Source: an optimization exercise on an open RTL-to-GDS flow (aim: small area, a short achievable clock period and few clock cycles). Production flows keep margins and buffers that such runs may drop. RTL that was checked went through simulation tests only; none was proved equivalent to the original. The series may have gaps, and a smaller design here may also do less where the tests do not look. For runs 2 to 5 and 9 to 12, only the layout was checked, not whether the RTL still works.

Run 1, register map, names as in the netlist:
Drawn at 3 px/um. Other sequential cells in the stronger grey, the rest of the logic in the fainter grey.
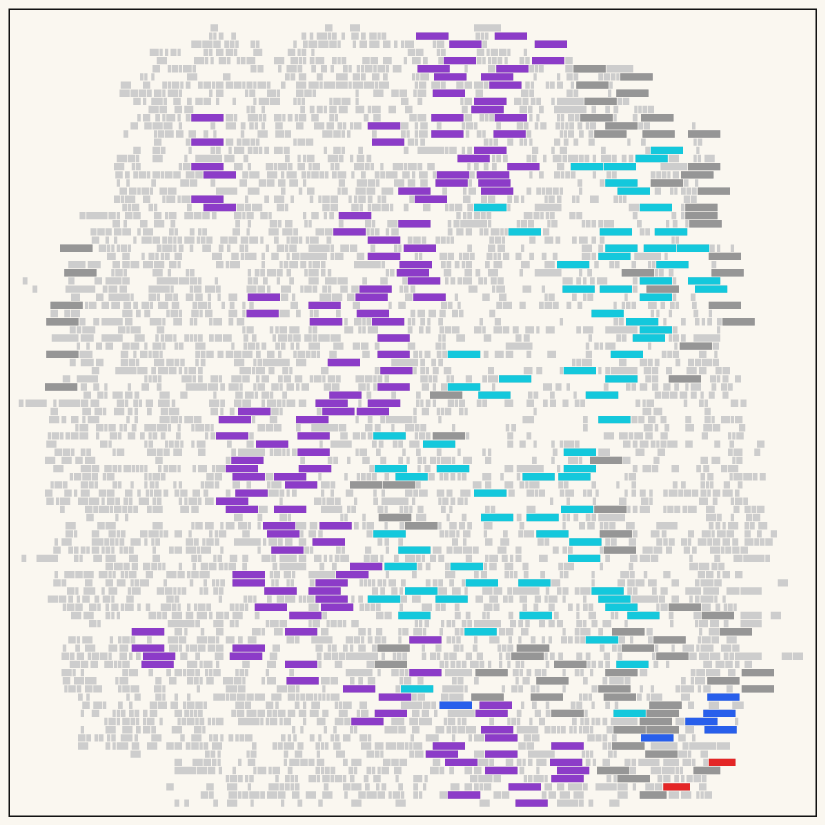
Run 1, power grid:
Drawn at 1.5 px/um. Pins as bars on the die edge. Tap cells in grey.
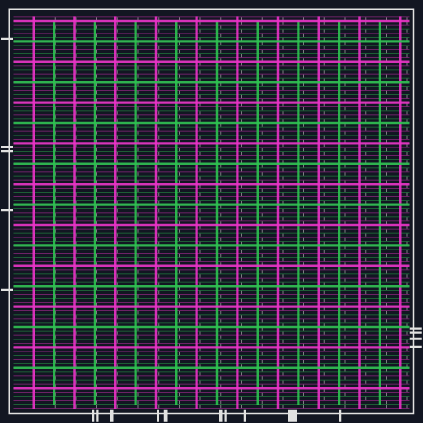
Run 1, the worst timing path:
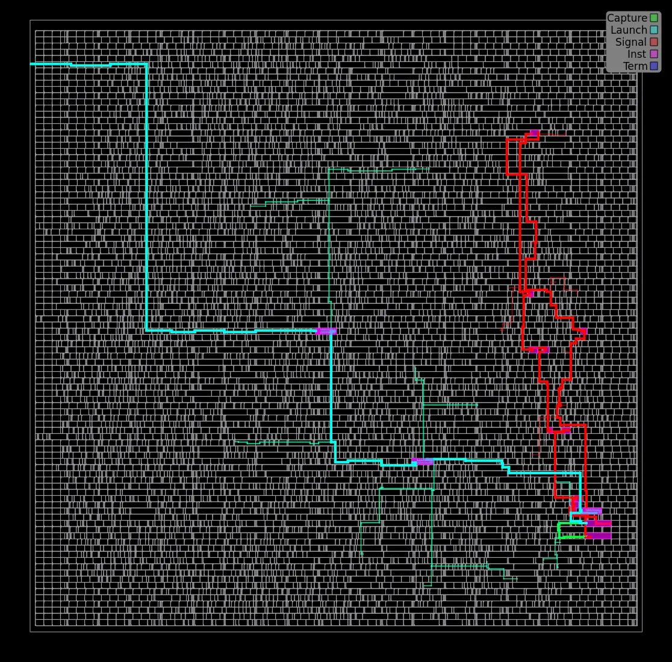
--- flow/config.mk ---
export PLATFORM = sky130hd
export DESIGN_NAME = maze
export DESIGN_NICKNAME = maze
export VERILOG_FILES = /design/flow/design.v
export SDC_FILE = /design/flow/constraint.sdc
export NUM_CORES = 4
export LEC_CHECK = 0
export CAP_MARGIN = 20
export CORE_MARGIN = 2
export CORE_UTILIZATION = 40
export SLEW_MARGIN = 20
--- flow/constraint.sdc ---
create_clock -name core_clock -period 3.7 [get_ports {clk}]
set_input_delay 0.7400 -clock core_clock [delete_from_list [all_inputs] [get_ports {clk}]]
set_output_delay 0.7400 -clock core_clock [all_outputs]
set_load 0.01 [all_outputs]
--- flow/design.v ---
module maze(clk, reset, start_i, row_i, action_o, coord_o);
    input clk,reset, start_i;
    input [15:0] row_i;
    output reg [1:0] action_o;
    output reg [5:0] coord_o;
    reg [1:0] map [64-1:0];
    reg [1:0] direction [64-1:0];
    (* fsm_encoding = "none" *) reg [1:0] state;
    reg [5:0] cnt;
    reg [5:0] START, END;
    reg [7:0] i;
    always @(posedge clk or posedge reset) begin
        if(reset) begin
            state <= 2'd0;
            action_o <= 2'b00;
        end
        else begin
            case (state)
                2'd0: begin
                   state <= start_i ? 2'd1 : 2'd0;
                   action_o <= start_i ? 2'b01 : 2'b00;
                   cnt <= 1'b0;
                   coord_o <= 6'b0; 
                end
                2'd1: begin
                    if(cnt!=8) begin
                        for(i = 0; i != 8; i = i + 1) begin
                            map[cnt + (i << 3)] <= row_i >> (14 - (i << 1)); 
                        end
                    end
                    else begin
                        START <= ((row_i[15:12]) << 3) + (row_i[11:8]);
                        END <= ((row_i[7:4]) << 3) + (row_i[3:0]);
                        state <= 2'd2;
                        action_o <= 2'b10;
                    end
                    cnt <= cnt + 1;
                end
                2'd2: begin
                    for (i = 0; i != 64; i = i + 1) begin
                        if(map[i] == 2'b11) begin
                            if(i < 56) begin
                                if(map[i+8] == 2'b00) begin
                                    map[i+8] <= 2'b11;
                                    direction[i+8] <= 2'b10;
                                end
                                if(map[i+8] == 2'b10) begin
                                    direction[i+8] <= 2'b10;
                                    state <= 2'd3;
                                    action_o <= 2'b11;
                                    coord_o  <= START;
                                end
                            end
                            if(i > 7) begin
                                if(map[i-8] == 2'b00) begin
                                    map[i-8] <= 2'b11;
                                    direction[i-8] <= 2'b11;
                                end
                                if(map[i-8] == 2'b10) begin
                                    direction[i-8] <= 2'b11;
                                    state <= 2'd3;
                                    action_o <= 2'b11;
                                    coord_o  <= START;
                                end
                            end
                            if(i[2:0] != 0) begin
                                if(map[i-1] == 2'b00) begin
                                    map[i-1] <= 2'b11;
                                    direction[i-1] <= 2'b01;
                                end
                                if(map[i-1] == 2'b10) begin
                                    direction[i-1] <= 2'b01;
                                    state <= 2'd3;
                                    action_o <= 2'b11;
                                    coord_o  <= START;
                                end
                            end
                            if(i[2:0] != 7) begin
                                if(map[i+1] == 2'b00) begin
                                    map[i+1] <= 2'b11;
                                    direction[i+1] <= 2'b00;
                                end
                                if(map[i+1] == 2'b10) begin
                                    direction[i+1] <= 2'b00;
                                    state <= 2'd3;
                                    action_o <= 2'b11;
                                    coord_o  <= START;
                                end
                            end
                            map[i] <= 2'b01;
                        end
                    end
                end
                2'd3: begin
                    if(coord_o != END) begin
                        if(direction[coord_o] == 2'b00) begin
                            coord_o <= coord_o - 1;
                        end
                        else if(direction[coord_o] == 2'b01) begin
                            coord_o <= coord_o + 1;
                        end
                        else if(direction[coord_o] == 2'b10) begin
                            coord_o <= coord_o - 8;
                        end
                        else if(direction[coord_o] == 2'b11) begin
                            coord_o <= coord_o + 8;
                        end
                    end
                    else begin
                        action_o <= 2'b00;
                        state <= 2'd0;
                    end
                end
                default: begin
                end
            endcase
        end
    end
endmodule
--- flow/run.sh ---
#!/bin/bash
# synth_recipe.tcl (not shown) runs the flow's synth.tcl, then flattens the netlist and writes it again
# the make line also repeats each setting of config.mk as NAME=value (left out here)
make -C /OpenROAD-flow-scripts/flow DESIGN_CONFIG=/design/flow/config.mk WORK_HOME=/design/flow/orfs CLKGATE_MAP_FILE= SYNTH_SCRIPT=/design/flow/synth_recipe.tcl finish
==> metrics.cfg, run 1 <==
[status]
status = no timing/DRC/antenna violations

[cts]
cts_made_buffers = 37
clock_sinks = 284
cts_setup_buffers = 0
clock_latency_ns = 0.58
clk_pin_slew_worst_paths_ns = 0.06
cts_resized = 0
cts_tree = done
cts-root-buf = clkbuf_16
clk_path_buf_depth = 3
postCtsHoldBufs = 0
htree_num_levels = 2

[grt]
busiest_layer = met1
grt_overflow = 0
grt_pass1_wl_mm = 192.8
grt_max_degree = 115
grt_pass1_vias = 27860
met1_usage_pct = 51.14
antenna_found_initial = 0
gr-usage-met3_pct = 10.38
use_met2_pct = 50.38
grt_usage_pct = 35.88

[yosys]
synth_area_mm2 = 0.02798
synth_simple_gate_area_share_pct = 22.29
synth_xor_area_share_pct = 0.5904
seq_area_frac_synth_pct = 30.41
ys_seq_elements = 284
synth_ff_type = edfxtp_1
syn_avg_cell_area_um2 = 7.490
yosys_warnings = 3
synthTopCellsByCount = nor2_1 (625), a21oi_1 (487), nand2_1 (308)
synthArstFlopShare_pct = 1.408
yosys.cell_types.count = 76
synth.top_cell.area_share_pct = 30.06
synth-compound-area-share_pct = 32.88
yosys.area.top_type = edfxtp_1
synth-adder-area-share_pct = 0.9392
syn_inst = 3735
synth.area.top_cells = edfxtp_1 (30%), a21oi_1 (8.7%), nor2_1 (8.4%)
synth_top_family_by_area = compound AO/OA/AOI/OAI gates
synth_mux_area_share_pct = 6.798
synth_edf_count = 280
yosysMostFrequentCell = nor2_1
synth_fp_nets = 3775

[worst_setup_path]
endpoint_kind = flop
reg2reg_to = coord_o[3]
crit_end = coord_o[3]
path_max_fanout = 17
cp.required_ns = 4.03
critPathLaunch = coord_o[5]
critical-path-slowest-cell = edfxtp_1
critPathMaxStageDelay_ns = 0.65
arrival_ns = 3.90
crit_family = compound AO/OA/AOI/OAI gates
cp_num_cells = 10
r2r_setup_slack_ns = 0.13
path_class = reg -> reg
rr_startpoint = coord_o[5]
start_kind = flop
reg2reg_depth = 10
crit_chain = buf_4 > mux2i_1 > o22ai_1 > a32o_1 > a21o_1 > nor3_1 > a41o_1 > mux2i_1 > nand3_1 > a32o_1
worst-path-buf-inv = 1

[layout]
nFlopsAndLatches = 284
nets = 3739
dominant-cell-class = multi-input combinational cells
nMultiInputCombCells = 3012
layout_common_cells = nor2_1 (625), a21oi_1 (487), nand2_1 (307)
inverters_excl_clock = 87
fin_area_mm2 = 0.03150
fill_cells = 6914
drive_above_1_share_pct = 10.43
nonClockBufferCount = 277
syn2layout_area_growth_pct = 12.61
buffer_area_share_pct = 7.737
multi_input_area_mm2 = 0.01783
clock_buffers = 48
multi_input_area_share_pct = 56.59
final-clk-cell-share_pct = 3.928
layout_commonest_cell = nor2_1
diodes = 0

[sta]
fmax_ghz = 0.2803
finalHoldViolations = 0
slew_headroom_pct = 23.63
finalMaxSlewViolations = 0
finalClockSkew_ns = 0.02732
hold_ws_ns = 0.5032
setup_violations = 0
max_slew.worst_pin.slew_ns = 1.145
rsz0062_at_grt = no
finalCritPeriodShare_pct = 96.41

[place]
dp_slack_ns = 0.1403
hpwlAfterDp_mm = 97.67
dpl_cell_area_mm2 = 0.03026
gp_congestion = 1.051
io_buffers = 26
dp.cells = 4591

[floorplanning]
dieArea_mm2 = 0.07207
start_util_pct = 40.58
num_rows = 96
taps = 931
num_io_pins = 27

[detailed_routing]
wl_per_cell_um = 28.43
drtIter0Drc = 5616
vias = 31493
wl_met3_mm = 18.65
vias_per_cell = 6.760
antenna_left = 0
wl_mm = 132.4
drc = 0
wl_met1_mm = 54.16
first_pass_iters = 8
routed.top_layer = met4
met2_wirelength_mm = 53.26

[job]
maxCapViolCount = 0

[min_path]
worst_hold_path_type = in -> async

## Picture notes: 'register map, names as in the netlist'
`START`: drawn in blue, sequential cells 6, where south-east. `state`: drawn in red, sequential cells 2. `direction`: drawn in cyan, sequential cells 72. `map`: drawn in purple, sequential cells 128.
post-layout utilization of the core: 45.69%
sequential cell area: 0.008508 mm2
Seq/total area: 27.01%

## Picture notes: 'power grid'
VSS: drawn in magenta. VDD: drawn in green.
19 straps on met5. 19 straps on met4.
DIE HEIGHT: 268.5 um
Die Width: 268.5 um
total core area: 0.06895 mm2

## Picture notes: 'the worst timing path'
setup TNS: 0 ns
Final Instance Count excl. Fillers: 4659
final worst path period need: 3.567 ns
PnR worst setup slack: 0.1327 ns

==> run 2, diff against run 1 <==
==> flow/design.v (replaced) <==
module maze(clk, reset, start_i, row_i, action_o, coord_o);
    input clk, reset, start_i;
    input [15:0] row_i;
    output reg [1:0] action_o;
    output reg [5:0] coord_o;
    localparam [1:0] A_IDLE = 2'b00, A_IN = 2'b01, A_CAL = 2'b10, A_OUT = 2'b11;
    reg [63:0] s1, s0;
    reg [3:0]  cnt;
    reg [1:0]  T;       
    reg [1:0]  dm;      
    reg        tgt;     
    reg [5:0]  endc;
    wire load = (action_o == A_IN) & ~cnt[3];
    wire walk = (action_o == A_OUT);
    wire [63:0] ROW0 = 64'h0101010101010101;
    wire [63:0] ROW7 = 64'h8080808080808080;
    wire [63:0] nb  = ((s1 >> 1) & ~ROW7) | ((s1 << 1) & ~ROW0) | (s1 >> 8) | (s1 << 8);
    wire [63:0] nw  = nb & ~s1 & ~s0;
    wire        lab = T[1] ^ T[0];       
    wire [7:0] in1, in0, isst;
    genvar g;
    generate for (g = 0; g < 8; g = g + 1) begin : col
        assign in1[g]  =  row_i[15-2*g] &  row_i[14-2*g];
        assign in0[g]  = ~row_i[15-2*g] &  row_i[14-2*g];
        assign isst[g] =  row_i[15-2*g] & ~row_i[14-2*g];
    end endgenerate
    wire [2:0] stcol = {|isst[7:4], isst[2]|isst[3]|isst[6]|isst[7], isst[1]|isst[3]|isst[5]|isst[7]};
    reg [63:0] sh1, sh0;
    integer k;
    always @* begin
        for (k = 0; k < 64; k = k + 1) begin
            if (k[2:0] == 3'd7) begin
                sh1[k] = in1[k >> 3];
                sh0[k] = in0[k >> 3];
            end else begin
                sh1[k] = s1[k+1];
                sh0[k] = s0[k+1];
            end
        end
    end
    always @(posedge clk) begin
        if (load) begin
            s1 <= sh1;
            s0 <= sh0;
        end else begin
            s1 <= s1 | nw;
            s0 <= s0 | (nw & {64{lab}});
        end
    end
    wire [2:0] cc = coord_o[5:3];
    wire [2:0] cr = coord_o[2:0];
    wire [7:0] cdec = 8'd1 << cc;
    wire [7:0] rdec = 8'd1 << cr;
    wire [63:0] G = s1 & ~(s0 ^ {64{tgt}});
    reg  [7:0] cv, rv;    
    integer a, b;
    always @* begin
        for (a = 0; a < 8; a = a + 1) begin
            cv[a] = 1'b0;
            rv[a] = 1'b0;
            for (b = 0; b < 8; b = b + 1) begin
                cv[a] = cv[a] | (cdec[b] & G[b*8+a]);
                rv[a] = rv[a] | (rdec[b] & G[a*8+b]);
            end
        end
    end
    wire up    = |(rdec[7:1] & cv[6:0]);
    wire down  = |(rdec[6:0] & cv[7:1]);
    wire left  = |(cdec[7:1] & rv[6:0]);
    wire right = |(cdec[6:0] & rv[7:1]);
    wire reach = up | down | left | right;
    wire [2:0] nrow = up ? cr - 3'd1 : down ? cr + 3'd1 : cr;
    wire [2:0] ncol = (up | down) ? cc : left ? cc - 3'd1 : cc + 3'd1;
    always @(posedge clk) begin
        if (load) T <= 2'd0;
        else      T <= T + 2'd1;
        if (action_o == A_IN & cnt[3]) endc <= {row_i[6:4], row_i[2:0]};
        if (load & |isst) coord_o <= {stcol, cnt[2:0]};
        else if (walk)    coord_o <= {ncol, nrow};
        if (walk) begin
            dm  <= dm - 2'd1;
            tgt <= ~dm[1];
        end else begin
            dm  <= T + 2'd1;
            if (load)       tgt <= 1'b0;
            else if (!reach) tgt <= lab;
        end
    end
    always @(posedge clk or posedge reset) begin
        if (reset) begin
            action_o <= A_IDLE;
            cnt <= 4'd0;
        end else begin
            case (action_o)
                A_IDLE: begin
                    cnt <= 4'd0;
                    if (start_i) action_o <= A_IN;
                end
                A_IN: begin
                    cnt <= cnt + 4'd1;
                    if (cnt[3]) action_o <= reach ? A_OUT : A_CAL;
                end
                A_CAL: if (reach) action_o <= A_OUT;
                A_OUT: if (coord_o == endc) action_o <= A_IDLE;
            endcase
        end
    end
endmodule
--- a/flow/config.mk
+++ b/flow/config.mk
@@ -8,4 +8,5 @@
 export CAP_MARGIN = 20
 export CORE_MARGIN = 2
 export CORE_UTILIZATION = 40
+export SETUP_SLACK_MARGIN = 1.5
 export SLEW_MARGIN = 20
Run 2, register map, names as in the netlist:
Drawn at 4 px/um. Other sequential cells in the stronger grey, the rest of the logic in the fainter grey.
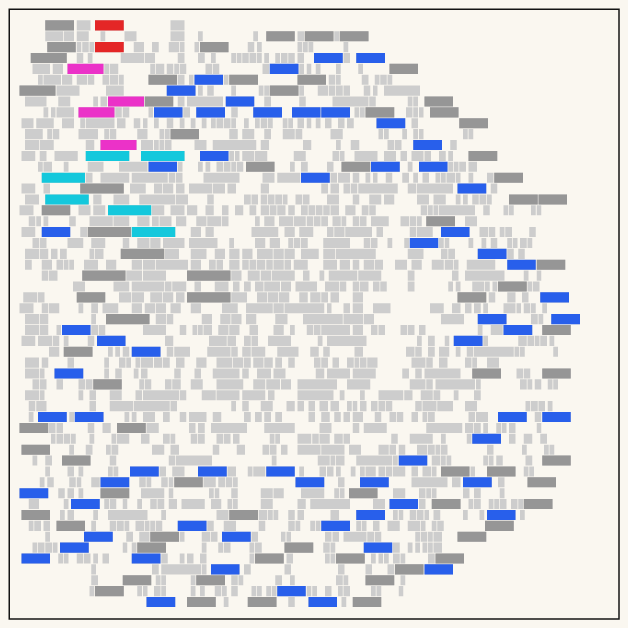
`cnt`: drawn in magenta, sequential cells 4, where north-west. `endc`: drawn in cyan, sequential cells 6. `s0`: drawn in blue, sequential cells 64, where spread over the die. `T`: drawn in red, sequential cells 2.
Another 75 sequential cells are not coloured.
Seq/total area: 29.13%

Run 2, routed metal, one colour a layer:
Drawn at 3 px/um.
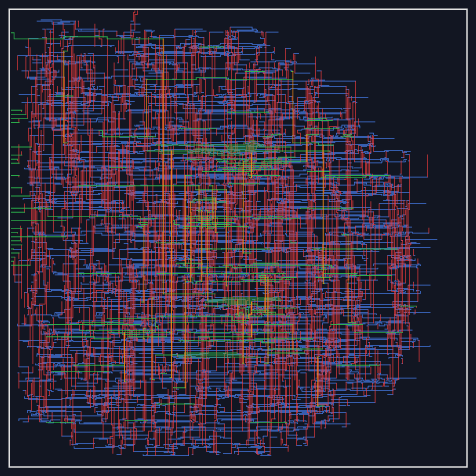
met1: drawn in blue, wire length 13500 um. met4: drawn in orange, wire length 739 um. met3: drawn in green, wire length 2000 um. met2: drawn in red, wire length 14300 um.
routed length per instance: 19.77 um
WL final: 30.51 mm
GR Util All Layers: 25.72%

==> metrics.cfg, run 2 <==
[yosys]
synth_mux_area_share_pct = 0.8559  ; -5.9 points
synth_edf_count = 13  ; -95%
synthTopCellsByCount = nor2_1 (271), nor3_1 (197), dfxtp_1 (132)
yosys.area.top_type = dfxtp_1
syn_avg_cell_area_um2 = 7.154  ; -4.5%
synth.area.top_cells = dfxtp_1 (30%), nor2_1 (12%), nor3_1 (11%)
synth_simple_gate_area_share_pct = 40.71  ; +18 points
yosys.cell_types.count = 56  ; -26%
synth_top_family_by_area = simple AND/OR/NAND/NOR gates
synth-adder-area-share_pct = 1.170  ; +0.23 points
yosysMostFrequentCell = nor2_1
synthArstFlopShare_pct = 3.974  ; +2.6 points
synth_ff_type = dfxtp_1
ys_seq_elements = 151  ; -47%
seq_area_frac_synth_pct = 36.29  ; +5.9 points
synth.top_cell.area_share_pct = 30.13  ; +0.073 points

[layout]
final_cell_count_no_fill = 1543  ; -67%
layout_common_cells = nor2_1 (271), nor3_1 (191), dfxtp_1 (132)
buffer_area_share_pct = 10.44  ; +2.7 points
inverters_excl_clock = 19  ; -78%
drive_above_1_share_pct = 16.23  ; +5.8 points
clock_buffers = 18  ; -63%
nMultiInputCombCells = 946  ; -69%
seq_area_mm2 = 0.003183  ; -63%
syn2layout_area_growth_pct = 24.57
dominant-cell-class = multi-input combinational cells

[detailed_routing]
vias_per_cell = 5.853  ; -13%
wl_met1_mm = 13.51  ; -75%
antenna_left = 0  ; unchanged
vias = 9031  ; -71%
drc = 0  ; unchanged
routed.top_layer = met4
first_pass_iters = 7  ; -1
met2_wirelength_mm = 14.26  ; -73%

[worst_setup_path]
crit_chain = buf_6 > buf_16 > xnor2_4 > nand3_1 > nand2_1 > nor3_2 > o32ai_2 > a211o_1 > fa_2 > xor2_2 > xnor2_1 > mux2i_1
critical-path-slowest-cell = edfxtp_1
crit_end = coord_o[5]
arrival_ns = 3.29  ; -0.61 ns
crit_family = simple AND/OR/NAND/NOR gates
worst-path-buf-inv = 2  ; +1
critPathMaxStageDelay_ns = 0.47  ; -0.18 ns
reg2reg_to = coord_o[5]
start_kind = flop
r2r_setup_slack_ns = 0.60  ; +0.46 ns
cp_num_cells = 12  ; +2
critPathLaunch = tgt
path_max_fanout = 8  ; -9

[cts]
clock_latency_ns = 0.44  ; -0.14 ns
cts_resized = 67  ; +67
cts-root-buf = clkbuf_16
cts_setup_buffers = 47  ; +47
htree_num_levels = 4  ; +2
clk_pin_slew_worst_paths_ns = 0.07  ; about the same
postCtsHoldBufs = 0  ; unchanged
clock_sinks = 151  ; -47%

[status]
status = no timing/DRC/antenna violations

[job]
maxCapViolCount = 0  ; unchanged

[sta]
fin_ws_ns = 0.5968  ; +0.4641 ns
rsz0062_at_grt = yes
finalCritPeriodShare_pct = 83.87  ; -13 points
max_slew.worst_pin.slew_ns = 0.7548  ; -0.3907 ns
min_period_ns = 3.103  ; -0.4641 ns
finalMaxSlewViolations = 0  ; unchanged
fmax_ghz = 0.3223  ; +15%

[place]
hpwlAfterDp_mm = 19.63  ; -80%
dpl_cell_area_mm2 = 0.009121  ; -70%
io_buffers = 26  ; unchanged
dp.cells = 1439  ; -69%
dp_slack_ns = 0.4231  ; +0.2829 ns

[floorplanning]
taps = 280  ; -70%
dieArea_mm2 = 0.02313  ; -68%
die_h_um = 152.1  ; -43%
start_util_pct = 40.44  ; -0.14 points
die_x_um = 152.1  ; -43%
num_io_pins = 27  ; unchanged

[grt]
gr-usage-met3_pct = 4.136  ; -6.2 points
met1_usage_pct = 35.58  ; -16 points
use_met2_pct = 41.48  ; -8.9 points
grt_pass1_wl_mm = 47.71  ; -75%
grt_overflow = 0  ; unchanged

Run 2, cells coloured by class:
Drawn at 3 px/um. Fill, decap, tap and diode cells in grey.
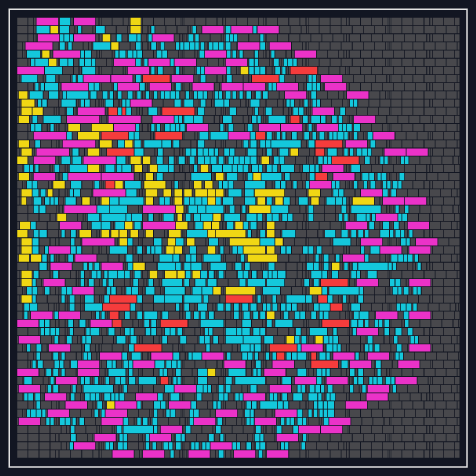
other buffers and delay cells: drawn in yellow, cells 115, share of their area 11%. all other logic: drawn in cyan, cells 965, share of their area 54%. clock drivers and dummy loads: drawn in red, cells 32, share of their area 5.4%. flip-flops: drawn in magenta, cells 151, share of their area 30%.
# rows: 54
final instance area: 0.01093 mm2
total core area: 0.02169 mm2

==> run 3, diff against run 2 <==
--- a/flow/config.mk
+++ b/flow/config.mk
@@ -8,5 +8,4 @@
 export CAP_MARGIN = 20
 export CORE_MARGIN = 2
 export CORE_UTILIZATION = 40
-export SETUP_SLACK_MARGIN = 1.5
 export SLEW_MARGIN = 20
Run 3, power grid:
Drawn at 2 px/um. Pins as bars on the die edge. Tap cells in grey.
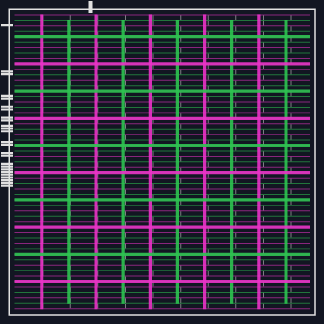
VSS: drawn in magenta. VDD: drawn in green.
10 straps on met4. The core has 54 rows.
DIE HEIGHT: 152.1 um
Die Width: 152.1 um

Run 3, register map, names as in the netlist:
Drawn at 4 px/um. Other sequential cells in the stronger grey, the rest of the logic in the fainter grey.
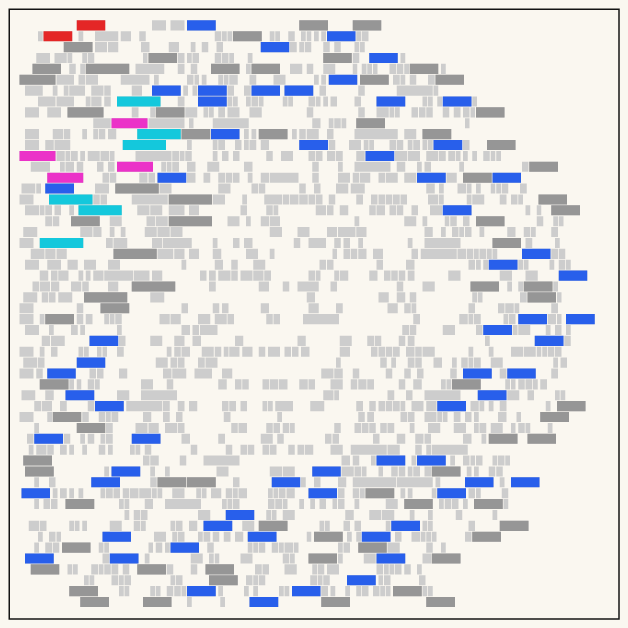
`endc`: drawn in cyan, sequential cells 6, where north-west. `cnt`: drawn in magenta, sequential cells 4, where north-west. `T`: drawn in red, sequential cells 2. `s0`: drawn in blue, sequential cells 64, where spread over the die.
Another 75 sequential cells are not coloured.
post-layout utilization of the core: 44.80%
Seq/total area: 32.76%
sequential cell area: 0.003183 mm2

Run 3, cells coloured by class:
Drawn at 3 px/um. Fill, decap, tap and diode cells in grey.
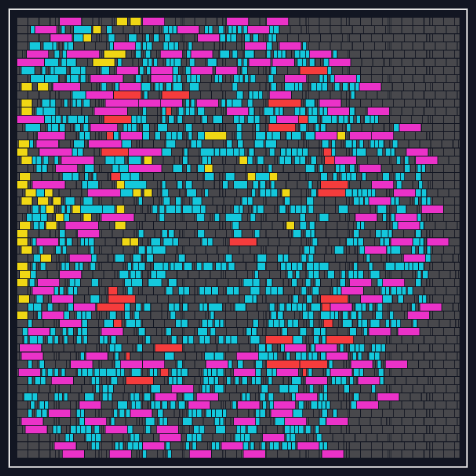
flip-flops: drawn in magenta, cells 151, share of their area 34%. clock drivers and dummy loads: drawn in red, cells 32, share of their area 6.2%. all other logic: drawn in cyan, cells 965, share of their area 55%. other buffers and delay cells: drawn in yellow, cells 51, share of their area 5.2%.
final instance area: 0.009717 mm2

==> metrics.cfg, run 3 <==
[worst_setup_path]
path_max_fanout = 15  ; +7
cp_num_cells = 8  ; -4
critical-path-slowest-cell = nor3b_1
reg2reg_depth = 8
arrival_ns = 3.64  ; +0.35 ns
endpoint_kind = flop
worst-path-buf-inv = 0  ; -2
reg2reg_to = coord_o[1]
start_kind = flop
path_class = reg -> reg
r2r_setup_slack_ns = 0.24  ; -0.36 ns
cpMostUsedCell = nand3_1
crit_end = coord_o[1]
cp.required_ns = 3.88
crit_family = simple AND/OR/NAND/NOR gates
rr_startpoint = coord_o[5]
crit_chain = nor3b_1 > nand3_1 > nand4_1 > o21ai_0 > nand3_1 > or2_2 > fa_1 > mux2_2
critPathMaxStageDelay_ns = 0.98  ; +0.51 ns
critPathLaunch = coord_o[5]

[place]
dpl_cell_area_mm2 = 0.009139  ; +0.19%
dp_slack_ns = 0.3459  ; -0.07725 ns
gp_congestion = 0.9831
hpwlAfterDp_mm = 20.50  ; +4.4%
io_buffers = 26  ; unchanged
dp.cells = 1447  ; +0.56%

[detailed_routing]
first_pass_iters = 5  ; -2
met2_wirelength_mm = 13.34  ; -6.4%
wl_met3_mm = 1.454
wl_mm = 28.94  ; -5.1%
drtIter0Drc = 813
wl_met1_mm = 13.56  ; +0.37%
vias_per_cell = 5.727  ; -2.2%
routed.top_layer = met4
drc = 0  ; unchanged
vias = 8470  ; -6.2%
wl_per_cell_um = 19.57  ; -1.0%
antenna_left = 0  ; unchanged

[grt]
use_met2_pct = 39.47  ; -2.0 points
antenna_found_initial = 0
met1_usage_pct = 34.76  ; -0.82 points
grt_pass1_wl_mm = 46.01  ; -3.6%
busiest_layer = met2
grt_usage_pct = 24.91  ; -0.81 points
grt_max_degree = 70
grt_overflow = 0  ; unchanged
gr-usage-met3_pct = 4.250  ; +0.11 points
grt_pass1_vias = 8020

[layout]
layout_common_cells = nor2_1 (271), nor3_1 (197), dfxtp_1 (132)
final-clk-cell-share_pct = 5.949
buffer_area_share_pct = 4.996  ; -5.4 points
clock_buffers = 18  ; unchanged
nFlopsAndLatches = 151
nonClockBufferCount = 51
syn2layout_area_growth_pct = 10.78
fill_cells = 2218
drive_above_1_share_pct = 6.005  ; -10 points
diodes = 0
nets = 1212
multi_input_area_mm2 = 0.005049
final_cell_count_no_fill = 1479  ; -4.1%
layout_commonest_cell = nor2_1
dominant-cell-class = multi-input combinational cells
top_regs = s0: 64 flops, s1: 64 flops
nMultiInputCombCells = 946  ; unchanged
inverters_excl_clock = 19  ; unchanged
multi_input_area_share_pct = 51.96

[yosys]
synth_edf_count = 13  ; unchanged
synth_xor_area_share_pct = 7.689
synth_fp_nets = 1252
synth-compound-area-share_pct = 6.876
synth_simple_gate_area_share_pct = 40.71  ; unchanged
yosysMostFrequentCell = nor2_1
yosys.cell_types.count = 56  ; unchanged
yosys.area.top_type = dfxtp_1
syn_inst = 1226
synth_area_mm2 = 0.008771
syn_avg_cell_area_um2 = 7.154  ; unchanged
synth.area.top_cells = dfxtp_1 (30%), nor2_1 (12%), nor3_1 (11%)
synthTopCellsByCount = nor2_1 (271), nor3_1 (197), dfxtp_1 (132)
synth-adder-area-share_pct = 1.170  ; unchanged
synth_top_family_by_area = simple AND/OR/NAND/NOR gates
synthArstFlopShare_pct = 3.974  ; unchanged
ys_seq_elements = 151  ; unchanged
yosys_warnings = 1
synth.top_cell.area_share_pct = 30.13  ; unchanged
seq_area_frac_synth_pct = 36.29  ; unchanged
synth_mux_area_share_pct = 0.8559  ; unchanged
synth_ff_type = dfxtp_1

[floorplanning]
dieArea_mm2 = 0.02313  ; unchanged
num_rows = 54  ; unchanged
start_util_pct = 40.44  ; unchanged
core_area_mm2 = 0.02169  ; unchanged
taps = 280  ; unchanged
num_io_pins = 27  ; unchanged

[status]
status = no timing/DRC/antenna violations

[sta]
min_period_ns = 3.462  ; +0.3587 ns
slew_headroom_pct = 26.74
finalMaxSlewViolations = 0  ; unchanged
max_slew.worst_pin.slew_ns = 1.097  ; +0.3417 ns
hold_ws_ns = 0.4577
tns_ns = 0
finalHoldViolations = 0
finalClockSkew_ns = 0.01391
fin_ws_ns = 0.2382  ; -0.3587 ns
fmax_ghz = 0.2889  ; -10%
rsz0062_at_grt = no
setup_violations = 0
finalCritPeriodShare_pct = 93.56  ; +9.7 points

[cts]
clk_path_buf_depth = 2
cts_tree = done
clock_latency_ns = 0.44  ; about the same
cts_setup_buffers = 0  ; -100%
cts-root-buf = clkbuf_16
clock_sinks = 151  ; unchanged
clk_pin_slew_worst_paths_ns = 0.07  ; about the same
cts_made_buffers = 17
postCtsHoldBufs = 0  ; unchanged
cts_resized = 0  ; -100%
htree_num_levels = 4  ; unchanged

[min_path]
hold_end = dm[0]
worst_hold_path_type = reg -> reg
hold_path_depth = 1
worstHoldStart = dm[0]

[job]
maxCapViolCount = 0  ; unchanged

==> run 4, diff against run 3 <==
--- a/flow/design.v
+++ b/flow/design.v
@@ -10,6 +10,7 @@
     reg [1:0]  dm;      
     reg        tgt;     
     reg [5:0]  endc;
+    reg [7:0]  cpos, rpos;
     wire load = (action_o == A_IN) & ~cnt[3];
     wire walk = (action_o == A_OUT);
     wire [63:0] ROW0 = 64'h0101010101010101;
@@ -47,10 +48,6 @@
             s0 <= s0 | (nw & {64{lab}});
         end
     end
-    wire [2:0] cc = coord_o[5:3];
-    wire [2:0] cr = coord_o[2:0];
-    wire [7:0] cdec = 8'd1 << cc;
-    wire [7:0] rdec = 8'd1 << cr;
     wire [63:0] G = s1 & ~(s0 ^ {64{tgt}});
     reg  [7:0] cv, rv;    
     integer a, b;
@@ -59,24 +56,34 @@
             cv[a] = 1'b0;
             rv[a] = 1'b0;
             for (b = 0; b < 8; b = b + 1) begin
-                cv[a] = cv[a] | (cdec[b] & G[b*8+a]);
-                rv[a] = rv[a] | (rdec[b] & G[a*8+b]);
+                cv[a] = cv[a] | (cpos[b] & G[b*8+a]);
+                rv[a] = rv[a] | (rpos[b] & G[a*8+b]);
             end
         end
     end
-    wire up    = |(rdec[7:1] & cv[6:0]);
-    wire down  = |(rdec[6:0] & cv[7:1]);
-    wire left  = |(cdec[7:1] & rv[6:0]);
-    wire right = |(cdec[6:0] & rv[7:1]);
+    wire up    = |(rpos[7:1] & cv[6:0]);
+    wire down  = |(rpos[6:0] & cv[7:1]);
+    wire left  = |(cpos[7:1] & rv[6:0]);
+    wire right = |(cpos[6:0] & rv[7:1]);
     wire reach = up | down | left | right;
-    wire [2:0] nrow = up ? cr - 3'd1 : down ? cr + 3'd1 : cr;
-    wire [2:0] ncol = (up | down) ? cc : left ? cc - 3'd1 : cc + 3'd1;
+    wire [2:0] cc = coord_o[5:3];
+    wire [2:0] cr = coord_o[2:0];
+    wire [2:0] crm = cr - 3'd1, crp = cr + 3'd1, ccm = cc - 3'd1, ccp = cc + 3'd1;
+    wire       vert = up | down;
     always @(posedge clk) begin
         if (load) T <= 2'd0;
         else      T <= T + 2'd1;
         if (action_o == A_IN & cnt[3]) endc <= {row_i[6:4], row_i[2:0]};
-        if (load & |isst) coord_o <= {stcol, cnt[2:0]};
-        else if (walk)    coord_o <= {ncol, nrow};
+        if (load & |isst) begin
+            coord_o <= {stcol, cnt[2:0]};
+            cpos    <= isst;
+            rpos    <= 8'd1 << cnt[2:0];
+        end else if (walk) begin
+            coord_o[2:0] <= up ? crm : down ? crp : cr;
+            coord_o[5:3] <= vert ? cc : left ? ccm : ccp;
+            rpos <= up ? rpos >> 1 : down ? rpos << 1 : rpos;
+            cpos <= vert ? cpos : left ? cpos >> 1 : cpos << 1;
+        end
         if (walk) begin
             dm  <= dm - 2'd1;
             tgt <= ~dm[1];
Run 4, power grid:
Drawn at 2 px/um. Pins as bars on the die edge. Tap cells in grey.
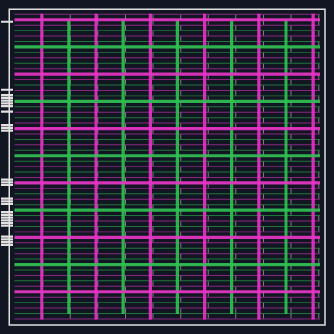
VDD: drawn in green. VSS: drawn in magenta.
319 tap cells. 11 straps on met5. 11 straps on met4. 57 met1 rails follow the rows.
DIE HEIGHT: 157.2 um

Run 4, the worst timing path:
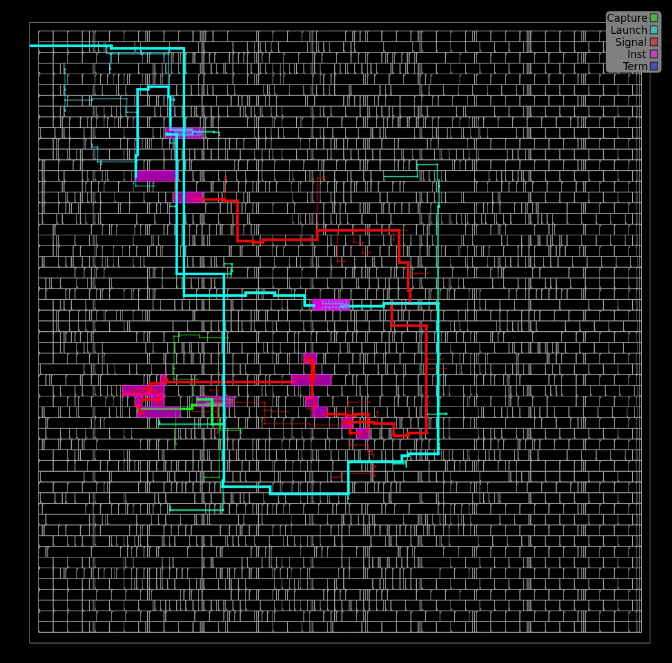
PnR worst setup slack: 0.2494 ns
post-layout utilization of the core: 45.21%
Final Instance Count excl. Fillers: 1545
final worst path period need: 3.451 ns

==> metrics.cfg, run 4 <==
[yosys]
synthArstFlopShare_pct = 3.593  ; -0.38 points
synth.top_cell.area_share_pct = 28.15  ; -2.0 points
synth.area.top_cells = dfxtp_1 (28%), nor2_1 (11%), nor3_1 (10%)
synth_mux_area_share_pct = 1.640  ; +0.78 points
synth_simple_gate_area_share_pct = 35.31  ; -5.4 points
yosys.cell_types.count = 53  ; -5.4%
seq_area_frac_synth_pct = 39.03  ; +2.7 points
synth_edf_count = 29  ; +16
syn_avg_cell_area_um2 = 7.570  ; +5.8%
synth_ff_type = dfxtp_1
synth_fp_nets = 1271  ; +1.5%
synth_top_family_by_area = simple AND/OR/NAND/NOR gates
syn_inst = 1240  ; +1.1%
synth_xor_area_share_pct = 7.185  ; -0.50 points
yosys.area.top_type = dfxtp_1
ys_seq_elements = 167  ; +11%
yosys_warnings = 1  ; unchanged
synth-compound-area-share_pct = 9.384  ; +2.5 points
synthTopCellsByCount = nor2_1 (268), nor3_1 (187), dfxtp_1 (132)
synth-adder-area-share_pct = 1.760  ; +0.59 points
yosysMostFrequentCell = nor2_1

[cts]
cts_setup_buffers = 0  ; unchanged
clock_latency_ns = 0.44  ; about the same
htree_num_levels = 4  ; unchanged
postCtsHoldBufs = 0  ; unchanged
clk_pin_slew_worst_paths_ns = 0.07  ; about the same
cts_made_buffers = 17  ; unchanged
clock_sinks = 167  ; +11%
cts_tree = done
cts_resized = 0  ; unchanged
cts-root-buf = clkbuf_16
clk_path_buf_depth = 2  ; unchanged

[detailed_routing]
antenna_left = 0  ; unchanged
met2_wirelength_mm = 13.60  ; +1.9%
vias_per_cell = 5.729  ; about the same
vias = 8852  ; +4.5%
wl_mm = 29.55  ; +2.1%
wl_per_cell_um = 19.12  ; -2.3%
first_pass_iters = 7  ; +2
drc = 0  ; unchanged
routed.top_layer = met4
drtIter0Drc = 979  ; +20%

[place]
dpl_cell_area_mm2 = 0.009918  ; +8.5%
dp_slack_ns = 0.2482  ; -0.09766 ns
hpwlAfterDp_mm = 20.78  ; +1.4%
io_buffers = 26  ; unchanged
gp_congestion = 0.9992  ; +1.6%
dp.cells = 1513  ; +4.6%

[grt]
use_met2_pct = 38.76  ; -0.71 points
antenna_found_initial = 0  ; unchanged
grt_pass1_wl_mm = 46.83  ; +1.8%
grt_usage_pct = 24.37  ; -0.55 points
grt_pass1_vias = 8270  ; +3.1%
grt_max_degree = 75  ; +7.1%
busiest_layer = met2
met1_usage_pct = 33.55  ; -1.2 points
gr-usage-met3_pct = 3.056  ; -1.2 points
grt_overflow = 0  ; unchanged

[layout]
sh_seq_area_pct = 34.83  ; +2.1 points
final-clk-cell-share_pct = 5.567  ; -0.38 points
syn2layout_area_growth_pct = 12.05
layout_commonest_cell = nor2_1
buffer_area_share_pct = 5.520  ; +0.52 points
multi_input_area_mm2 = 0.005225  ; +3.5%
inverters_excl_clock = 17  ; -2
fill_cells = 2354  ; +6.1%
clock_buffers = 18  ; unchanged
multi_input_area_share_pct = 49.68  ; -2.3 points
nMultiInputCombCells = 943  ; -0.32%
nFlopsAndLatches = 167  ; +11%
layout_common_cells = nor2_1 (268), nor3_1 (187), dfxtp_1 (132)
top_regs = s0: 64 flops, s1: 64 flops
seq_area_mm2 = 0.003664  ; +15%
nets = 1244  ; +2.6%
nonClockBufferCount = 67  ; +31%
dominant-cell-class = multi-input combinational cells
diodes = 0  ; unchanged

[floorplanning]
taps = 319  ; +14%
num_io_pins = 27  ; unchanged
dieArea_mm2 = 0.02471  ; +6.8%
die_x_um = 157.2  ; +3.4%
start_util_pct = 40.35  ; -0.090 points
num_rows = 56  ; +3.7%

[sta]
hold_ws_ns = 0.4617  ; +0.003954 ns
setup_violations = 0  ; unchanged
rsz0062_at_grt = no
max_slew.worst_pin.slew_ns = 0.8444  ; -0.2521 ns
fmax_ghz = 0.2898  ; +0.32%
finalMaxSlewViolations = 0  ; unchanged
finalHoldViolations = 0  ; unchanged
slew_headroom_pct = 43.43  ; +17 points
finalClockSkew_ns = 0.01815  ; +0.004233 ns
finalCritPeriodShare_pct = 93.26  ; -0.30 points
tns_ns = 0  ; unchanged

[worst_setup_path]
arrival_ns = 3.62  ; -0.02 ns
crit_end = coord_o[5]
path_max_fanout = 33  ; +18
critPathLaunch = tgt
critical-path-slowest-cell = edfxtp_1
cpMostUsedCell = xnor2_1
crit_chain = buf_12 > buf_4 > xnor2_1 > a32o_1 > o41ai_1 > o2111ai_1 > a2111oi_4 > inv_1 > fa_1 > xnor2_1 > xnor2_1 > a21oi_1
cp_num_cells = 12  ; +4
reg2reg_depth = 12  ; +4
r2r_setup_slack_ns = 0.25  ; about the same
reg2reg_to = coord_o[5]
crit_family = compound AO/OA/AOI/OAI gates
rr_startpoint = tgt
start_kind = flop
path_class = reg -> reg
critPathMaxStageDelay_ns = 0.42  ; -0.56 ns
endpoint_kind = flop

[min_path]
hold_end = dm[0]
hold_path_depth = 1  ; unchanged
worstHoldStart = dm[0]

[status]
status = no timing/DRC/antenna violations

Run 4, cells coloured by class:
Drawn at 3 px/um. Fill, decap, tap and diode cells in grey.
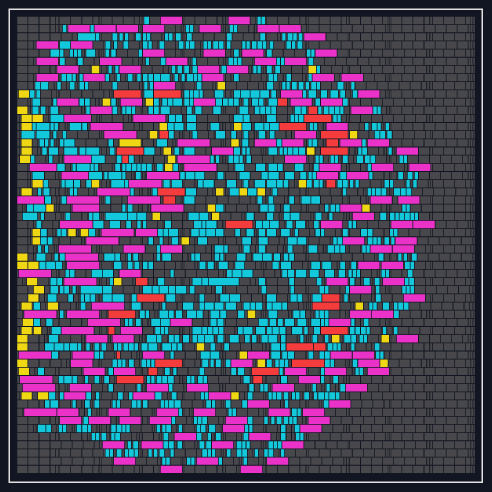
other buffers and delay cells: drawn in yellow, cells 67, share of their area 5.7%. all other logic: drawn in cyan, cells 960, share of their area 52%. clock drivers and dummy loads: drawn in red, cells 32, share of their area 5.8%. flip-flops: drawn in magenta, cells 167, share of their area 36%.
final instance area: 0.01052 mm2
total core area: 0.02326 mm2

Run 4, routed metal, one colour a layer:
Drawn at 3 px/um.
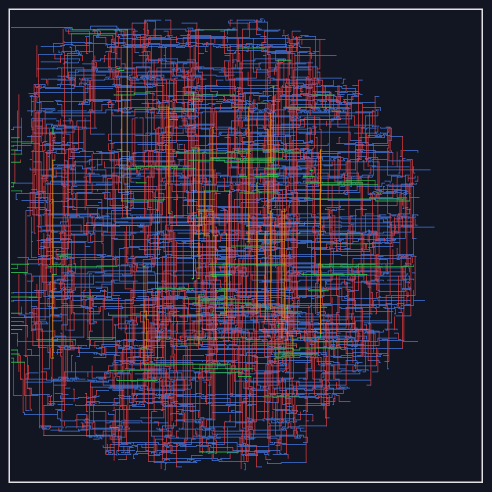

==> run 5, diff against run 4 <==
--- a/flow/config.mk
+++ b/flow/config.mk
@@ -8,4 +8,5 @@
 export CAP_MARGIN = 20
 export CORE_MARGIN = 2
 export CORE_UTILIZATION = 40
+export SETUP_SLACK_MARGIN = 2.0
 export SLEW_MARGIN = 20
Run 5, routed metal, one colour a layer:
Drawn at 3 px/um.
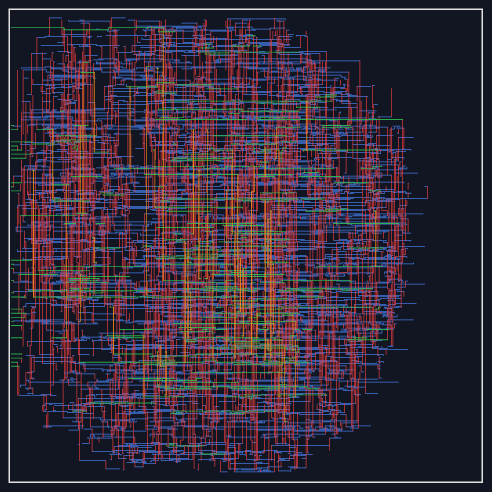
met2: drawn in red, wire length 16200 um. met4: drawn in orange, wire length 1360 um. met3: drawn in green, wire length 2750 um. met1: drawn in blue, wire length 14500 um.
GR Util All Layers: 26.81%
WL final: 34.80 mm
routed length per instance: 21.50 um

Run 5, the worst timing path:
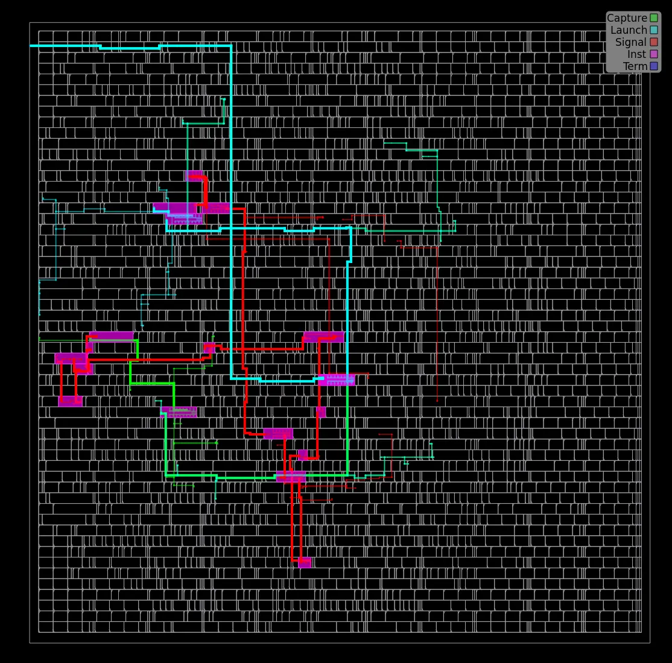
final worst path period need: 3.296 ns
Final Instance Count excl. Fillers: 1619
PnR worst setup slack: 0.4039 ns
post-layout utilization of the core: 54.82%

Run 5, register map, names as in the netlist:
Drawn at 4 px/um. Other sequential cells in the stronger grey, the rest of the logic in the fainter grey.
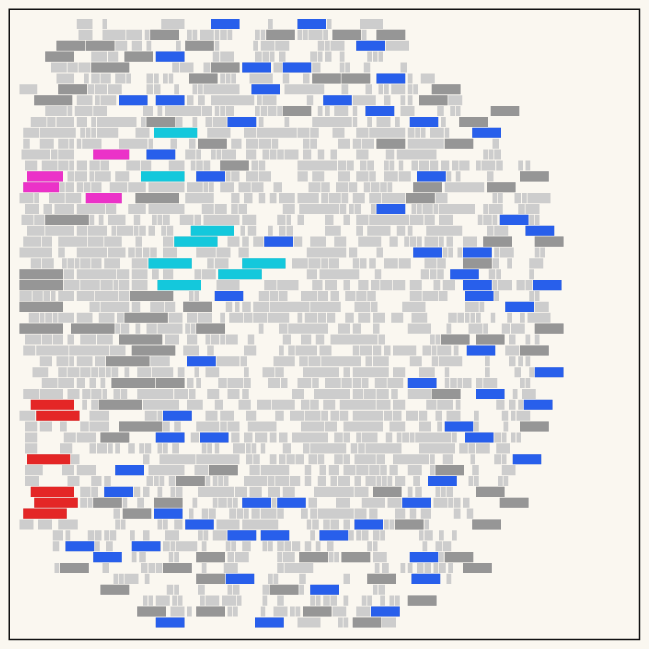
`endc`: drawn in red, sequential cells 6, where south-west. `s0`: drawn in blue, sequential cells 64. `rpos`: drawn in cyan, sequential cells 8, where west. `cnt`: drawn in magenta, sequential cells 4, where north-west.
Another 85 sequential cells are not coloured.
sequential cell area: 0.003666 mm2
Seq/total area: 28.75%

==> metrics.cfg, run 5 <==
[grt]
grt_pass1_wl_mm = 51.14  ; +9.2%
grt_overflow = 0  ; unchanged
met1_usage_pct = 36.53  ; +3.0 points
grt_pass1_vias = 8876  ; +7.3%
use_met2_pct = 42.42  ; +3.7 points
grt_max_degree = 75  ; unchanged
antenna_found_initial = 0  ; unchanged

[detailed_routing]
antenna_left = 0  ; unchanged
routed.top_layer = met4
drtIter0Drc = 1181  ; +21%
vias_per_cell = 6.045  ; +5.5%
drc = 0  ; unchanged
first_pass_iters = 9  ; +2
met2_wirelength_mm = 16.17  ; +19%

[worst_setup_path]
crit_chain = buf_6 > buf_12 > buf_12 > buf_12 > xnor2_1 > a31oi_1 > nand4_1 > a2111oi_4 > buf_4 > inv_2 > fa_2 > xnor2_2 > xnor2_1 > a21oi_1
r2r_setup_slack_ns = 0.40  ; +0.15 ns
path_max_fanout = 8  ; -76%
cpMostUsedCell = buf_12
critPathLaunch = tgt
arrival_ns = 3.47  ; -0.15 ns
cp_num_cells = 14  ; +2
reg2reg_to = coord_o[5]
start_kind = flop
path_class = reg -> reg
reg2reg_depth = 14  ; +2
crit_end = coord_o[5]

[cts]
cts_setup_buffers = 47  ; +47
postCtsHoldBufs = 0  ; unchanged
cts_made_buffers = 17  ; unchanged
cts-root-buf = clkbuf_16
clock_sinks = 167  ; unchanged
cts_resized = 182  ; +182
cts_tree = done
clk_pin_slew_worst_paths_ns = 0.07  ; about the same
clk_path_buf_depth = 2  ; unchanged

[floorplanning]
num_io_pins = 27  ; unchanged
dieArea_mm2 = 0.02471  ; unchanged
core_area_mm2 = 0.02326  ; unchanged
start_util_pct = 40.35  ; unchanged
taps = 319  ; unchanged

[layout]
multi_input_area_share_pct = 49.46  ; -0.22 points
nFlopsAndLatches = 167  ; unchanged
dominant-cell-class = multi-input combinational cells
fin_area_mm2 = 0.01275  ; +21%
final-clk-cell-share_pct = 4.925  ; -0.64 points
nMultiInputCombCells = 946  ; +0.32%
nets = 1318  ; +5.9%
nonClockBufferCount = 138  ; +110%
layout_commonest_cell = nor2_1
inverters_excl_clock = 17  ; unchanged

[sta]
max_slew.worst_pin.slew_ns = 0.6440  ; -0.2004 ns
hold_ws_ns = 0.4768  ; +0.01510 ns
finalCritPeriodShare_pct = 89.09  ; -4.2 points
finalClockSkew_ns = 0.01372  ; -0.004429 ns
rsz0062_at_grt = yes
fmax_ghz = 0.3034  ; +4.7%

[yosys]
synth_fp_nets = 1271  ; unchanged
ys_seq_elements = 167  ; unchanged
synth.top_cell.area_share_pct = 28.15  ; unchanged
yosys.cell_types.count = 53  ; unchanged
yosysMostFrequentCell = nor2_1
synth.area.top_cells = dfxtp_1 (28%), nor2_1 (11%), nor3_1 (10%)
yosys_warnings = 1  ; unchanged
synth-adder-area-share_pct = 1.760  ; unchanged
syn_inst = 1240  ; unchanged
synth-compound-area-share_pct = 9.384  ; unchanged
synth_mux_area_share_pct = 1.640  ; unchanged
synth_xor_area_share_pct = 7.185  ; unchanged
synthTopCellsByCount = nor2_1 (268), nor3_1 (187), dfxtp_1 (132)
synth_top_family_by_area = simple AND/OR/NAND/NOR gates
synth_simple_gate_area_share_pct = 35.31  ; unchanged
yosys.area.top_type = dfxtp_1
synth_ff_type = dfxtp_1
synthArstFlopShare_pct = 3.593  ; unchanged
synth_edf_count = 29  ; unchanged

[status]
status = no timing/DRC/antenna violations

[min_path]
hold_path_depth = 1  ; unchanged
worstHoldStart = dm[0]
hold_end = dm[0]

[place]
dpl_cell_area_mm2 = 0.009932  ; +0.14%
dp_slack_ns = 0.1981  ; -0.05013 ns
dp.cells = 1499  ; -0.93%
gp_congestion = 0.9851  ; -1.4%
io_buffers = 26  ; unchanged

Run 5, cells coloured by class:
Drawn at 3 px/um. Fill, decap, tap and diode cells in grey.
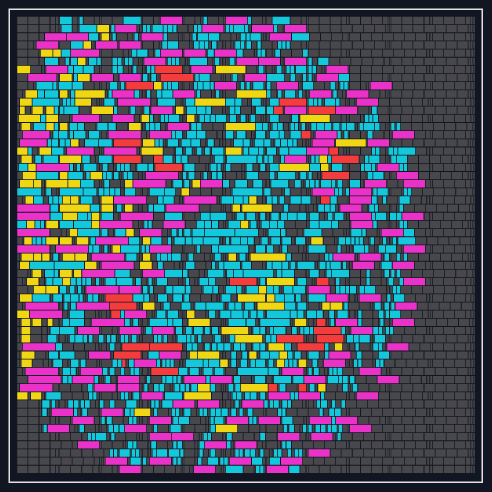

==> run 6, diff against run 5 <==
--- a/flow/design.v
+++ b/flow/design.v
@@ -26,6 +26,7 @@
         assign isst[g] =  row_i[15-2*g] & ~row_i[14-2*g];
     end endgenerate
     wire [2:0] stcol = {|isst[7:4], isst[2]|isst[3]|isst[6]|isst[7], isst[1]|isst[3]|isst[5]|isst[7]};
+    wire       found = load & |isst;
     reg [63:0] sh1, sh0;
     integer k;
     always @* begin
@@ -66,32 +67,44 @@
     wire left  = |(cpos[7:1] & rv[6:0]);
     wire right = |(cpos[6:0] & rv[7:1]);
     wire reach = up | down | left | right;
+    function [2:0] dec3(input [2:0] x);
+        case (x)
+            3'd0: dec3 = 3'd7; 3'd1: dec3 = 3'd0; 3'd2: dec3 = 3'd1; 3'd3: dec3 = 3'd2;
+            3'd4: dec3 = 3'd3; 3'd5: dec3 = 3'd4; 3'd6: dec3 = 3'd5; default: dec3 = 3'd6;
+        endcase
+    endfunction
+    function [2:0] inc3(input [2:0] x);
+        case (x)
+            3'd0: inc3 = 3'd1; 3'd1: inc3 = 3'd2; 3'd2: inc3 = 3'd3; 3'd3: inc3 = 3'd4;
+            3'd4: inc3 = 3'd5; 3'd5: inc3 = 3'd6; 3'd6: inc3 = 3'd7; default: inc3 = 3'd0;
+        endcase
+    endfunction
     wire [2:0] cc = coord_o[5:3];
     wire [2:0] cr = coord_o[2:0];
-    wire [2:0] crm = cr - 3'd1, crp = cr + 3'd1, ccm = cc - 3'd1, ccp = cc + 3'd1;
-    wire       vert = up | down;
+    wire [2:0] crm = dec3(cr), crp = inc3(cr), ccm = dec3(cc), ccp = inc3(cc);
+    wire mu = walk & up;
+    wire md = walk & ~up & down;
+    wire mv = walk & ~(up | down);           
+    wire ml = mv & left;
+    wire mr = mv & ~left;
+    wire hold = ~found & ~walk;
+    always @(posedge clk) begin
+        rpos <= ({8{found}} & (8'd1 << cnt[2:0])) | ({8{hold | mv}} & rpos)
+              | ({8{mu}} & (rpos >> 1)) | ({8{md}} & (rpos << 1));
+        cpos <= ({8{found}} & isst) | ({8{hold | mu | md}} & cpos)
+              | ({8{ml}} & (cpos >> 1)) | ({8{mr}} & (cpos << 1));
+        coord_o[2:0] <= ({3{found}} & cnt[2:0]) | ({3{hold | mv}} & cr)
+                      | ({3{mu}} & crm) | ({3{md}} & crp);
+        coord_o[5:3] <= ({3{found}} & stcol) | ({3{hold | mu | md}} & cc)
+                      | ({3{ml}} & ccm) | ({3{mr}} & ccp);
+    end
     always @(posedge clk) begin
         if (load) T <= 2'd0;
         else      T <= T + 2'd1;
         if (action_o == A_IN & cnt[3]) endc <= {row_i[6:4], row_i[2:0]};
-        if (load & |isst) begin
-            coord_o <= {stcol, cnt[2:0]};
-            cpos    <= isst;
-            rpos    <= 8'd1 << cnt[2:0];
-        end else if (walk) begin
-            coord_o[2:0] <= up ? crm : down ? crp : cr;
-            coord_o[5:3] <= vert ? cc : left ? ccm : ccp;
-            rpos <= up ? rpos >> 1 : down ? rpos << 1 : rpos;
-            cpos <= vert ? cpos : left ? cpos >> 1 : cpos << 1;
-        end
-        if (walk) begin
-            dm  <= dm - 2'd1;
-            tgt <= ~dm[1];
-        end else begin
-            dm  <= T + 2'd1;
-            if (load)       tgt <= 1'b0;
-            else if (!reach) tgt <= lab;
-        end
+        if (walk) dm <= dm - 2'd1;
+        else      dm <= T + 2'd1;
+        tgt <= (walk & ~dm[1]) | (~walk & ~load & ((reach & tgt) | (~reach & lab)));
     end
     always @(posedge clk or posedge reset) begin
         if (reset) begin
--- a/flow/config.mk
+++ b/flow/config.mk
@@ -8,5 +8,4 @@
 export CAP_MARGIN = 20
 export CORE_MARGIN = 2
 export CORE_UTILIZATION = 40
-export SETUP_SLACK_MARGIN = 2.0
 export SLEW_MARGIN = 20
Run 6, cells coloured by class:
Drawn at 3 px/um. Fill, decap, tap and diode cells in grey.
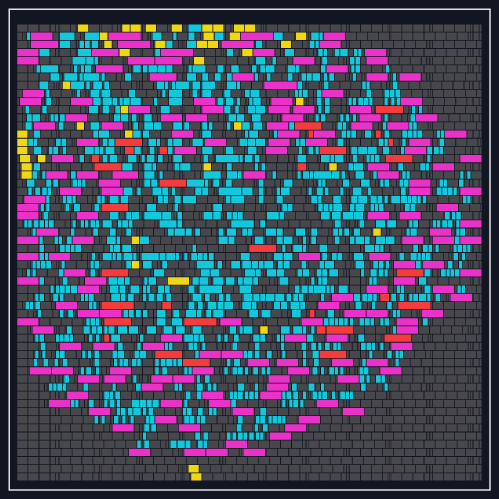
clock drivers and dummy loads: drawn in red, cells 32, share of their area 5.9%. other buffers and delay cells: drawn in yellow, cells 43, share of their area 3.9%. flip-flops: drawn in magenta, cells 167, share of their area 34%. all other logic: drawn in cyan, cells 1016, share of their area 56%.
Seq/total area: 32.47%
# rows: 56
final instance area: 0.01058 mm2
post-layout utilization of the core: 44.82%

Run 6, power grid:
Drawn at 2 px/um. Pins as bars on the die edge. Tap cells in grey.
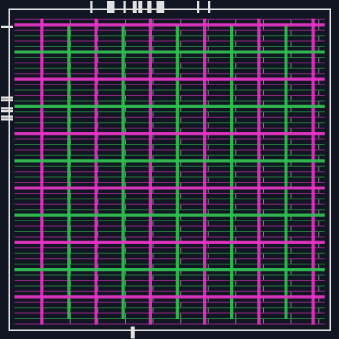
VSS: drawn in magenta. VDD: drawn in green.
319 tap cells. The core has 56 rows. 27 signal pins sit on the boundary.
Die Width: 159.7 um
DIE HEIGHT: 159.7 um
total core area: 0.02361 mm2

==> metrics.cfg, run 6 <==
[yosys]
synth_mux_area_share_pct = 0.8773  ; -0.76 points
synth_edf_count = 6  ; -79%
synth-compound-area-share_pct = 12.06  ; +2.7 points
synthArstFlopShare_pct = 3.593  ; unchanged
synth_fp_nets = 1332  ; +4.8%
synth_top_family_by_area = simple AND/OR/NAND/NOR gates
synth_ff_type = dfxtp_1
ys_seq_elements = 167  ; unchanged
yosys.area.top_type = dfxtp_1
synth-adder-area-share_pct = 1.290  ; -0.47 points
synth_simple_gate_area_share_pct = 36.90  ; +1.6 points
syn_inst = 1303  ; +5.1%
yosys.cell_types.count = 68  ; +28%

[worst_setup_path]
path_max_fanout = 24  ; +16
start_kind = flop
reg2reg_to = action_o[1]
reg2reg_depth = 10  ; -4
crit_chain = buf_12 > buf_4 > xor2_1 > o22ai_1 > nor3_2 > a21oi_1 > nor3_2 > nand4_4 > o31a_1 > mux2_4
cpMostUsedCell = nor3_2
path_class = reg -> reg
arrival_ns = 3.47  ; about the same

[sta]
max_slew.worst_pin.slew_ns = 0.8558  ; +0.2118 ns
finalClockSkew_ns = 0.02148  ; +0.007762 ns
hold_ws_ns = 0.4745  ; -0.002264 ns
finalCritPeriodShare_pct = 84.44  ; -4.6 points
min_period_ns = 3.124  ; -0.1719 ns
fin_ws_ns = 0.5758  ; +0.1719 ns

[grt]
grt_max_degree = 78  ; +4.0%
use_met2_pct = 37.58  ; -4.8 points
grt_usage_pct = 24.59  ; -2.2 points
grt_overflow = 0  ; unchanged
met1_usage_pct = 35.13  ; -1.4 points
grt_pass1_vias = 8446  ; -4.8%

[place]
gp_congestion = 0.9726  ; -1.3%
dp.cells = 1545  ; +3.1%
dpl_cell_area_mm2 = 0.009985  ; +0.53%
io_buffers = 26  ; unchanged
dp_slack_ns = 0.5981  ; +0.4001 ns

[cts]
clk_pin_slew_worst_paths_ns = 0.07  ; about the same
cts_made_buffers = 17  ; unchanged
postCtsHoldBufs = 0  ; unchanged
cts-root-buf = clkbuf_16
clock_sinks = 167  ; unchanged
cts_resized = 0  ; -100%
cts_tree = done
cts_setup_buffers = 0  ; -100%

[layout]
nonClockBufferCount = 43  ; -69%
layout_commonest_cell = nor2_1
nFlopsAndLatches = 167  ; unchanged
final-clk-cell-share_pct = 5.663  ; +0.74 points
final_cell_count_no_fill = 1577  ; -2.6%
dominant-cell-class = multi-input combinational cells
nMultiInputCombCells = 993  ; +5.0%
multi_input_area_share_pct = 53.49  ; +4.0 points

[detailed_routing]
met2_wirelength_mm = 13.88  ; -14%
antenna_left = 0  ; unchanged
wl_per_cell_um = 19.90  ; -7.4%
first_pass_iters = 5  ; -4
vias_per_cell = 5.858  ; -3.1%
drtIter0Drc = 1014  ; -14%
wl_mm = 31.38  ; -9.8%

[min_path]
hold_path_depth = 1  ; unchanged
hold_end = dm[0]
worstHoldStart = dm[0]

[floorplanning]
start_util_pct = 41.07  ; +0.72 points
num_io_pins = 27  ; unchanged
taps = 319  ; unchanged
dieArea_mm2 = 0.02551  ; +3.2%

[status]
status = no timing/DRC/antenna violations

Testbench counts for the RTL of run 6, summed over its fixed seeds: cycles 40,888.
Run 6, register map, names as in the netlist:
Drawn at 4 px/um. Other sequential cells in the stronger grey, the rest of the logic in the fainter grey.
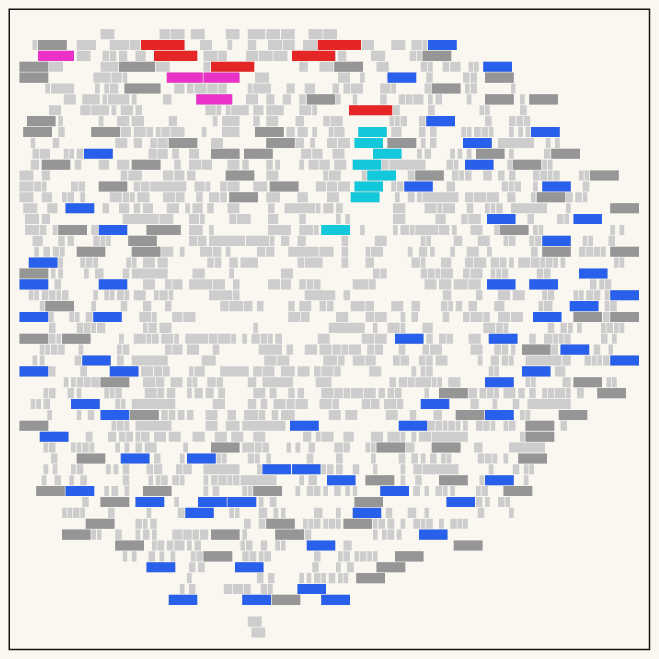
`cnt`: drawn in magenta, sequential cells 4. `s0`: drawn in blue, sequential cells 64, where spread over the die. `rpos`: drawn in cyan, sequential cells 8, where north. `endc`: drawn in red, sequential cells 6, where north.
Another 85 sequential cells are not coloured.
sequential cell area: 0.003437 mm2

==> run 7, diff against run 6 <==
--- a/flow/config.mk
+++ b/flow/config.mk
@@ -8,4 +8,5 @@
 export CAP_MARGIN = 20
 export CORE_MARGIN = 2
 export CORE_UTILIZATION = 40
+export SETUP_SLACK_MARGIN = 2.0
 export SLEW_MARGIN = 20
Run 7, power grid:
Drawn at 2 px/um. Pins as bars on the die edge. Tap cells in grey.
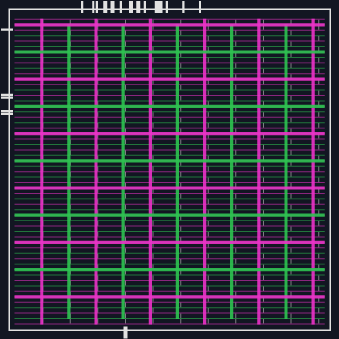
VDD: drawn in green. VSS: drawn in magenta.
27 signal pins sit on the boundary. 11 straps on met5. 11 straps on met4. 319 tap cells. 57 met1 rails follow the rows.

Run 7, register map, names as in the netlist:
Drawn at 4 px/um. Other sequential cells in the stronger grey, the rest of the logic in the fainter grey.
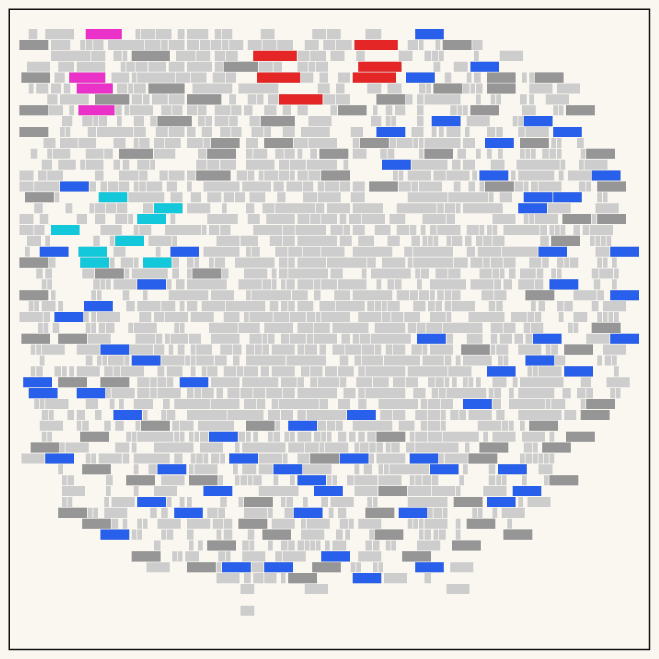
`s0`: drawn in blue, sequential cells 64. `endc`: drawn in red, sequential cells 6, where north. `cnt`: drawn in magenta, sequential cells 4, where north-west. `rpos`: drawn in cyan, sequential cells 8.
sequential cell area: 0.003461 mm2
Seq/total area: 24.34%

==> metrics.cfg, run 7 <==
[layout]
syn2layout_area_growth_pct = 46.61
buffer_area_share_pct = 16.09
nMultiInputCombCells = 993  ; unchanged
multi_input_area_share_pct = 51.20  ; -2.3 points
nFlopsAndLatches = 167  ; unchanged
dominant-cell-class = multi-input combinational cells
layout_commonest_cell = nor2_1
final-clk-cell-share_pct = 4.937  ; -0.73 points
nonClockBufferCount = 143  ; +230%
top_regs = s0: 64 flops, s1: 64 flops

[detailed_routing]
vias_per_cell = 6.532  ; +12%
wl_per_cell_um = 25.55  ; +28%
wl_mm = 42.85  ; +37%
antenna_left = 0  ; unchanged
first_pass_iters = 9  ; +4
met2_wirelength_mm = 18.44  ; +33%
drtIter0Drc = 1437  ; +42%

[grt]
met1_usage_pct = 42.38  ; +7.3 points
use_met2_pct = 45.67  ; +8.1 points
grt_usage_pct = 31.09  ; +6.5 points
grt_overflow = 0  ; unchanged
grt_max_degree = 65  ; -17%
grt_pass1_vias = 9860  ; +17%

[worst_setup_path]
path_class = reg -> reg
path_max_fanout = 8  ; -67%
crit_chain = buf_12 > buf_6 > xor2_4 > nor2_1 > nand4b_1 > o21ai_0 > and4_4 > nand3_2 > o31a_1 > mux2_4
critPathMaxStageDelay_ns = 0.44
start_kind = flop
endpoint_kind = flop
reg2reg_depth = 10  ; unchanged
r2r_setup_slack_ns = 0.79
arrival_ns = 3.22  ; -0.25 ns
reg2reg_to = action_o[1]

[yosys]
syn_inst = 1303  ; unchanged
synth-adder-area-share_pct = 1.290  ; unchanged
synthArstFlopShare_pct = 3.593  ; unchanged
synth_mux_area_share_pct = 0.8773  ; unchanged
ys_seq_elements = 167  ; unchanged
synth_ff_type = dfxtp_1
yosys.area.top_type = dfxtp_1
yosys.cell_types.count = 68  ; unchanged
synth_fp_nets = 1332  ; unchanged
synth_top_family_by_area = simple AND/OR/NAND/NOR gates
synth_simple_gate_area_share_pct = 36.90  ; unchanged
synth_edf_count = 6  ; unchanged
synth-compound-area-share_pct = 12.06  ; unchanged

[min_path]
hold_end = dm[0]
hold_path_depth = 1  ; unchanged
worstHoldStart = dm[0]

[sta]
max_slew.worst_pin.slew_ns = 0.8066  ; -0.04921 ns
finalClockSkew_ns = 0.01020  ; -0.01128 ns
hold_ws_ns = 0.4635  ; -0.01105 ns
fin_ws_ns = 0.7932  ; +0.2174 ns
min_period_ns = 2.907  ; -0.2174 ns
finalCritPeriodShare_pct = 78.56  ; -5.9 points

[cts]
cts_tree = done
cts-root-buf = clkbuf_16
cts_made_buffers = 17  ; unchanged
cts_setup_buffers = 54  ; +54
clock_latency_ns = 0.44
cts_resized = 291  ; +291
clock_sinks = 167  ; unchanged
postCtsHoldBufs = 0  ; unchanged
clk_pin_slew_worst_paths_ns = 0.07  ; about the same

[floorplanning]
core_area_mm2 = 0.02361  ; unchanged
dieArea_mm2 = 0.02551  ; unchanged
die_h_um = 159.7  ; unchanged
taps = 319  ; unchanged
die_x_um = 159.7  ; unchanged
num_io_pins = 27  ; unchanged
start_util_pct = 41.07  ; unchanged
num_rows = 56  ; unchanged

[place]
dpl_cell_area_mm2 = 0.009988  ; about the same
dp_slack_ns = 0.7099  ; +0.1117 ns
io_buffers = 26  ; unchanged
gp_congestion = 1.018  ; +4.7%

[status]
status = no timing/DRC/antenna violations

Run 7, cells coloured by class:
Drawn at 3 px/um. Fill, decap, tap and diode cells in grey.
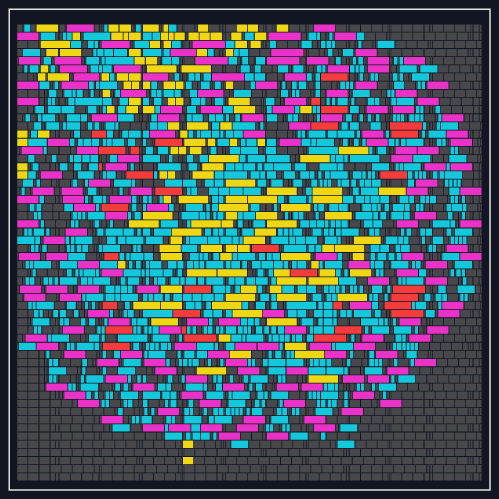
all other logic: drawn in cyan, cells 1016, share of their area 53%. other buffers and delay cells: drawn in yellow, cells 143, share of their area 17%. clock drivers and dummy loads: drawn in red, cells 32, share of their area 5.1%. flip-flops: drawn in magenta, cells 167, share of their area 25%.
final instance area: 0.01422 mm2
post-layout utilization of the core: 60.22%

Run 7, the worst timing path:
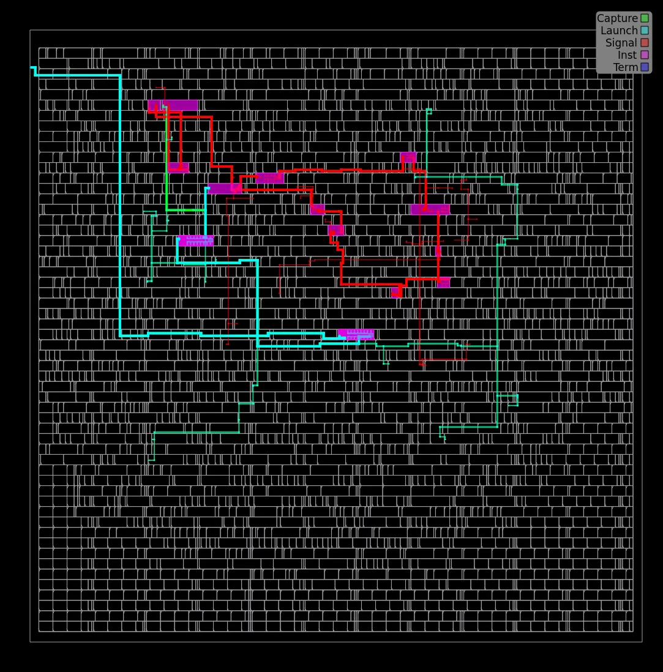

==> run 8, diff against run 7 <==
--- a/flow/config.mk
+++ b/flow/config.mk
@@ -8,5 +8,5 @@
 export CAP_MARGIN = 20
 export CORE_MARGIN = 2
 export CORE_UTILIZATION = 40
-export SETUP_SLACK_MARGIN = 2.0
+export SETUP_SLACK_MARGIN = 1.0
 export SLEW_MARGIN = 20
Run 8, the worst timing path:
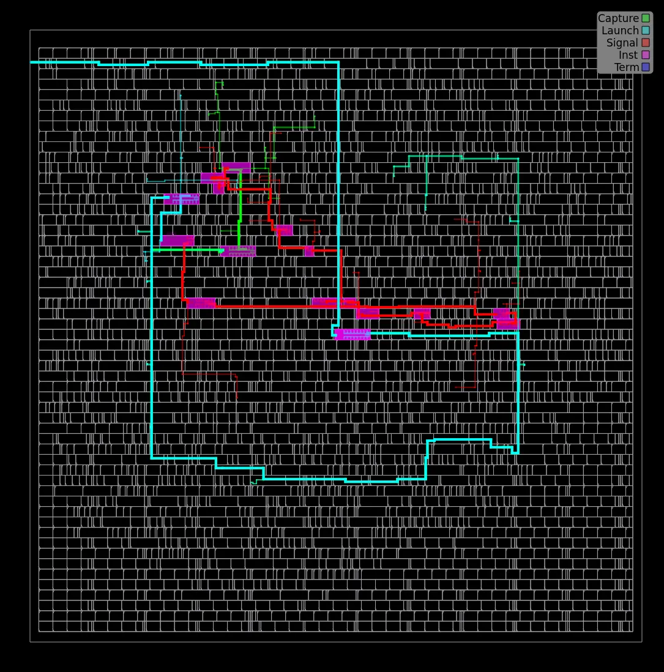
PnR worst setup slack: 0.9636 ns
post-layout utilization of the core: 46.25%
Final Instance Count excl. Fillers: 1591
final worst path period need: 2.736 ns

Run 8, register map, names as in the netlist:
Drawn at 4 px/um. Other sequential cells in the stronger grey, the rest of the logic in the fainter grey.
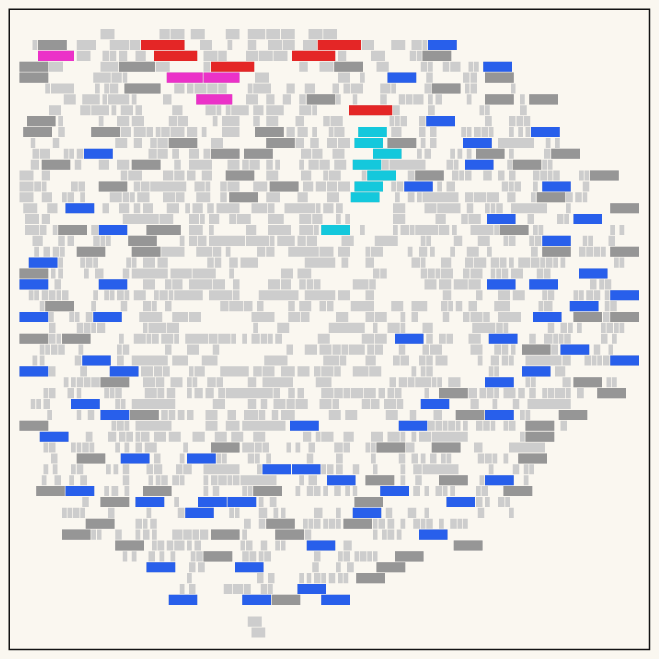
`cnt`: drawn in magenta, sequential cells 4. `rpos`: drawn in cyan, sequential cells 8, where north. `endc`: drawn in red, sequential cells 6, where north. `s0`: drawn in blue, sequential cells 64, where spread over the die.
Seq/total area: 31.47%
sequential cell area: 0.003437 mm2

Run 8, routed metal, one colour a layer:
Drawn at 3 px/um.
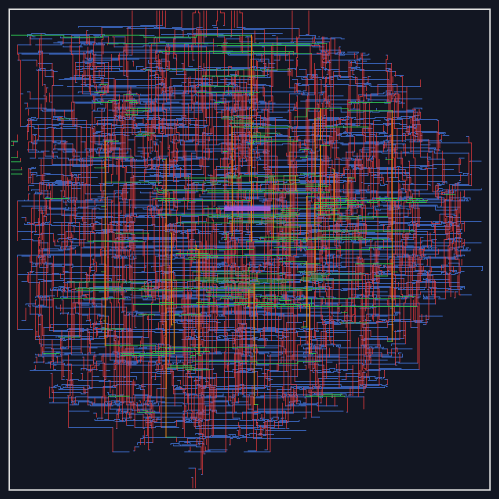
met5: drawn in purple, wire length 13.8 um. met3: drawn in green, wire length 2400 um. met1: drawn in blue, wire length 14800 um. met2: drawn in red, wire length 14100 um. met4: drawn in orange, wire length 688 um.
GR Util All Layers: 24.85%
WL final: 32.03 mm
routed length per instance: 20.13 um
DR vias: 9344

==> metrics.cfg, run 8 <==
[sta]
rsz0062_at_grt = yes
tns_ns = 0
finalClockSkew_ns = 0.02202  ; +0.01182 ns
hold_ws_ns = 0.4743  ; +0.01086 ns
finalHoldViolations = 0
max_slew.worst_pin.slew_ns = 0.8513  ; +0.04470 ns
finalCritPeriodShare_pct = 73.96  ; -4.6 points

[detailed_routing]
wl_met3_mm = 2.396
wl_met1_mm = 14.82
first_pass_iters = 5  ; -4
vias_per_cell = 5.873  ; -10%
drtIter0Drc = 957  ; -33%
drc = 0
antenna_left = 0  ; unchanged
met2_wirelength_mm = 14.12  ; -23%

[layout]
buffer_area_share_pct = 5.190  ; -11 points
syn2layout_area_growth_pct = 12.62
fin_area_mm2 = 0.01092  ; -23%
nMultiInputCombCells = 993  ; unchanged
clock_buffers = 17
top_regs = s0: 64 flops, s1: 64 flops
dominant-cell-class = multi-input combinational cells
diodes = 0
multi_input_area_mm2 = 0.005833
nets = 1288
fill_cells = 2382
layout_commonest_cell = nor2_1
nFlopsAndLatches = 167  ; unchanged
final-clk-cell-share_pct = 5.487  ; +0.55 points
multi_input_area_share_pct = 53.41  ; +2.2 points
nonClockBufferCount = 57  ; -60%

[cts]
postCtsHoldBufs = 0  ; unchanged
clock_sinks = 167  ; unchanged
cts-root-buf = clkbuf_16
clk_pin_slew_worst_paths_ns = 0.07  ; about the same
cts_setup_buffers = 7  ; -87%
cts_made_buffers = 17  ; unchanged
cts_tree = done
clock_latency_ns = 0.45  ; about the same
cts_resized = 12  ; -96%

[worst_setup_path]
reg2reg_depth = 11  ; +1
start_kind = flop
cp_num_cells = 11
reg2reg_to = coord_o[5]
endpoint_kind = flop
r2r_setup_slack_ns = 0.96  ; +0.17 ns
crit_end = coord_o[5]
crit_family = simple AND/OR/NAND/NOR gates
crit_chain = buf_12 > buf_6 > xnor2_2 > and3_4 > nor3_4 > a21oi_2 > nor4_4 > nand4_1 > buf_6 > o311ai_2 > o211ai_1
critPathLaunch = tgt
arrival_ns = 3.05  ; -0.17 ns
path_max_fanout = 10  ; +2
worst-path-buf-inv = 3
critical-path-slowest-cell = nor4_4
path_class = reg -> reg
cp.required_ns = 4.02
critPathMaxStageDelay_ns = 0.41  ; -0.03 ns
cpMostUsedCell = buf_6
rr_startpoint = tgt

[grt]
use_met2_pct = 37.92  ; -7.8 points
grt_overflow = 0  ; unchanged
grt_pass1_wl_mm = 50.10
met1_usage_pct = 35.50  ; -6.9 points
grt_pass1_vias = 8531  ; -13%
busiest_layer = met2
grt_max_degree = 78  ; +20%
antenna_found_initial = 2

[floorplanning]
num_io_pins = 27  ; unchanged
core_area_mm2 = 0.02361  ; unchanged
dieArea_mm2 = 0.02551  ; unchanged
die_h_um = 159.7  ; unchanged
num_rows = 56  ; unchanged
start_util_pct = 41.07  ; unchanged
die_x_um = 159.7  ; unchanged
taps = 319  ; unchanged

[place]
dp_slack_ns = 0.5981  ; -0.1117 ns
dp.cells = 1545
gp_congestion = 0.9726  ; -4.5%
io_buffers = 26  ; unchanged
dpl_cell_area_mm2 = 0.009985  ; about the same

[yosys]
synthArstFlopShare_pct = 3.593  ; unchanged
ys_seq_elements = 167  ; unchanged
yosys.area.top_type = dfxtp_1
synth_top_family_by_area = simple AND/OR/NAND/NOR gates
seq_area_frac_synth_pct = 35.40
synth_edf_count = 6  ; unchanged
yosys_warnings = 1
yosys.cell_types.count = 68  ; unchanged
synth-compound-area-share_pct = 12.06  ; unchanged
synth_mux_area_share_pct = 0.8773  ; unchanged
synth-adder-area-share_pct = 1.290  ; unchanged
synth_area_mm2 = 0.009698
synth_simple_gate_area_share_pct = 36.90  ; unchanged
synth_fp_nets = 1332  ; unchanged
syn_inst = 1303  ; unchanged
yosysMostFrequentCell = nor2_1
synth_xor_area_share_pct = 7.018
synth_ff_type = dfxtp_1

[min_path]
worstHoldStart = dm[0]
hold_path_depth = 1  ; unchanged
hold_end = dm[0]

[status]
status = no timing/DRC/antenna violations

[job]
maxCapViolCount = 0

==> run 9, diff against run 8 <==
--- a/flow/design.v
+++ b/flow/design.v
@@ -13,11 +13,6 @@
     reg [7:0]  cpos, rpos;
     wire load = (action_o == A_IN) & ~cnt[3];
     wire walk = (action_o == A_OUT);
-    wire [63:0] ROW0 = 64'h0101010101010101;
-    wire [63:0] ROW7 = 64'h8080808080808080;
-    wire [63:0] nb  = ((s1 >> 1) & ~ROW7) | ((s1 << 1) & ~ROW0) | (s1 >> 8) | (s1 << 8);
-    wire [63:0] nw  = nb & ~s1 & ~s0;
-    wire        lab = T[1] ^ T[0];       
     wire [7:0] in1, in0, isst;
     genvar g;
     generate for (g = 0; g < 8; g = g + 1) begin : col
@@ -27,26 +22,32 @@
     end endgenerate
     wire [2:0] stcol = {|isst[7:4], isst[2]|isst[3]|isst[6]|isst[7], isst[1]|isst[3]|isst[5]|isst[7]};
     wire       found = load & |isst;
-    reg [63:0] sh1, sh0;
+    wire       last  = load & (cnt[2:0] == 3'd7);    
+    wire [7:0] ldr   = {8{load}} & (8'd1 << cnt[2:0]);
+    reg [63:0] x1, x0;
     integer k;
     always @* begin
-        for (k = 0; k < 64; k = k + 1) begin
-            if (k[2:0] == 3'd7) begin
-                sh1[k] = in1[k >> 3];
-                sh0[k] = in0[k >> 3];
-            end else begin
-                sh1[k] = s1[k+1];
-                sh0[k] = s0[k+1];
-            end
+        x1 = s1;
+        x0 = s0;
+        for (k = 7; k < 64; k = k + 8) begin
+            x1[k] = last ? in1[k >> 3] : s1[k];
+            x0[k] = last ? in0[k >> 3] : s0[k];
         end
     end
+    wire [63:0] ROW0 = 64'h0101010101010101;
+    wire [63:0] ROW7 = 64'h8080808080808080;
+    wire [63:0] nb  = ((x1 >> 1) & ~ROW7) | ((x1 << 1) & ~ROW0) | (x1 >> 8) | (x1 << 8);
+    wire [63:0] nw  = nb & ~x1 & ~x0 & {64{~load | last}};
+    wire        lab = T[1] ^ T[0];       
     always @(posedge clk) begin
-        if (load) begin
-            s1 <= sh1;
-            s0 <= sh0;
-        end else begin
-            s1 <= s1 | nw;
-            s0 <= s0 | (nw & {64{lab}});
+        for (k = 0; k < 64; k = k + 1) begin
+            if (ldr[k & 7] & ((k & 7) != 7)) begin
+                s1[k] <= in1[k >> 3];
+                s0[k] <= in0[k >> 3];
+            end else begin
+                s1[k] <= x1[k] | nw[k];
+                s0[k] <= x0[k] | (nw[k] & lab);
+            end
         end
     end
     wire [63:0] G = s1 & ~(s0 ^ {64{tgt}});
@@ -88,6 +89,7 @@
     wire ml = mv & left;
     wire mr = mv & ~left;
     wire hold = ~found & ~walk;
+    wire pd = cc[0] ^ cr[0] ^ row_i[4] ^ row_i[0];    
     always @(posedge clk) begin
         rpos <= ({8{found}} & (8'd1 << cnt[2:0])) | ({8{hold | mv}} & rpos)
               | ({8{mu}} & (rpos >> 1)) | ({8{md}} & (rpos << 1));
@@ -99,11 +101,12 @@
                       | ({3{ml}} & ccm) | ({3{mr}} & ccp);
     end
     always @(posedge clk) begin
-        if (load) T <= 2'd0;
-        else      T <= T + 2'd1;
+        if (load & ~last) T <= 2'd0;
+        else              T <= T + 2'd1;
         if (action_o == A_IN & cnt[3]) endc <= {row_i[6:4], row_i[2:0]};
-        if (walk) dm <= dm - 2'd1;
-        else      dm <= T + 2'd1;
+        if (walk)                  dm <= dm - 2'd1;
+        else if (action_o == A_IN) dm <= {~pd, pd};
+        else                       dm <= T + 2'd1;
         tgt <= (walk & ~dm[1]) | (~walk & ~load & ((reach & tgt) | (~reach & lab)));
     end
     always @(posedge clk or posedge reset) begin
--- a/flow/config.mk
+++ b/flow/config.mk
@@ -8,5 +8,5 @@
 export CAP_MARGIN = 20
 export CORE_MARGIN = 2
 export CORE_UTILIZATION = 40
-export SETUP_SLACK_MARGIN = 1.0
+export SETUP_SLACK_MARGIN = 1.5
 export SLEW_MARGIN = 20
Run 9, cells coloured by class:
Drawn at 3 px/um. Fill, decap, tap and diode cells in grey.
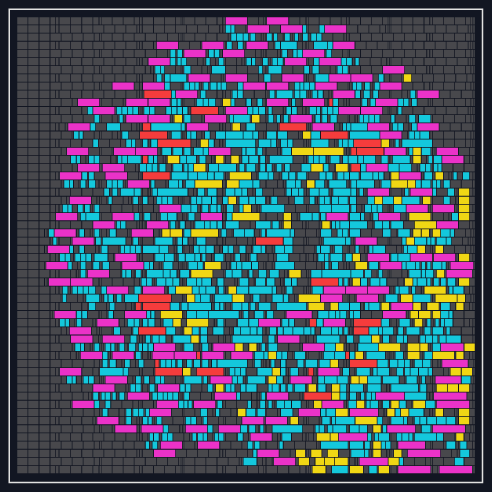
other buffers and delay cells: drawn in yellow, cells 143, share of their area 12%. all other logic: drawn in cyan, cells 938, share of their area 54%. flip-flops: drawn in magenta, cells 167, share of their area 29%. clock drivers and dummy loads: drawn in red, cells 31, share of their area 4.7%.
post-layout utilization of the core: 53.15%
final instance area: 0.01236 mm2
Seq/total area: 27.97%
total core area: 0.02326 mm2

Run 9, routed metal, one colour a layer:
Drawn at 3 px/um.
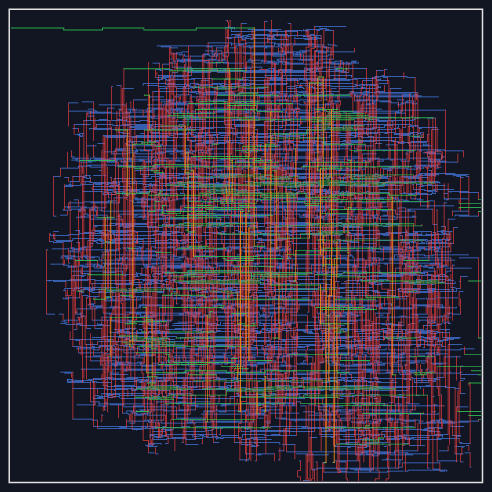
met2: drawn in red, wire length 16800 um. met4: drawn in orange, wire length 1400 um. met1: drawn in blue, wire length 15700 um. met3: drawn in green, wire length 3600 um.
routed length per instance: 23.50 um
DR vias: 10142

==> metrics.cfg, run 9 <==
[status]
status = no timing/DRC/antenna violations

[layout]
nets = 1296  ; +0.62%
diodes = 0  ; unchanged
fill_cells = 2120  ; -11%
multi_input_area_mm2 = 0.006394  ; +9.6%
inverters_excl_clock = 23
dominant-cell-class = multi-input combinational cells
layout_common_cells = dfxtp_1 (148), a21oi_1 (102), o21ai_0 (95)
layout_commonest_cell = dfxtp_1
final-clk-cell-share_pct = 4.503  ; -0.98 points
top_regs = s0: 64 flops, s1: 64 flops
seq_area_mm2 = 0.003458  ; +0.62%
buffer_area_share_pct = 11.89  ; +6.7 points
syn2layout_area_growth_pct = 31.55
final_cell_count_no_fill = 1598  ; +0.44%
drive_above_1_share_pct = 21.74
nFlopsAndLatches = 167  ; unchanged
clock_buffers = 22  ; +5
multi_input_area_share_pct = 51.71  ; -1.7 points
nonClockBufferCount = 143  ; +150%
nMultiInputCombCells = 915  ; -7.9%

[yosys]
synth_area_mm2 = 0.009399  ; -3.1%
synth_fp_nets = 1227  ; -7.9%
syn_avg_cell_area_um2 = 7.846
synthTopCellsByCount = dfxtp_1 (155), o21ai_0 (112), a21oi_1 (106)
synth_ff_type = dfxtp_1
seq_area_frac_synth_pct = 36.53  ; +1.1 points
synth-compound-area-share_pct = 20.33  ; +8.3 points
ys_seq_elements = 167  ; unchanged
synth_mux_area_share_pct = 2.023  ; +1.1 points
synth.top_cell.area_share_pct = 33.01
yosys.area.top_type = dfxtp_1
synth_xor_area_share_pct = 7.175  ; +0.16 points
synth-adder-area-share_pct = 1.331  ; +0.041 points
synth_top_family_by_area = simple AND/OR/NAND/NOR gates
yosysMostFrequentCell = dfxtp_1
synth_edf_count = 6  ; unchanged
yosys_warnings = 1  ; unchanged
yosys.cell_types.count = 62  ; -8.8%
synthArstFlopShare_pct = 3.593  ; unchanged
synth_simple_gate_area_share_pct = 27.24  ; -9.7 points
syn_inst = 1198  ; -8.1%

[grt]
met1_usage_pct = 40.09  ; +4.6 points
grt_usage_pct = 28.91  ; +4.1 points
grt_max_degree = 57  ; -27%
grt_overflow = 0  ; unchanged
grt_pass1_vias = 9031  ; +5.9%
grt_pass1_wl_mm = 54.62  ; +9.0%
busiest_layer = met2
gr-usage-met3_pct = 5.149
antenna_found_initial = 0  ; -2
use_met2_pct = 45.29  ; +7.4 points

[worst_setup_path]
critPathLaunch = tgt
start_kind = flop
crit_end = action_o[1]
reg2reg_to = action_o[1]
rr_startpoint = tgt
endpoint_kind = flop
critPathMaxStageDelay_ns = 0.51  ; +0.10 ns
path_class = reg -> reg
reg2reg_depth = 11  ; unchanged
crit_chain = buf_12 > xnor2_1 > nand3_1 > nand4_1 > o21a_1 > a2111o_1 > a211o_4 > nor4_4 > buf_4 > a21oi_2 > mux2_4
cp.required_ns = 4.01  ; about the same
arrival_ns = 3.34  ; +0.29 ns
r2r_setup_slack_ns = 0.67  ; -0.29 ns
cp_num_cells = 11  ; unchanged
worst-path-buf-inv = 2  ; -1
crit_family = compound AO/OA/AOI/OAI gates
path_max_fanout = 11  ; +1
critical-path-slowest-cell = dfxtp_4

[cts]
clk_pin_slew_worst_paths_ns = 0.06  ; about the same
clock_latency_ns = 0.44  ; about the same
clock_sinks = 167  ; unchanged
clk_path_buf_depth = 2
postCtsHoldBufs = 0  ; unchanged
cts_tree = done
cts_resized = 97  ; +85
htree_num_levels = 4
cts_setup_buffers = 38  ; +31
cts-root-buf = clkbuf_16
cts_made_buffers = 17  ; unchanged

[job]
maxCapViolCount = 0  ; unchanged

[sta]
tns_ns = 0  ; unchanged
finalCritPeriodShare_pct = 81.80  ; +7.8 points
max_slew.worst_pin.slew_ns = 0.9405  ; +0.08919 ns
fmax_ghz = 0.3304
min_period_ns = 3.027  ; +0.2902 ns
finalHoldViolations = 0  ; unchanged
hold_ws_ns = 0.4834  ; +0.009012 ns
finalMaxSlewViolations = 0
finalClockSkew_ns = 0.01312  ; -0.008902 ns
fin_ws_ns = 0.6734  ; -0.2902 ns
slew_headroom_pct = 36.85
rsz0062_at_grt = yes

[min_path]
worstHoldStart = dm[0]
hold_path_depth = 1  ; unchanged
hold_end = dm[0]

[detailed_routing]
drc = 0  ; unchanged
routed.top_layer = met4
wl_met3_mm = 3.602  ; +50%
first_pass_iters = 5  ; unchanged
wl_mm = 37.55  ; +17%
met2_wirelength_mm = 16.84  ; +19%
antenna_left = 0  ; unchanged
drtIter0Drc = 1286  ; +34%
vias_per_cell = 6.347  ; +8.1%
wl_met1_mm = 15.72  ; +6.1%

[floorplanning]
num_io_pins = 27  ; unchanged
start_util_pct = 40.40  ; -0.67 points
dieArea_mm2 = 0.02474  ; -3.0%
num_rows = 56  ; unchanged
taps = 319  ; unchanged

[place]
io_buffers = 26  ; unchanged
dp.cells = 1477  ; -4.4%
dp_slack_ns = 0.2765  ; -0.3216 ns
dpl_cell_area_mm2 = 0.009945  ; -0.40%
gp_congestion = 0.9944  ; +2.2%
hpwlAfterDp_mm = 24.33

Run 9, power grid:
Drawn at 2 px/um. Pins as bars on the die edge. Tap cells in grey.
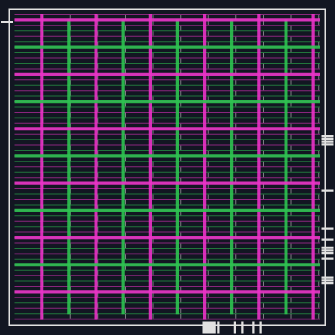
VSS: drawn in magenta. VDD: drawn in green.
27 signal pins sit on the boundary. The core has 56 rows. 319 tap cells. 11 straps on met5. 11 straps on met4.
Die Width: 157.3 um
DIE HEIGHT: 157.3 um

==> run 10, diff against run 9 <==
--- a/flow/config.mk
+++ b/flow/config.mk
@@ -8,5 +8,5 @@
 export CAP_MARGIN = 20
 export CORE_MARGIN = 2
 export CORE_UTILIZATION = 40
-export SETUP_SLACK_MARGIN = 1.5
+export SETUP_SLACK_MARGIN = 1.0
 export SLEW_MARGIN = 20
Run 10, the worst timing path:
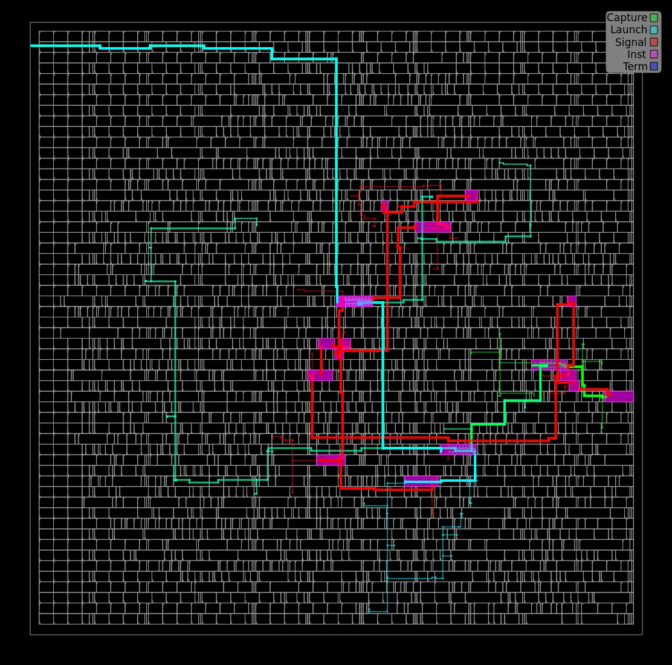
Final Instance Count excl. Fillers: 1546
final worst path period need: 2.981 ns
post-layout utilization of the core: 48.86%
PnR worst setup slack: 0.7187 ns

Run 10, power grid:
Drawn at 2 px/um. Pins as bars on the die edge. Tap cells in grey.
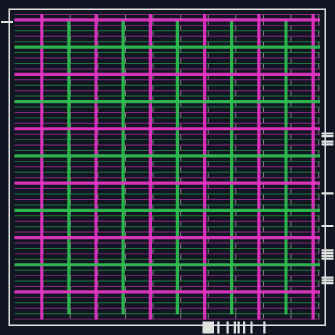
VSS: drawn in magenta. VDD: drawn in green.
The core has 56 rows. 27 signal pins sit on the boundary. 11 straps on met5. 319 tap cells. 11 straps on met4.

==> metrics.cfg, run 10 <==
[worst_setup_path]
cp_num_cells = 11  ; unchanged
critPathMaxStageDelay_ns = 0.53  ; +0.02 ns
crit_family = simple AND/OR/NAND/NOR gates
reg2reg_depth = 11  ; unchanged
r2r_setup_slack_ns = 0.72  ; +0.05 ns
path_max_fanout = 6  ; -5
crit_end = coord_o[2]
cp.required_ns = 4.01  ; about the same
arrival_ns = 3.29  ; -0.05 ns
path_class = reg -> reg
crit_chain = buf_12 > clkbuf_16 > xnor2_1 > nand3_1 > nand4_1 > nand4b_1 > a2111o_1 > a211o_4 > nand2_4 > nor4_1 > or4_1
endpoint_kind = flop
reg2reg_to = coord_o[2]
critical-path-slowest-cell = or4_1
start_kind = flop

[detailed_routing]
met2_wirelength_mm = 15.44  ; -8.3%
wl_met1_mm = 14.94  ; -4.9%
wl_per_cell_um = 22.89  ; -2.6%
vias_per_cell = 6.327  ; -0.32%
drc = 0  ; unchanged
drtIter0Drc = 1080  ; -16%
wl_mm = 35.39  ; -5.7%
antenna_left = 0  ; unchanged
routed.top_layer = met4
wl_met3_mm = 3.636  ; +0.94%
first_pass_iters = 6  ; +1
vias = 9781  ; -3.6%

[cts]
cts_resized = 26  ; -73%
cts-root-buf = clkbuf_16
clock_sinks = 167  ; unchanged
clk_path_buf_depth = 2  ; unchanged
cts_setup_buffers = 18  ; -53%
clock_latency_ns = 0.44  ; about the same
htree_num_levels = 4  ; unchanged
cts_made_buffers = 17  ; unchanged
postCtsHoldBufs = 0  ; unchanged
clk_pin_slew_worst_paths_ns = 0.07  ; about the same

[min_path]
worstHoldStart = dm[0]
hold_path_depth = 1  ; unchanged
hold_end = dm[0]

[yosys]
synth_xor_area_share_pct = 7.175  ; unchanged
synth_area_mm2 = 0.009399  ; unchanged
synth_edf_count = 6  ; unchanged
synthArstFlopShare_pct = 3.593  ; unchanged
synth_ff_type = dfxtp_1
syn_inst = 1198  ; unchanged
synthTopCellsByCount = dfxtp_1 (155), o21ai_0 (112), a21oi_1 (106)
synth_simple_gate_area_share_pct = 27.24  ; unchanged
synth_top_family_by_area = simple AND/OR/NAND/NOR gates
yosys_warnings = 1  ; unchanged
synth_fp_nets = 1227  ; unchanged
synth.top_cell.area_share_pct = 33.01  ; unchanged
yosys.area.top_type = dfxtp_1
syn_avg_cell_area_um2 = 7.846  ; unchanged
synth-adder-area-share_pct = 1.331  ; unchanged
yosys.cell_types.count = 62  ; unchanged
yosysMostFrequentCell = dfxtp_1
synth_mux_area_share_pct = 2.023  ; unchanged
seq_area_frac_synth_pct = 36.53  ; unchanged

[sta]
finalClockSkew_ns = 0.01226  ; -0.0008524 ns
finalHoldViolations = 0  ; unchanged
rsz0062_at_grt = yes
finalMaxSlewViolations = 0  ; unchanged
hold_ws_ns = 0.4766  ; -0.006745 ns
finalCritPeriodShare_pct = 80.57  ; -1.2 points
tns_ns = 0  ; unchanged
slew_headroom_pct = 39.22  ; +2.4 points
max_slew.worst_pin.slew_ns = 0.9092  ; -0.03127 ns
fmax_ghz = 0.3354  ; +1.5%

[status]
status = no timing/DRC/antenna violations

[floorplanning]
num_rows = 56  ; unchanged
core_area_mm2 = 0.02326  ; unchanged
taps = 319  ; unchanged
die_h_um = 157.3  ; unchanged
dieArea_mm2 = 0.02474  ; unchanged
die_x_um = 157.3  ; unchanged
start_util_pct = 40.40  ; unchanged

[place]
dp_slack_ns = 0.4362  ; +0.1597 ns
dpl_cell_area_mm2 = 0.009937  ; about the same
dp.cells = 1478  ; +0.068%
hpwlAfterDp_mm = 23.87  ; -1.9%
gp_congestion = 0.9809  ; -1.4%
io_buffers = 26  ; unchanged

[layout]
nFlopsAndLatches = 167  ; unchanged
syn2layout_area_growth_pct = 20.93
seq_area_mm2 = 0.003438  ; -0.58%
inverters_excl_clock = 23  ; unchanged
nonClockBufferCount = 92  ; -36%
layout_commonest_cell = dfxtp_1
dominant-cell-class = multi-input combinational cells
multi_input_area_mm2 = 0.005913  ; -7.5%
nets = 1244  ; -4.0%
diodes = 0  ; unchanged
multi_input_area_share_pct = 52.03  ; +0.32 points
nMultiInputCombCells = 914  ; -0.11%
clock_buffers = 21  ; -4.5%
fill_cells = 2302  ; +8.6%
final-clk-cell-share_pct = 5.284  ; +0.78 points
drive_above_1_share_pct = 14.26  ; -7.5 points
buffer_area_share_pct = 8.168  ; -3.7 points
layout_common_cells = dfxtp_1 (154), o21ai_0 (106), a21oi_1 (106)

[grt]
gr-usage-met3_pct = 6.525  ; +1.4 points
antenna_found_initial = 0  ; unchanged
grt_pass1_wl_mm = 52.87  ; -3.2%
grt_max_degree = 48  ; -16%
grt_usage_pct = 28.16  ; -0.76 points
grt_overflow = 0  ; unchanged
busiest_layer = met2
use_met2_pct = 43.27  ; -2.0 points
grt_pass1_vias = 8907  ; -1.4%

[job]
maxCapViolCount = 0  ; unchanged

Run 10, cells coloured by class:
Drawn at 3 px/um. Fill, decap, tap and diode cells in grey.
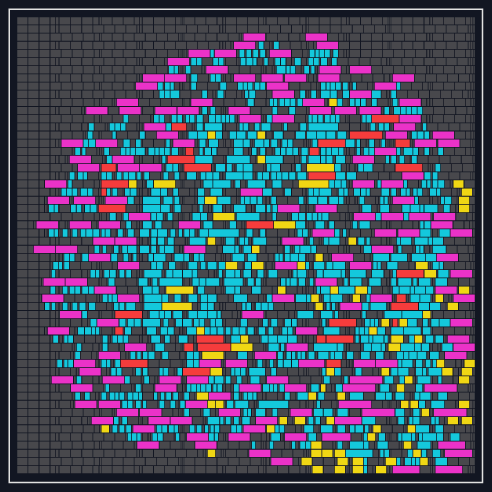
all other logic: drawn in cyan, cells 937, share of their area 55%. clock drivers and dummy loads: drawn in red, cells 31, share of their area 5.5%. other buffers and delay cells: drawn in yellow, cells 92, share of their area 8.5%. flip-flops: drawn in magenta, cells 167, share of their area 31%.
Seq/total area: 30.25%
final instance area: 0.01137 mm2

Run 10, register map, names as in the netlist:
Drawn at 4 px/um. Other sequential cells in the stronger grey, the rest of the logic in the fainter grey.
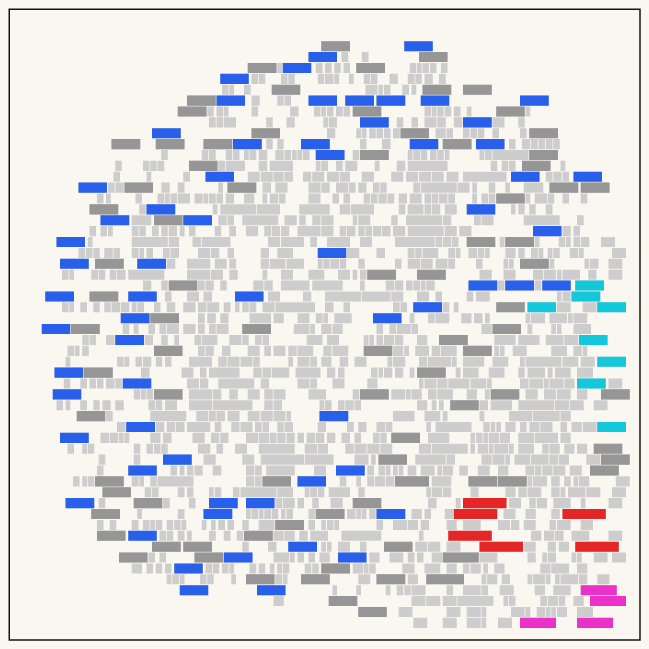

==> run 11, diff against run 10 <==
--- a/flow/design.v
+++ b/flow/design.v
@@ -50,19 +50,24 @@
             end
         end
     end
-    wire [63:0] G = s1 & ~(s0 ^ {64{tgt}});
-    reg  [7:0] cv, rv;    
+    wire [63:0] P = s1 &  s0;      
+    wire [63:0] Q = s1 & ~s0;      
+    reg  [7:0] cv1, cv0, rv1, rv0;    
     integer a, b;
     always @* begin
         for (a = 0; a < 8; a = a + 1) begin
-            cv[a] = 1'b0;
-            rv[a] = 1'b0;
+            cv1[a] = 1'b0; cv0[a] = 1'b0;
+            rv1[a] = 1'b0; rv0[a] = 1'b0;
             for (b = 0; b < 8; b = b + 1) begin
-                cv[a] = cv[a] | (cpos[b] & G[b*8+a]);
-                rv[a] = rv[a] | (rpos[b] & G[a*8+b]);
+                cv1[a] = cv1[a] | (cpos[b] & P[b*8+a]);
+                cv0[a] = cv0[a] | (cpos[b] & Q[b*8+a]);
+                rv1[a] = rv1[a] | (rpos[b] & P[a*8+b]);
+                rv0[a] = rv0[a] | (rpos[b] & Q[a*8+b]);
             end
         end
     end
+    wire [7:0] cv = tgt ? cv1 : cv0;
+    wire [7:0] rv = tgt ? rv1 : rv0;
     wire up    = |(rpos[7:1] & cv[6:0]);
     wire down  = |(rpos[6:0] & cv[7:1]);
     wire left  = |(cpos[7:1] & rv[6:0]);
Run 11, register map, names as in the netlist:
Drawn at 4 px/um. Other sequential cells in the stronger grey, the rest of the logic in the fainter grey.
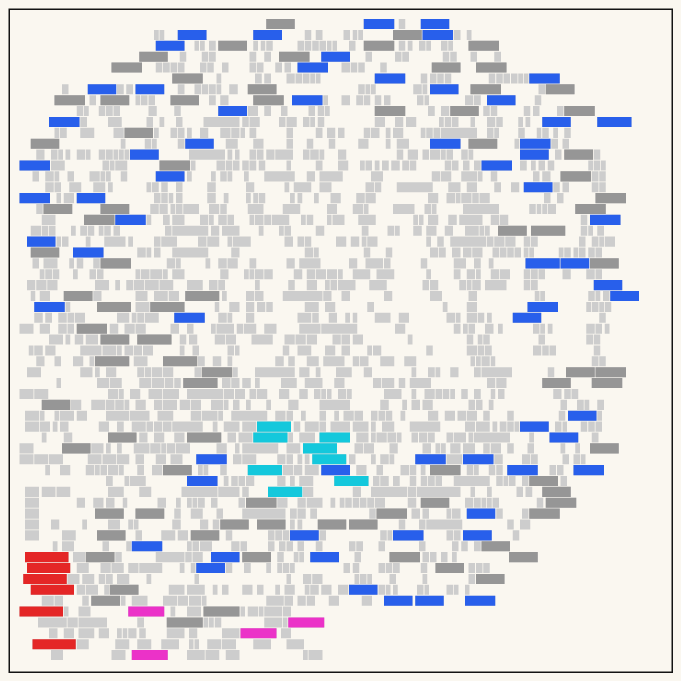
`endc`: drawn in red, sequential cells 6, where south-west. `rpos`: drawn in cyan, sequential cells 8. `cnt`: drawn in magenta, sequential cells 4. `s0`: drawn in blue, sequential cells 64, where spread over the die.
Another 85 sequential cells are not coloured.
post-layout utilization of the core: 46.43%
sequential cell area: 0.003570 mm2
Seq/total area: 29.76%

Run 11, power grid:
Drawn at 2 px/um. Pins as bars on the die edge. Tap cells in grey.
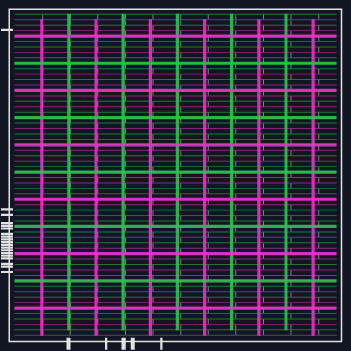
VSS: drawn in magenta. VDD: drawn in green.
11 straps on met5. The core has 59 rows. 335 tap cells. 60 met1 rails follow the rows. 11 straps on met4.
Die Width: 165.4 um
total core area: 0.02584 mm2
DIE HEIGHT: 165.4 um

==> metrics.cfg, run 11 <==
[worst_setup_path]
critPathLaunch = rpos[0]
arrival_ns = 3.06  ; -0.23 ns
rr_startpoint = rpos[0]
cp_num_cells = 12  ; +1
cpMostUsedCell = buf_4
reg2reg_depth = 12  ; +1
cp.required_ns = 4.04  ; +0.03 ns
crit_family = compound AO/OA/AOI/OAI gates
path_class = reg -> reg
critical-path-slowest-cell = dfxtp_4
crit_chain = buf_6 > nand2_1 > o22ai_1 > nor4_2 > a31oi_2 > a222oi_1 > buf_4 > nand2_2 > nor4_4 > buf_4 > a21o_1 > mux2_1
reg2reg_to = action_o[1]
worst-path-buf-inv = 3
start_kind = flop
endpoint_kind = flop
critPathMaxStageDelay_ns = 0.39  ; -0.14 ns
crit_end = action_o[1]
path_max_fanout = 6  ; unchanged
r2r_setup_slack_ns = 0.97  ; +0.26 ns

[layout]
layout_commonest_cell = nand2_1
layout_common_cells = nand2_1 (187), nor3_1 (163), nand3_1 (104)
dominant-cell-class = multi-input combinational cells
nets = 1433  ; +15%
fin_area_mm2 = 0.01200  ; +5.5%
clock_buffers = 18  ; -14%
nonClockBufferCount = 91  ; -1.1%
multi_input_area_mm2 = 0.006464  ; +9.3%
syn2layout_area_growth_pct = 15.19
top_regs = s0: 64 flops, s1: 64 flops
diodes = 0  ; unchanged
nFlopsAndLatches = 167  ; unchanged
fill_cells = 2619  ; +14%
multi_input_area_share_pct = 53.89  ; +1.9 points
final-clk-cell-share_pct = 4.975  ; -0.31 points
final_cell_count_no_fill = 1752  ; +13%
nMultiInputCombCells = 1098  ; +20%
drive_above_1_share_pct = 16.37  ; +2.1 points
inverters_excl_clock = 29  ; +26%
buffer_area_share_pct = 6.916  ; -1.3 points

[detailed_routing]
routed.top_layer = met4
wl_met3_mm = 4.206  ; +16%
first_pass_iters = 6  ; unchanged
drc = 0  ; unchanged
vias_per_cell = 6.636  ; +4.9%
antenna_left = 0  ; unchanged
drtIter0Drc = 1665  ; +54%
met2_wirelength_mm = 19.46  ; +26%
wl_met1_mm = 18.32  ; +23%

[place]
dpl_cell_area_mm2 = 0.01069  ; +7.6%
hpwlAfterDp_mm = 30.31  ; +27%
io_buffers = 26  ; unchanged
gp_congestion = 1.019  ; +3.9%
dp_slack_ns = 0.4757  ; +0.03952 ns
dp.cells = 1690  ; +14%

[cts]
clk_path_buf_depth = 2  ; unchanged
clk_pin_slew_worst_paths_ns = 0.08  ; about the same
cts-root-buf = clkbuf_16
postCtsHoldBufs = 0  ; unchanged
clock_latency_ns = 0.45  ; about the same
htree_num_levels = 4  ; unchanged
clock_sinks = 167  ; unchanged
cts_resized = 57  ; +120%
cts_setup_buffers = 14  ; -4
cts_tree = done
cts_made_buffers = 17  ; unchanged

[yosys]
yosysMostFrequentCell = nand2_1
synth_xor_area_share_pct = 1.093  ; -6.1 points
synth_ff_type = dfxtp_1
synth-compound-area-share_pct = 19.73
synthTopCellsByCount = nand2_1 (187), nor3_1 (165), dfxtp_1 (155)
synth_simple_gate_area_share_pct = 35.16  ; +7.9 points
synth.top_cell.area_share_pct = 29.80  ; -3.2 points
yosys.area.top_type = dfxtp_1
synth_area_mm2 = 0.01041  ; +11%
syn_avg_cell_area_um2 = 7.232  ; -7.8%
synth-adder-area-share_pct = 1.201  ; -0.13 points
synth_mux_area_share_pct = 1.766  ; -0.26 points
synth.area.top_cells = dfxtp_1 (30%), nor3_1 (7.9%), nand2_1 (6.7%)
seq_area_frac_synth_pct = 32.97  ; -3.6 points
synth_fp_nets = 1469  ; +20%
synth_top_family_by_area = simple AND/OR/NAND/NOR gates
synthArstFlopShare_pct = 3.593  ; unchanged
syn_inst = 1440  ; +20%
yosys.cell_types.count = 71  ; +15%
synth_edf_count = 6  ; unchanged
ys_seq_elements = 167
yosys_warnings = 1  ; unchanged

[floorplanning]
num_io_pins = 27
taps = 335  ; +5.0%
start_util_pct = 40.31  ; -0.099 points
num_rows = 59  ; +5.4%
dieArea_mm2 = 0.02734  ; +11%

[min_path]
hold_path_depth = 1  ; unchanged
worst_hold_path_type = reg -> reg
worstHoldStart = dm[0]
hold_end = dm[0]

[job]
maxCapViolCount = 0  ; unchanged

[sta]
slew_headroom_pct = 38.19  ; -1.0 points
min_period_ns = 2.726  ; -0.2550 ns
rsz0062_at_grt = yes
max_slew.worst_pin.slew_ns = 0.9252  ; +0.01596 ns
setup_violations = 0
tns_ns = 0  ; unchanged
finalMaxSlewViolations = 0  ; unchanged
fmax_ghz = 0.3668  ; +9.4%
hold_ws_ns = 0.4755  ; -0.001146 ns
finalHoldViolations = 0  ; unchanged
finalClockSkew_ns = 0.01621  ; +0.003945 ns
fin_ws_ns = 0.9737  ; +0.2550 ns
finalCritPeriodShare_pct = 73.68  ; -6.9 points

[grt]
use_met2_pct = 49.30  ; +6.0 points
grt_pass1_wl_mm = 65.76  ; +24%
grt_overflow = 0  ; unchanged
grt_pass1_vias = 10520  ; +18%
antenna_found_initial = 0  ; unchanged
gr-usage-met3_pct = 4.895  ; -1.6 points
busiest_layer = met2
met1_usage_pct = 44.15
grt_max_degree = 58  ; +21%

[status]
status = no timing/DRC/antenna violations

Run 11, routed metal, one colour a layer:
Drawn at 3 px/um.
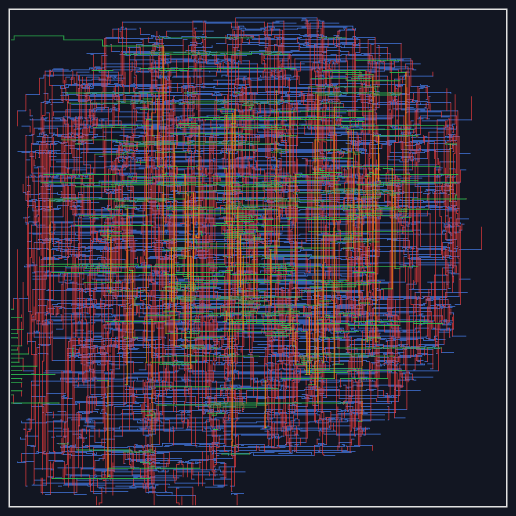
met4: drawn in orange, wire length 2050 um. met2: drawn in red, wire length 19500 um. met3: drawn in green, wire length 4210 um. met1: drawn in blue, wire length 18300 um.
DR vias: 11626
GR Util All Layers: 32.00%
WL final: 44.05 mm
routed length per instance: 25.14 um

Run 11, cells coloured by class:
Drawn at 3 px/um. Fill, decap, tap and diode cells in grey.
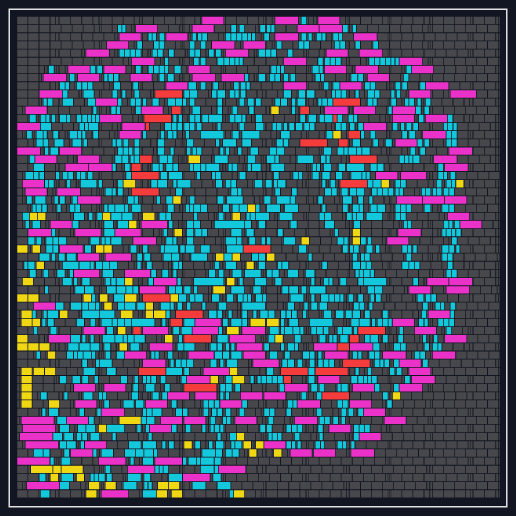

==> run 12, diff against run 11 <==
--- a/flow/config.mk
+++ b/flow/config.mk
@@ -8,5 +8,5 @@
 export CAP_MARGIN = 20
 export CORE_MARGIN = 2
 export CORE_UTILIZATION = 40
-export SETUP_SLACK_MARGIN = 1.0
+export SETUP_SLACK_MARGIN = 1.3
 export SLEW_MARGIN = 20
Run 12, cells coloured by class:
Drawn at 3 px/um. Fill, decap, tap and diode cells in grey.
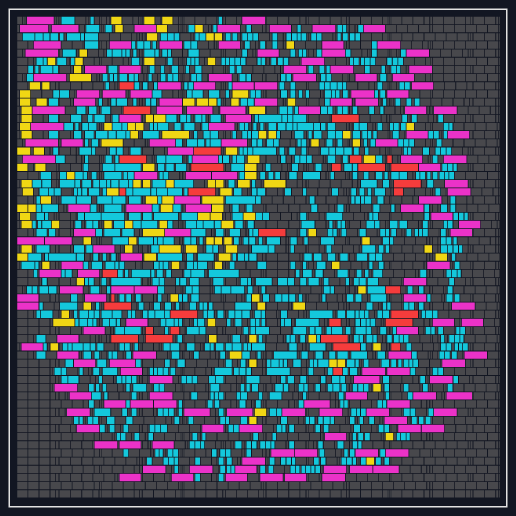
clock drivers and dummy loads: drawn in red, cells 32, share of their area 4.7%. other buffers and delay cells: drawn in yellow, cells 133, share of their area 10%. all other logic: drawn in cyan, cells 1126, share of their area 56%. flip-flops: drawn in magenta, cells 167, share of their area 29%.
final instance area: 0.01284 mm2
post-layout utilization of the core: 49.71%

Run 12, register map, names as in the netlist:
Drawn at 4 px/um. Other sequential cells in the stronger grey, the rest of the logic in the fainter grey.
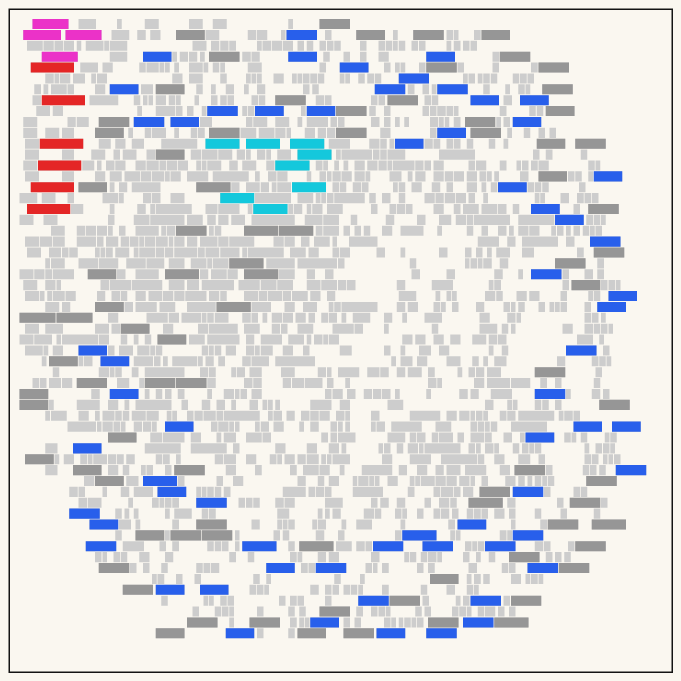
`endc`: drawn in red, sequential cells 6, where north-west. `rpos`: drawn in cyan, sequential cells 8, where north. `s0`: drawn in blue, sequential cells 64, where spread over the die. `cnt`: drawn in magenta, sequential cells 4, where north-west.
Another 85 sequential cells are not coloured.
sequential cell area: 0.003606 mm2

==> metrics.cfg, run 12 <==
[status]
status = no timing/DRC/antenna violations

[worst_setup_path]
critical-path-slowest-cell = dfxtp_2
arrival_ns = 2.97  ; -0.09 ns
reg2reg_depth = 9  ; -3
rr_startpoint = s0[55]
r2r_setup_slack_ns = 1.05  ; +0.08 ns
worst-path-buf-inv = 0  ; -3
cpMostUsedCell = nor4_4
critPathMaxStageDelay_ns = 0.40  ; about the same
cp_num_cells = 9  ; -3
path_max_fanout = 6  ; unchanged
path_class = reg -> reg
crit_family = simple AND/OR/NAND/NOR gates
crit_chain = nand3b_1 > nand4_1 > nor4_4 > nor2_1 > a221oi_2 > nand3_2 > nor4_4 > a21o_1 > mux2_4
cp.required_ns = 4.03  ; about the same
crit_end = action_o[1]
critPathLaunch = s0[55]
reg2reg_to = action_o[1]
start_kind = flop
endpoint_kind = flop

[sta]
finalCritPeriodShare_pct = 71.53  ; -2.2 points
setup_violations = 0  ; unchanged
max_slew.worst_pin.slew_ns = 1.089  ; +0.1636 ns
hold_ws_ns = 0.4606  ; -0.01482 ns
finalHoldViolations = 0  ; unchanged
finalClockSkew_ns = 0.02055  ; +0.004340 ns
rsz0062_at_grt = yes
tns_ns = 0  ; unchanged
finalMaxSlewViolations = 0  ; unchanged
slew_headroom_pct = 27.27  ; -11 points
fin_ws_ns = 1.054  ; +0.07979 ns
fmax_ghz = 0.3779  ; +3.0%

[layout]
diodes = 0  ; unchanged
dominant-cell-class = multi-input combinational cells
drive_above_1_share_pct = 23.87  ; +7.5 points
layout_commonest_cell = nand2_1
top_regs = s0: 64 flops, s1: 64 flops
final-clk-cell-share_pct = 4.559  ; -0.42 points
nFlopsAndLatches = 167  ; unchanged
multi_input_area_share_pct = 53.19  ; -0.69 points
inverters_excl_clock = 28  ; -3.4%
nonClockBufferCount = 133  ; +46%
clock_buffers = 21  ; +3
buffer_area_share_pct = 10.05  ; +3.1 points
layout_common_cells = nand2_1 (178), nor3_1 (160), nand3_1 (96)
sh_seq_area_pct = 28.08  ; -1.7 points
nets = 1474  ; +2.9%
multi_input_area_mm2 = 0.006832  ; +5.7%
fill_cells = 2569  ; -1.9%
syn2layout_area_growth_pct = 23.33
nMultiInputCombCells = 1098  ; unchanged

[yosys]
yosys.area.top_type = dfxtp_1
synth_ff_type = dfxtp_1
synth_area_mm2 = 0.01041  ; unchanged
synth.area.top_cells = dfxtp_1 (30%), nor3_1 (7.9%), nand2_1 (6.7%)
syn_inst = 1440  ; unchanged
synth_top_family_by_area = simple AND/OR/NAND/NOR gates
synthTopCellsByCount = nand2_1 (187), nor3_1 (165), dfxtp_1 (155)
synth-adder-area-share_pct = 1.201  ; unchanged
synth_mux_area_share_pct = 1.766  ; unchanged
syn_avg_cell_area_um2 = 7.232  ; unchanged
synth_simple_gate_area_share_pct = 35.16  ; unchanged
ys_seq_elements = 167  ; unchanged
seq_area_frac_synth_pct = 32.97  ; unchanged
synth_xor_area_share_pct = 1.093  ; unchanged
synth.top_cell.area_share_pct = 29.80  ; unchanged
yosys.cell_types.count = 71  ; unchanged
synth-compound-area-share_pct = 19.73  ; unchanged
synthArstFlopShare_pct = 3.593  ; unchanged
synth_edf_count = 6  ; unchanged
synth_fp_nets = 1469  ; unchanged
yosysMostFrequentCell = nand2_1
yosys_warnings = 1  ; unchanged

[grt]
antenna_found_initial = 0  ; unchanged
busiest_layer = met2
grt_max_degree = 57  ; -1.7%
grt_usage_pct = 33.61  ; +1.6 points
grt_pass1_wl_mm = 68.50  ; +4.2%
grt_pass1_vias = 11059  ; +5.1%
gr-usage-met3_pct = 5.794  ; +0.90 points
use_met2_pct = 52.52  ; +3.2 points
grt_overflow = 0  ; unchanged
met1_usage_pct = 43.49  ; -0.65 points

[min_path]
hold_path_depth = 1  ; unchanged
worst_hold_path_type = reg -> reg
hold_end = dm[0]
worstHoldStart = dm[0]

[detailed_routing]
wl_met1_mm = 18.15  ; -0.95%
vias = 11931  ; +2.6%
wl_per_cell_um = 25.85  ; +2.8%
met2_wirelength_mm = 20.52  ; +5.4%
wl_met3_mm = 4.503  ; +7.1%
drtIter0Drc = 1551  ; -6.8%
first_pass_iters = 8  ; +2
wl_mm = 46.34  ; +5.2%
routed.top_layer = met4
vias_per_cell = 6.654  ; +0.28%
drc = 0  ; unchanged
antenna_left = 0  ; unchanged

[place]
io_buffers = 26  ; unchanged
dpl_cell_area_mm2 = 0.01067  ; -0.21%
gp_congestion = 1.021  ; +0.21%
dp_slack_ns = 0.5654  ; +0.08961 ns
dp.cells = 1687  ; -0.18%
hpwlAfterDp_mm = 31.08  ; +2.6%

[floorplanning]
die_x_um = 165.4  ; unchanged
num_rows = 59  ; unchanged
num_io_pins = 27  ; unchanged
die_h_um = 165.4  ; unchanged
taps = 335  ; unchanged
dieArea_mm2 = 0.02734  ; unchanged
start_util_pct = 40.31  ; unchanged
core_area_mm2 = 0.02584  ; unchanged

[job]
maxCapViolCount = 0  ; unchanged

[cts]
cts-root-buf = clkbuf_16
postCtsHoldBufs = 0  ; unchanged
clock_sinks = 167  ; unchanged
cts_setup_buffers = 48  ; +34
htree_num_levels = 4  ; unchanged
clk_pin_slew_worst_paths_ns = 0.07  ; about the same
cts_tree = done
clk_path_buf_depth = 2  ; unchanged
clock_latency_ns = 0.45  ; about the same
cts_resized = 200  ; +250%
cts_made_buffers = 17  ; unchanged

Run 12, the worst timing path:
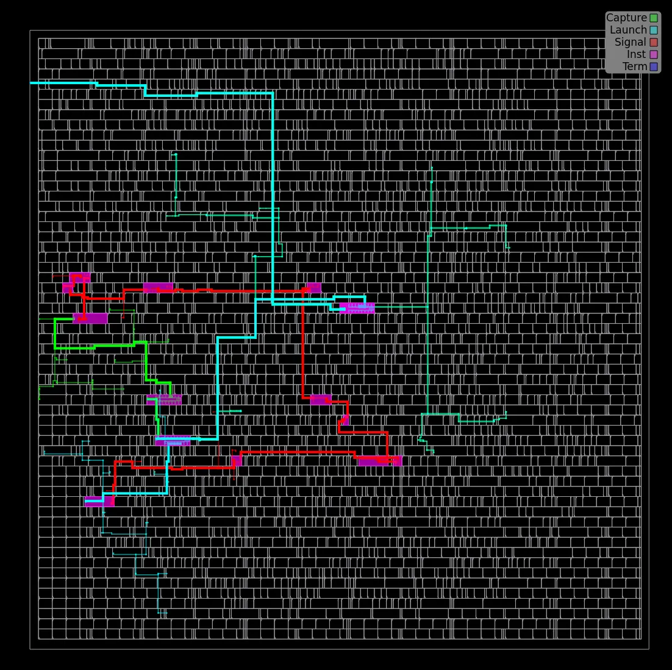
Final Instance Count excl. Fillers: 1793
final worst path period need: 2.646 ns

## separate check: timing with driven ports
No port has a modelled driver above. Below, the same layouts with a new extraction and two added sets of constraints.
Step 1 assumes that a clkbuf_16 drives the clock port and a buf_2 every other input.
Step 2 times the ports against the registers' clock, not the clock port: input delays grow and output delays shrink by t, the midpoint of the rising clock arrivals with the driver on.
Three values: ideal, step 1, step 2; two values: the first two.
run | t (ns) | setup WS [ns] | worst setup path at the end | worst register clock-pin slew, ns
run 1 | 0.633 | 0.133 / 0.133 / 0.133 | register to register | 0.06 / 0.06
run 2 | 0.484 | 0.597 / 0.597 / 0.597 | register to register | 0.07 / 0.07
run 3 | 0.480 | 0.238 / 0.238 / 0.238 | register to register | 0.07 / 0.07
run 4 | 0.481 | 0.249 / 0.249 / 0.249 | register to register | 0.07 / 0.07
run 5 | 0.483 | 0.404 / 0.404 / 0.404 | register to register | 0.07 / 0.07
run 6 | 0.490 | 0.576 / 0.576 / 0.576 | register to register | 0.07 / 0.07
run 7 | 0.489 | 0.793 / 0.793 / 0.758 | input to register | 0.07 / 0.07
run 8 | 0.492 | 0.964 / 0.964 / 0.656 | input to register | 0.07 / 0.07
run 9 | 0.481 | 0.673 / 0.673 / 0.370 | input to register | 0.07 / 0.07
run 10 | 0.483 | 0.719 / 0.719 / 0.448 | input to register | 0.07 / 0.07
run 11 | 0.491 | 0.974 / 0.974 / 0.670 | input to register | 0.08 / 0.08
run 12 | 0.487 | 1.054 / 1.054 / 0.694 | input to register | 0.08 / 0.08
After both steps every run listed still meets setup and hold. The setup slack of run 12, which loses most, moves by 0.000 ns with the drivers and by -0.360 ns with both steps.
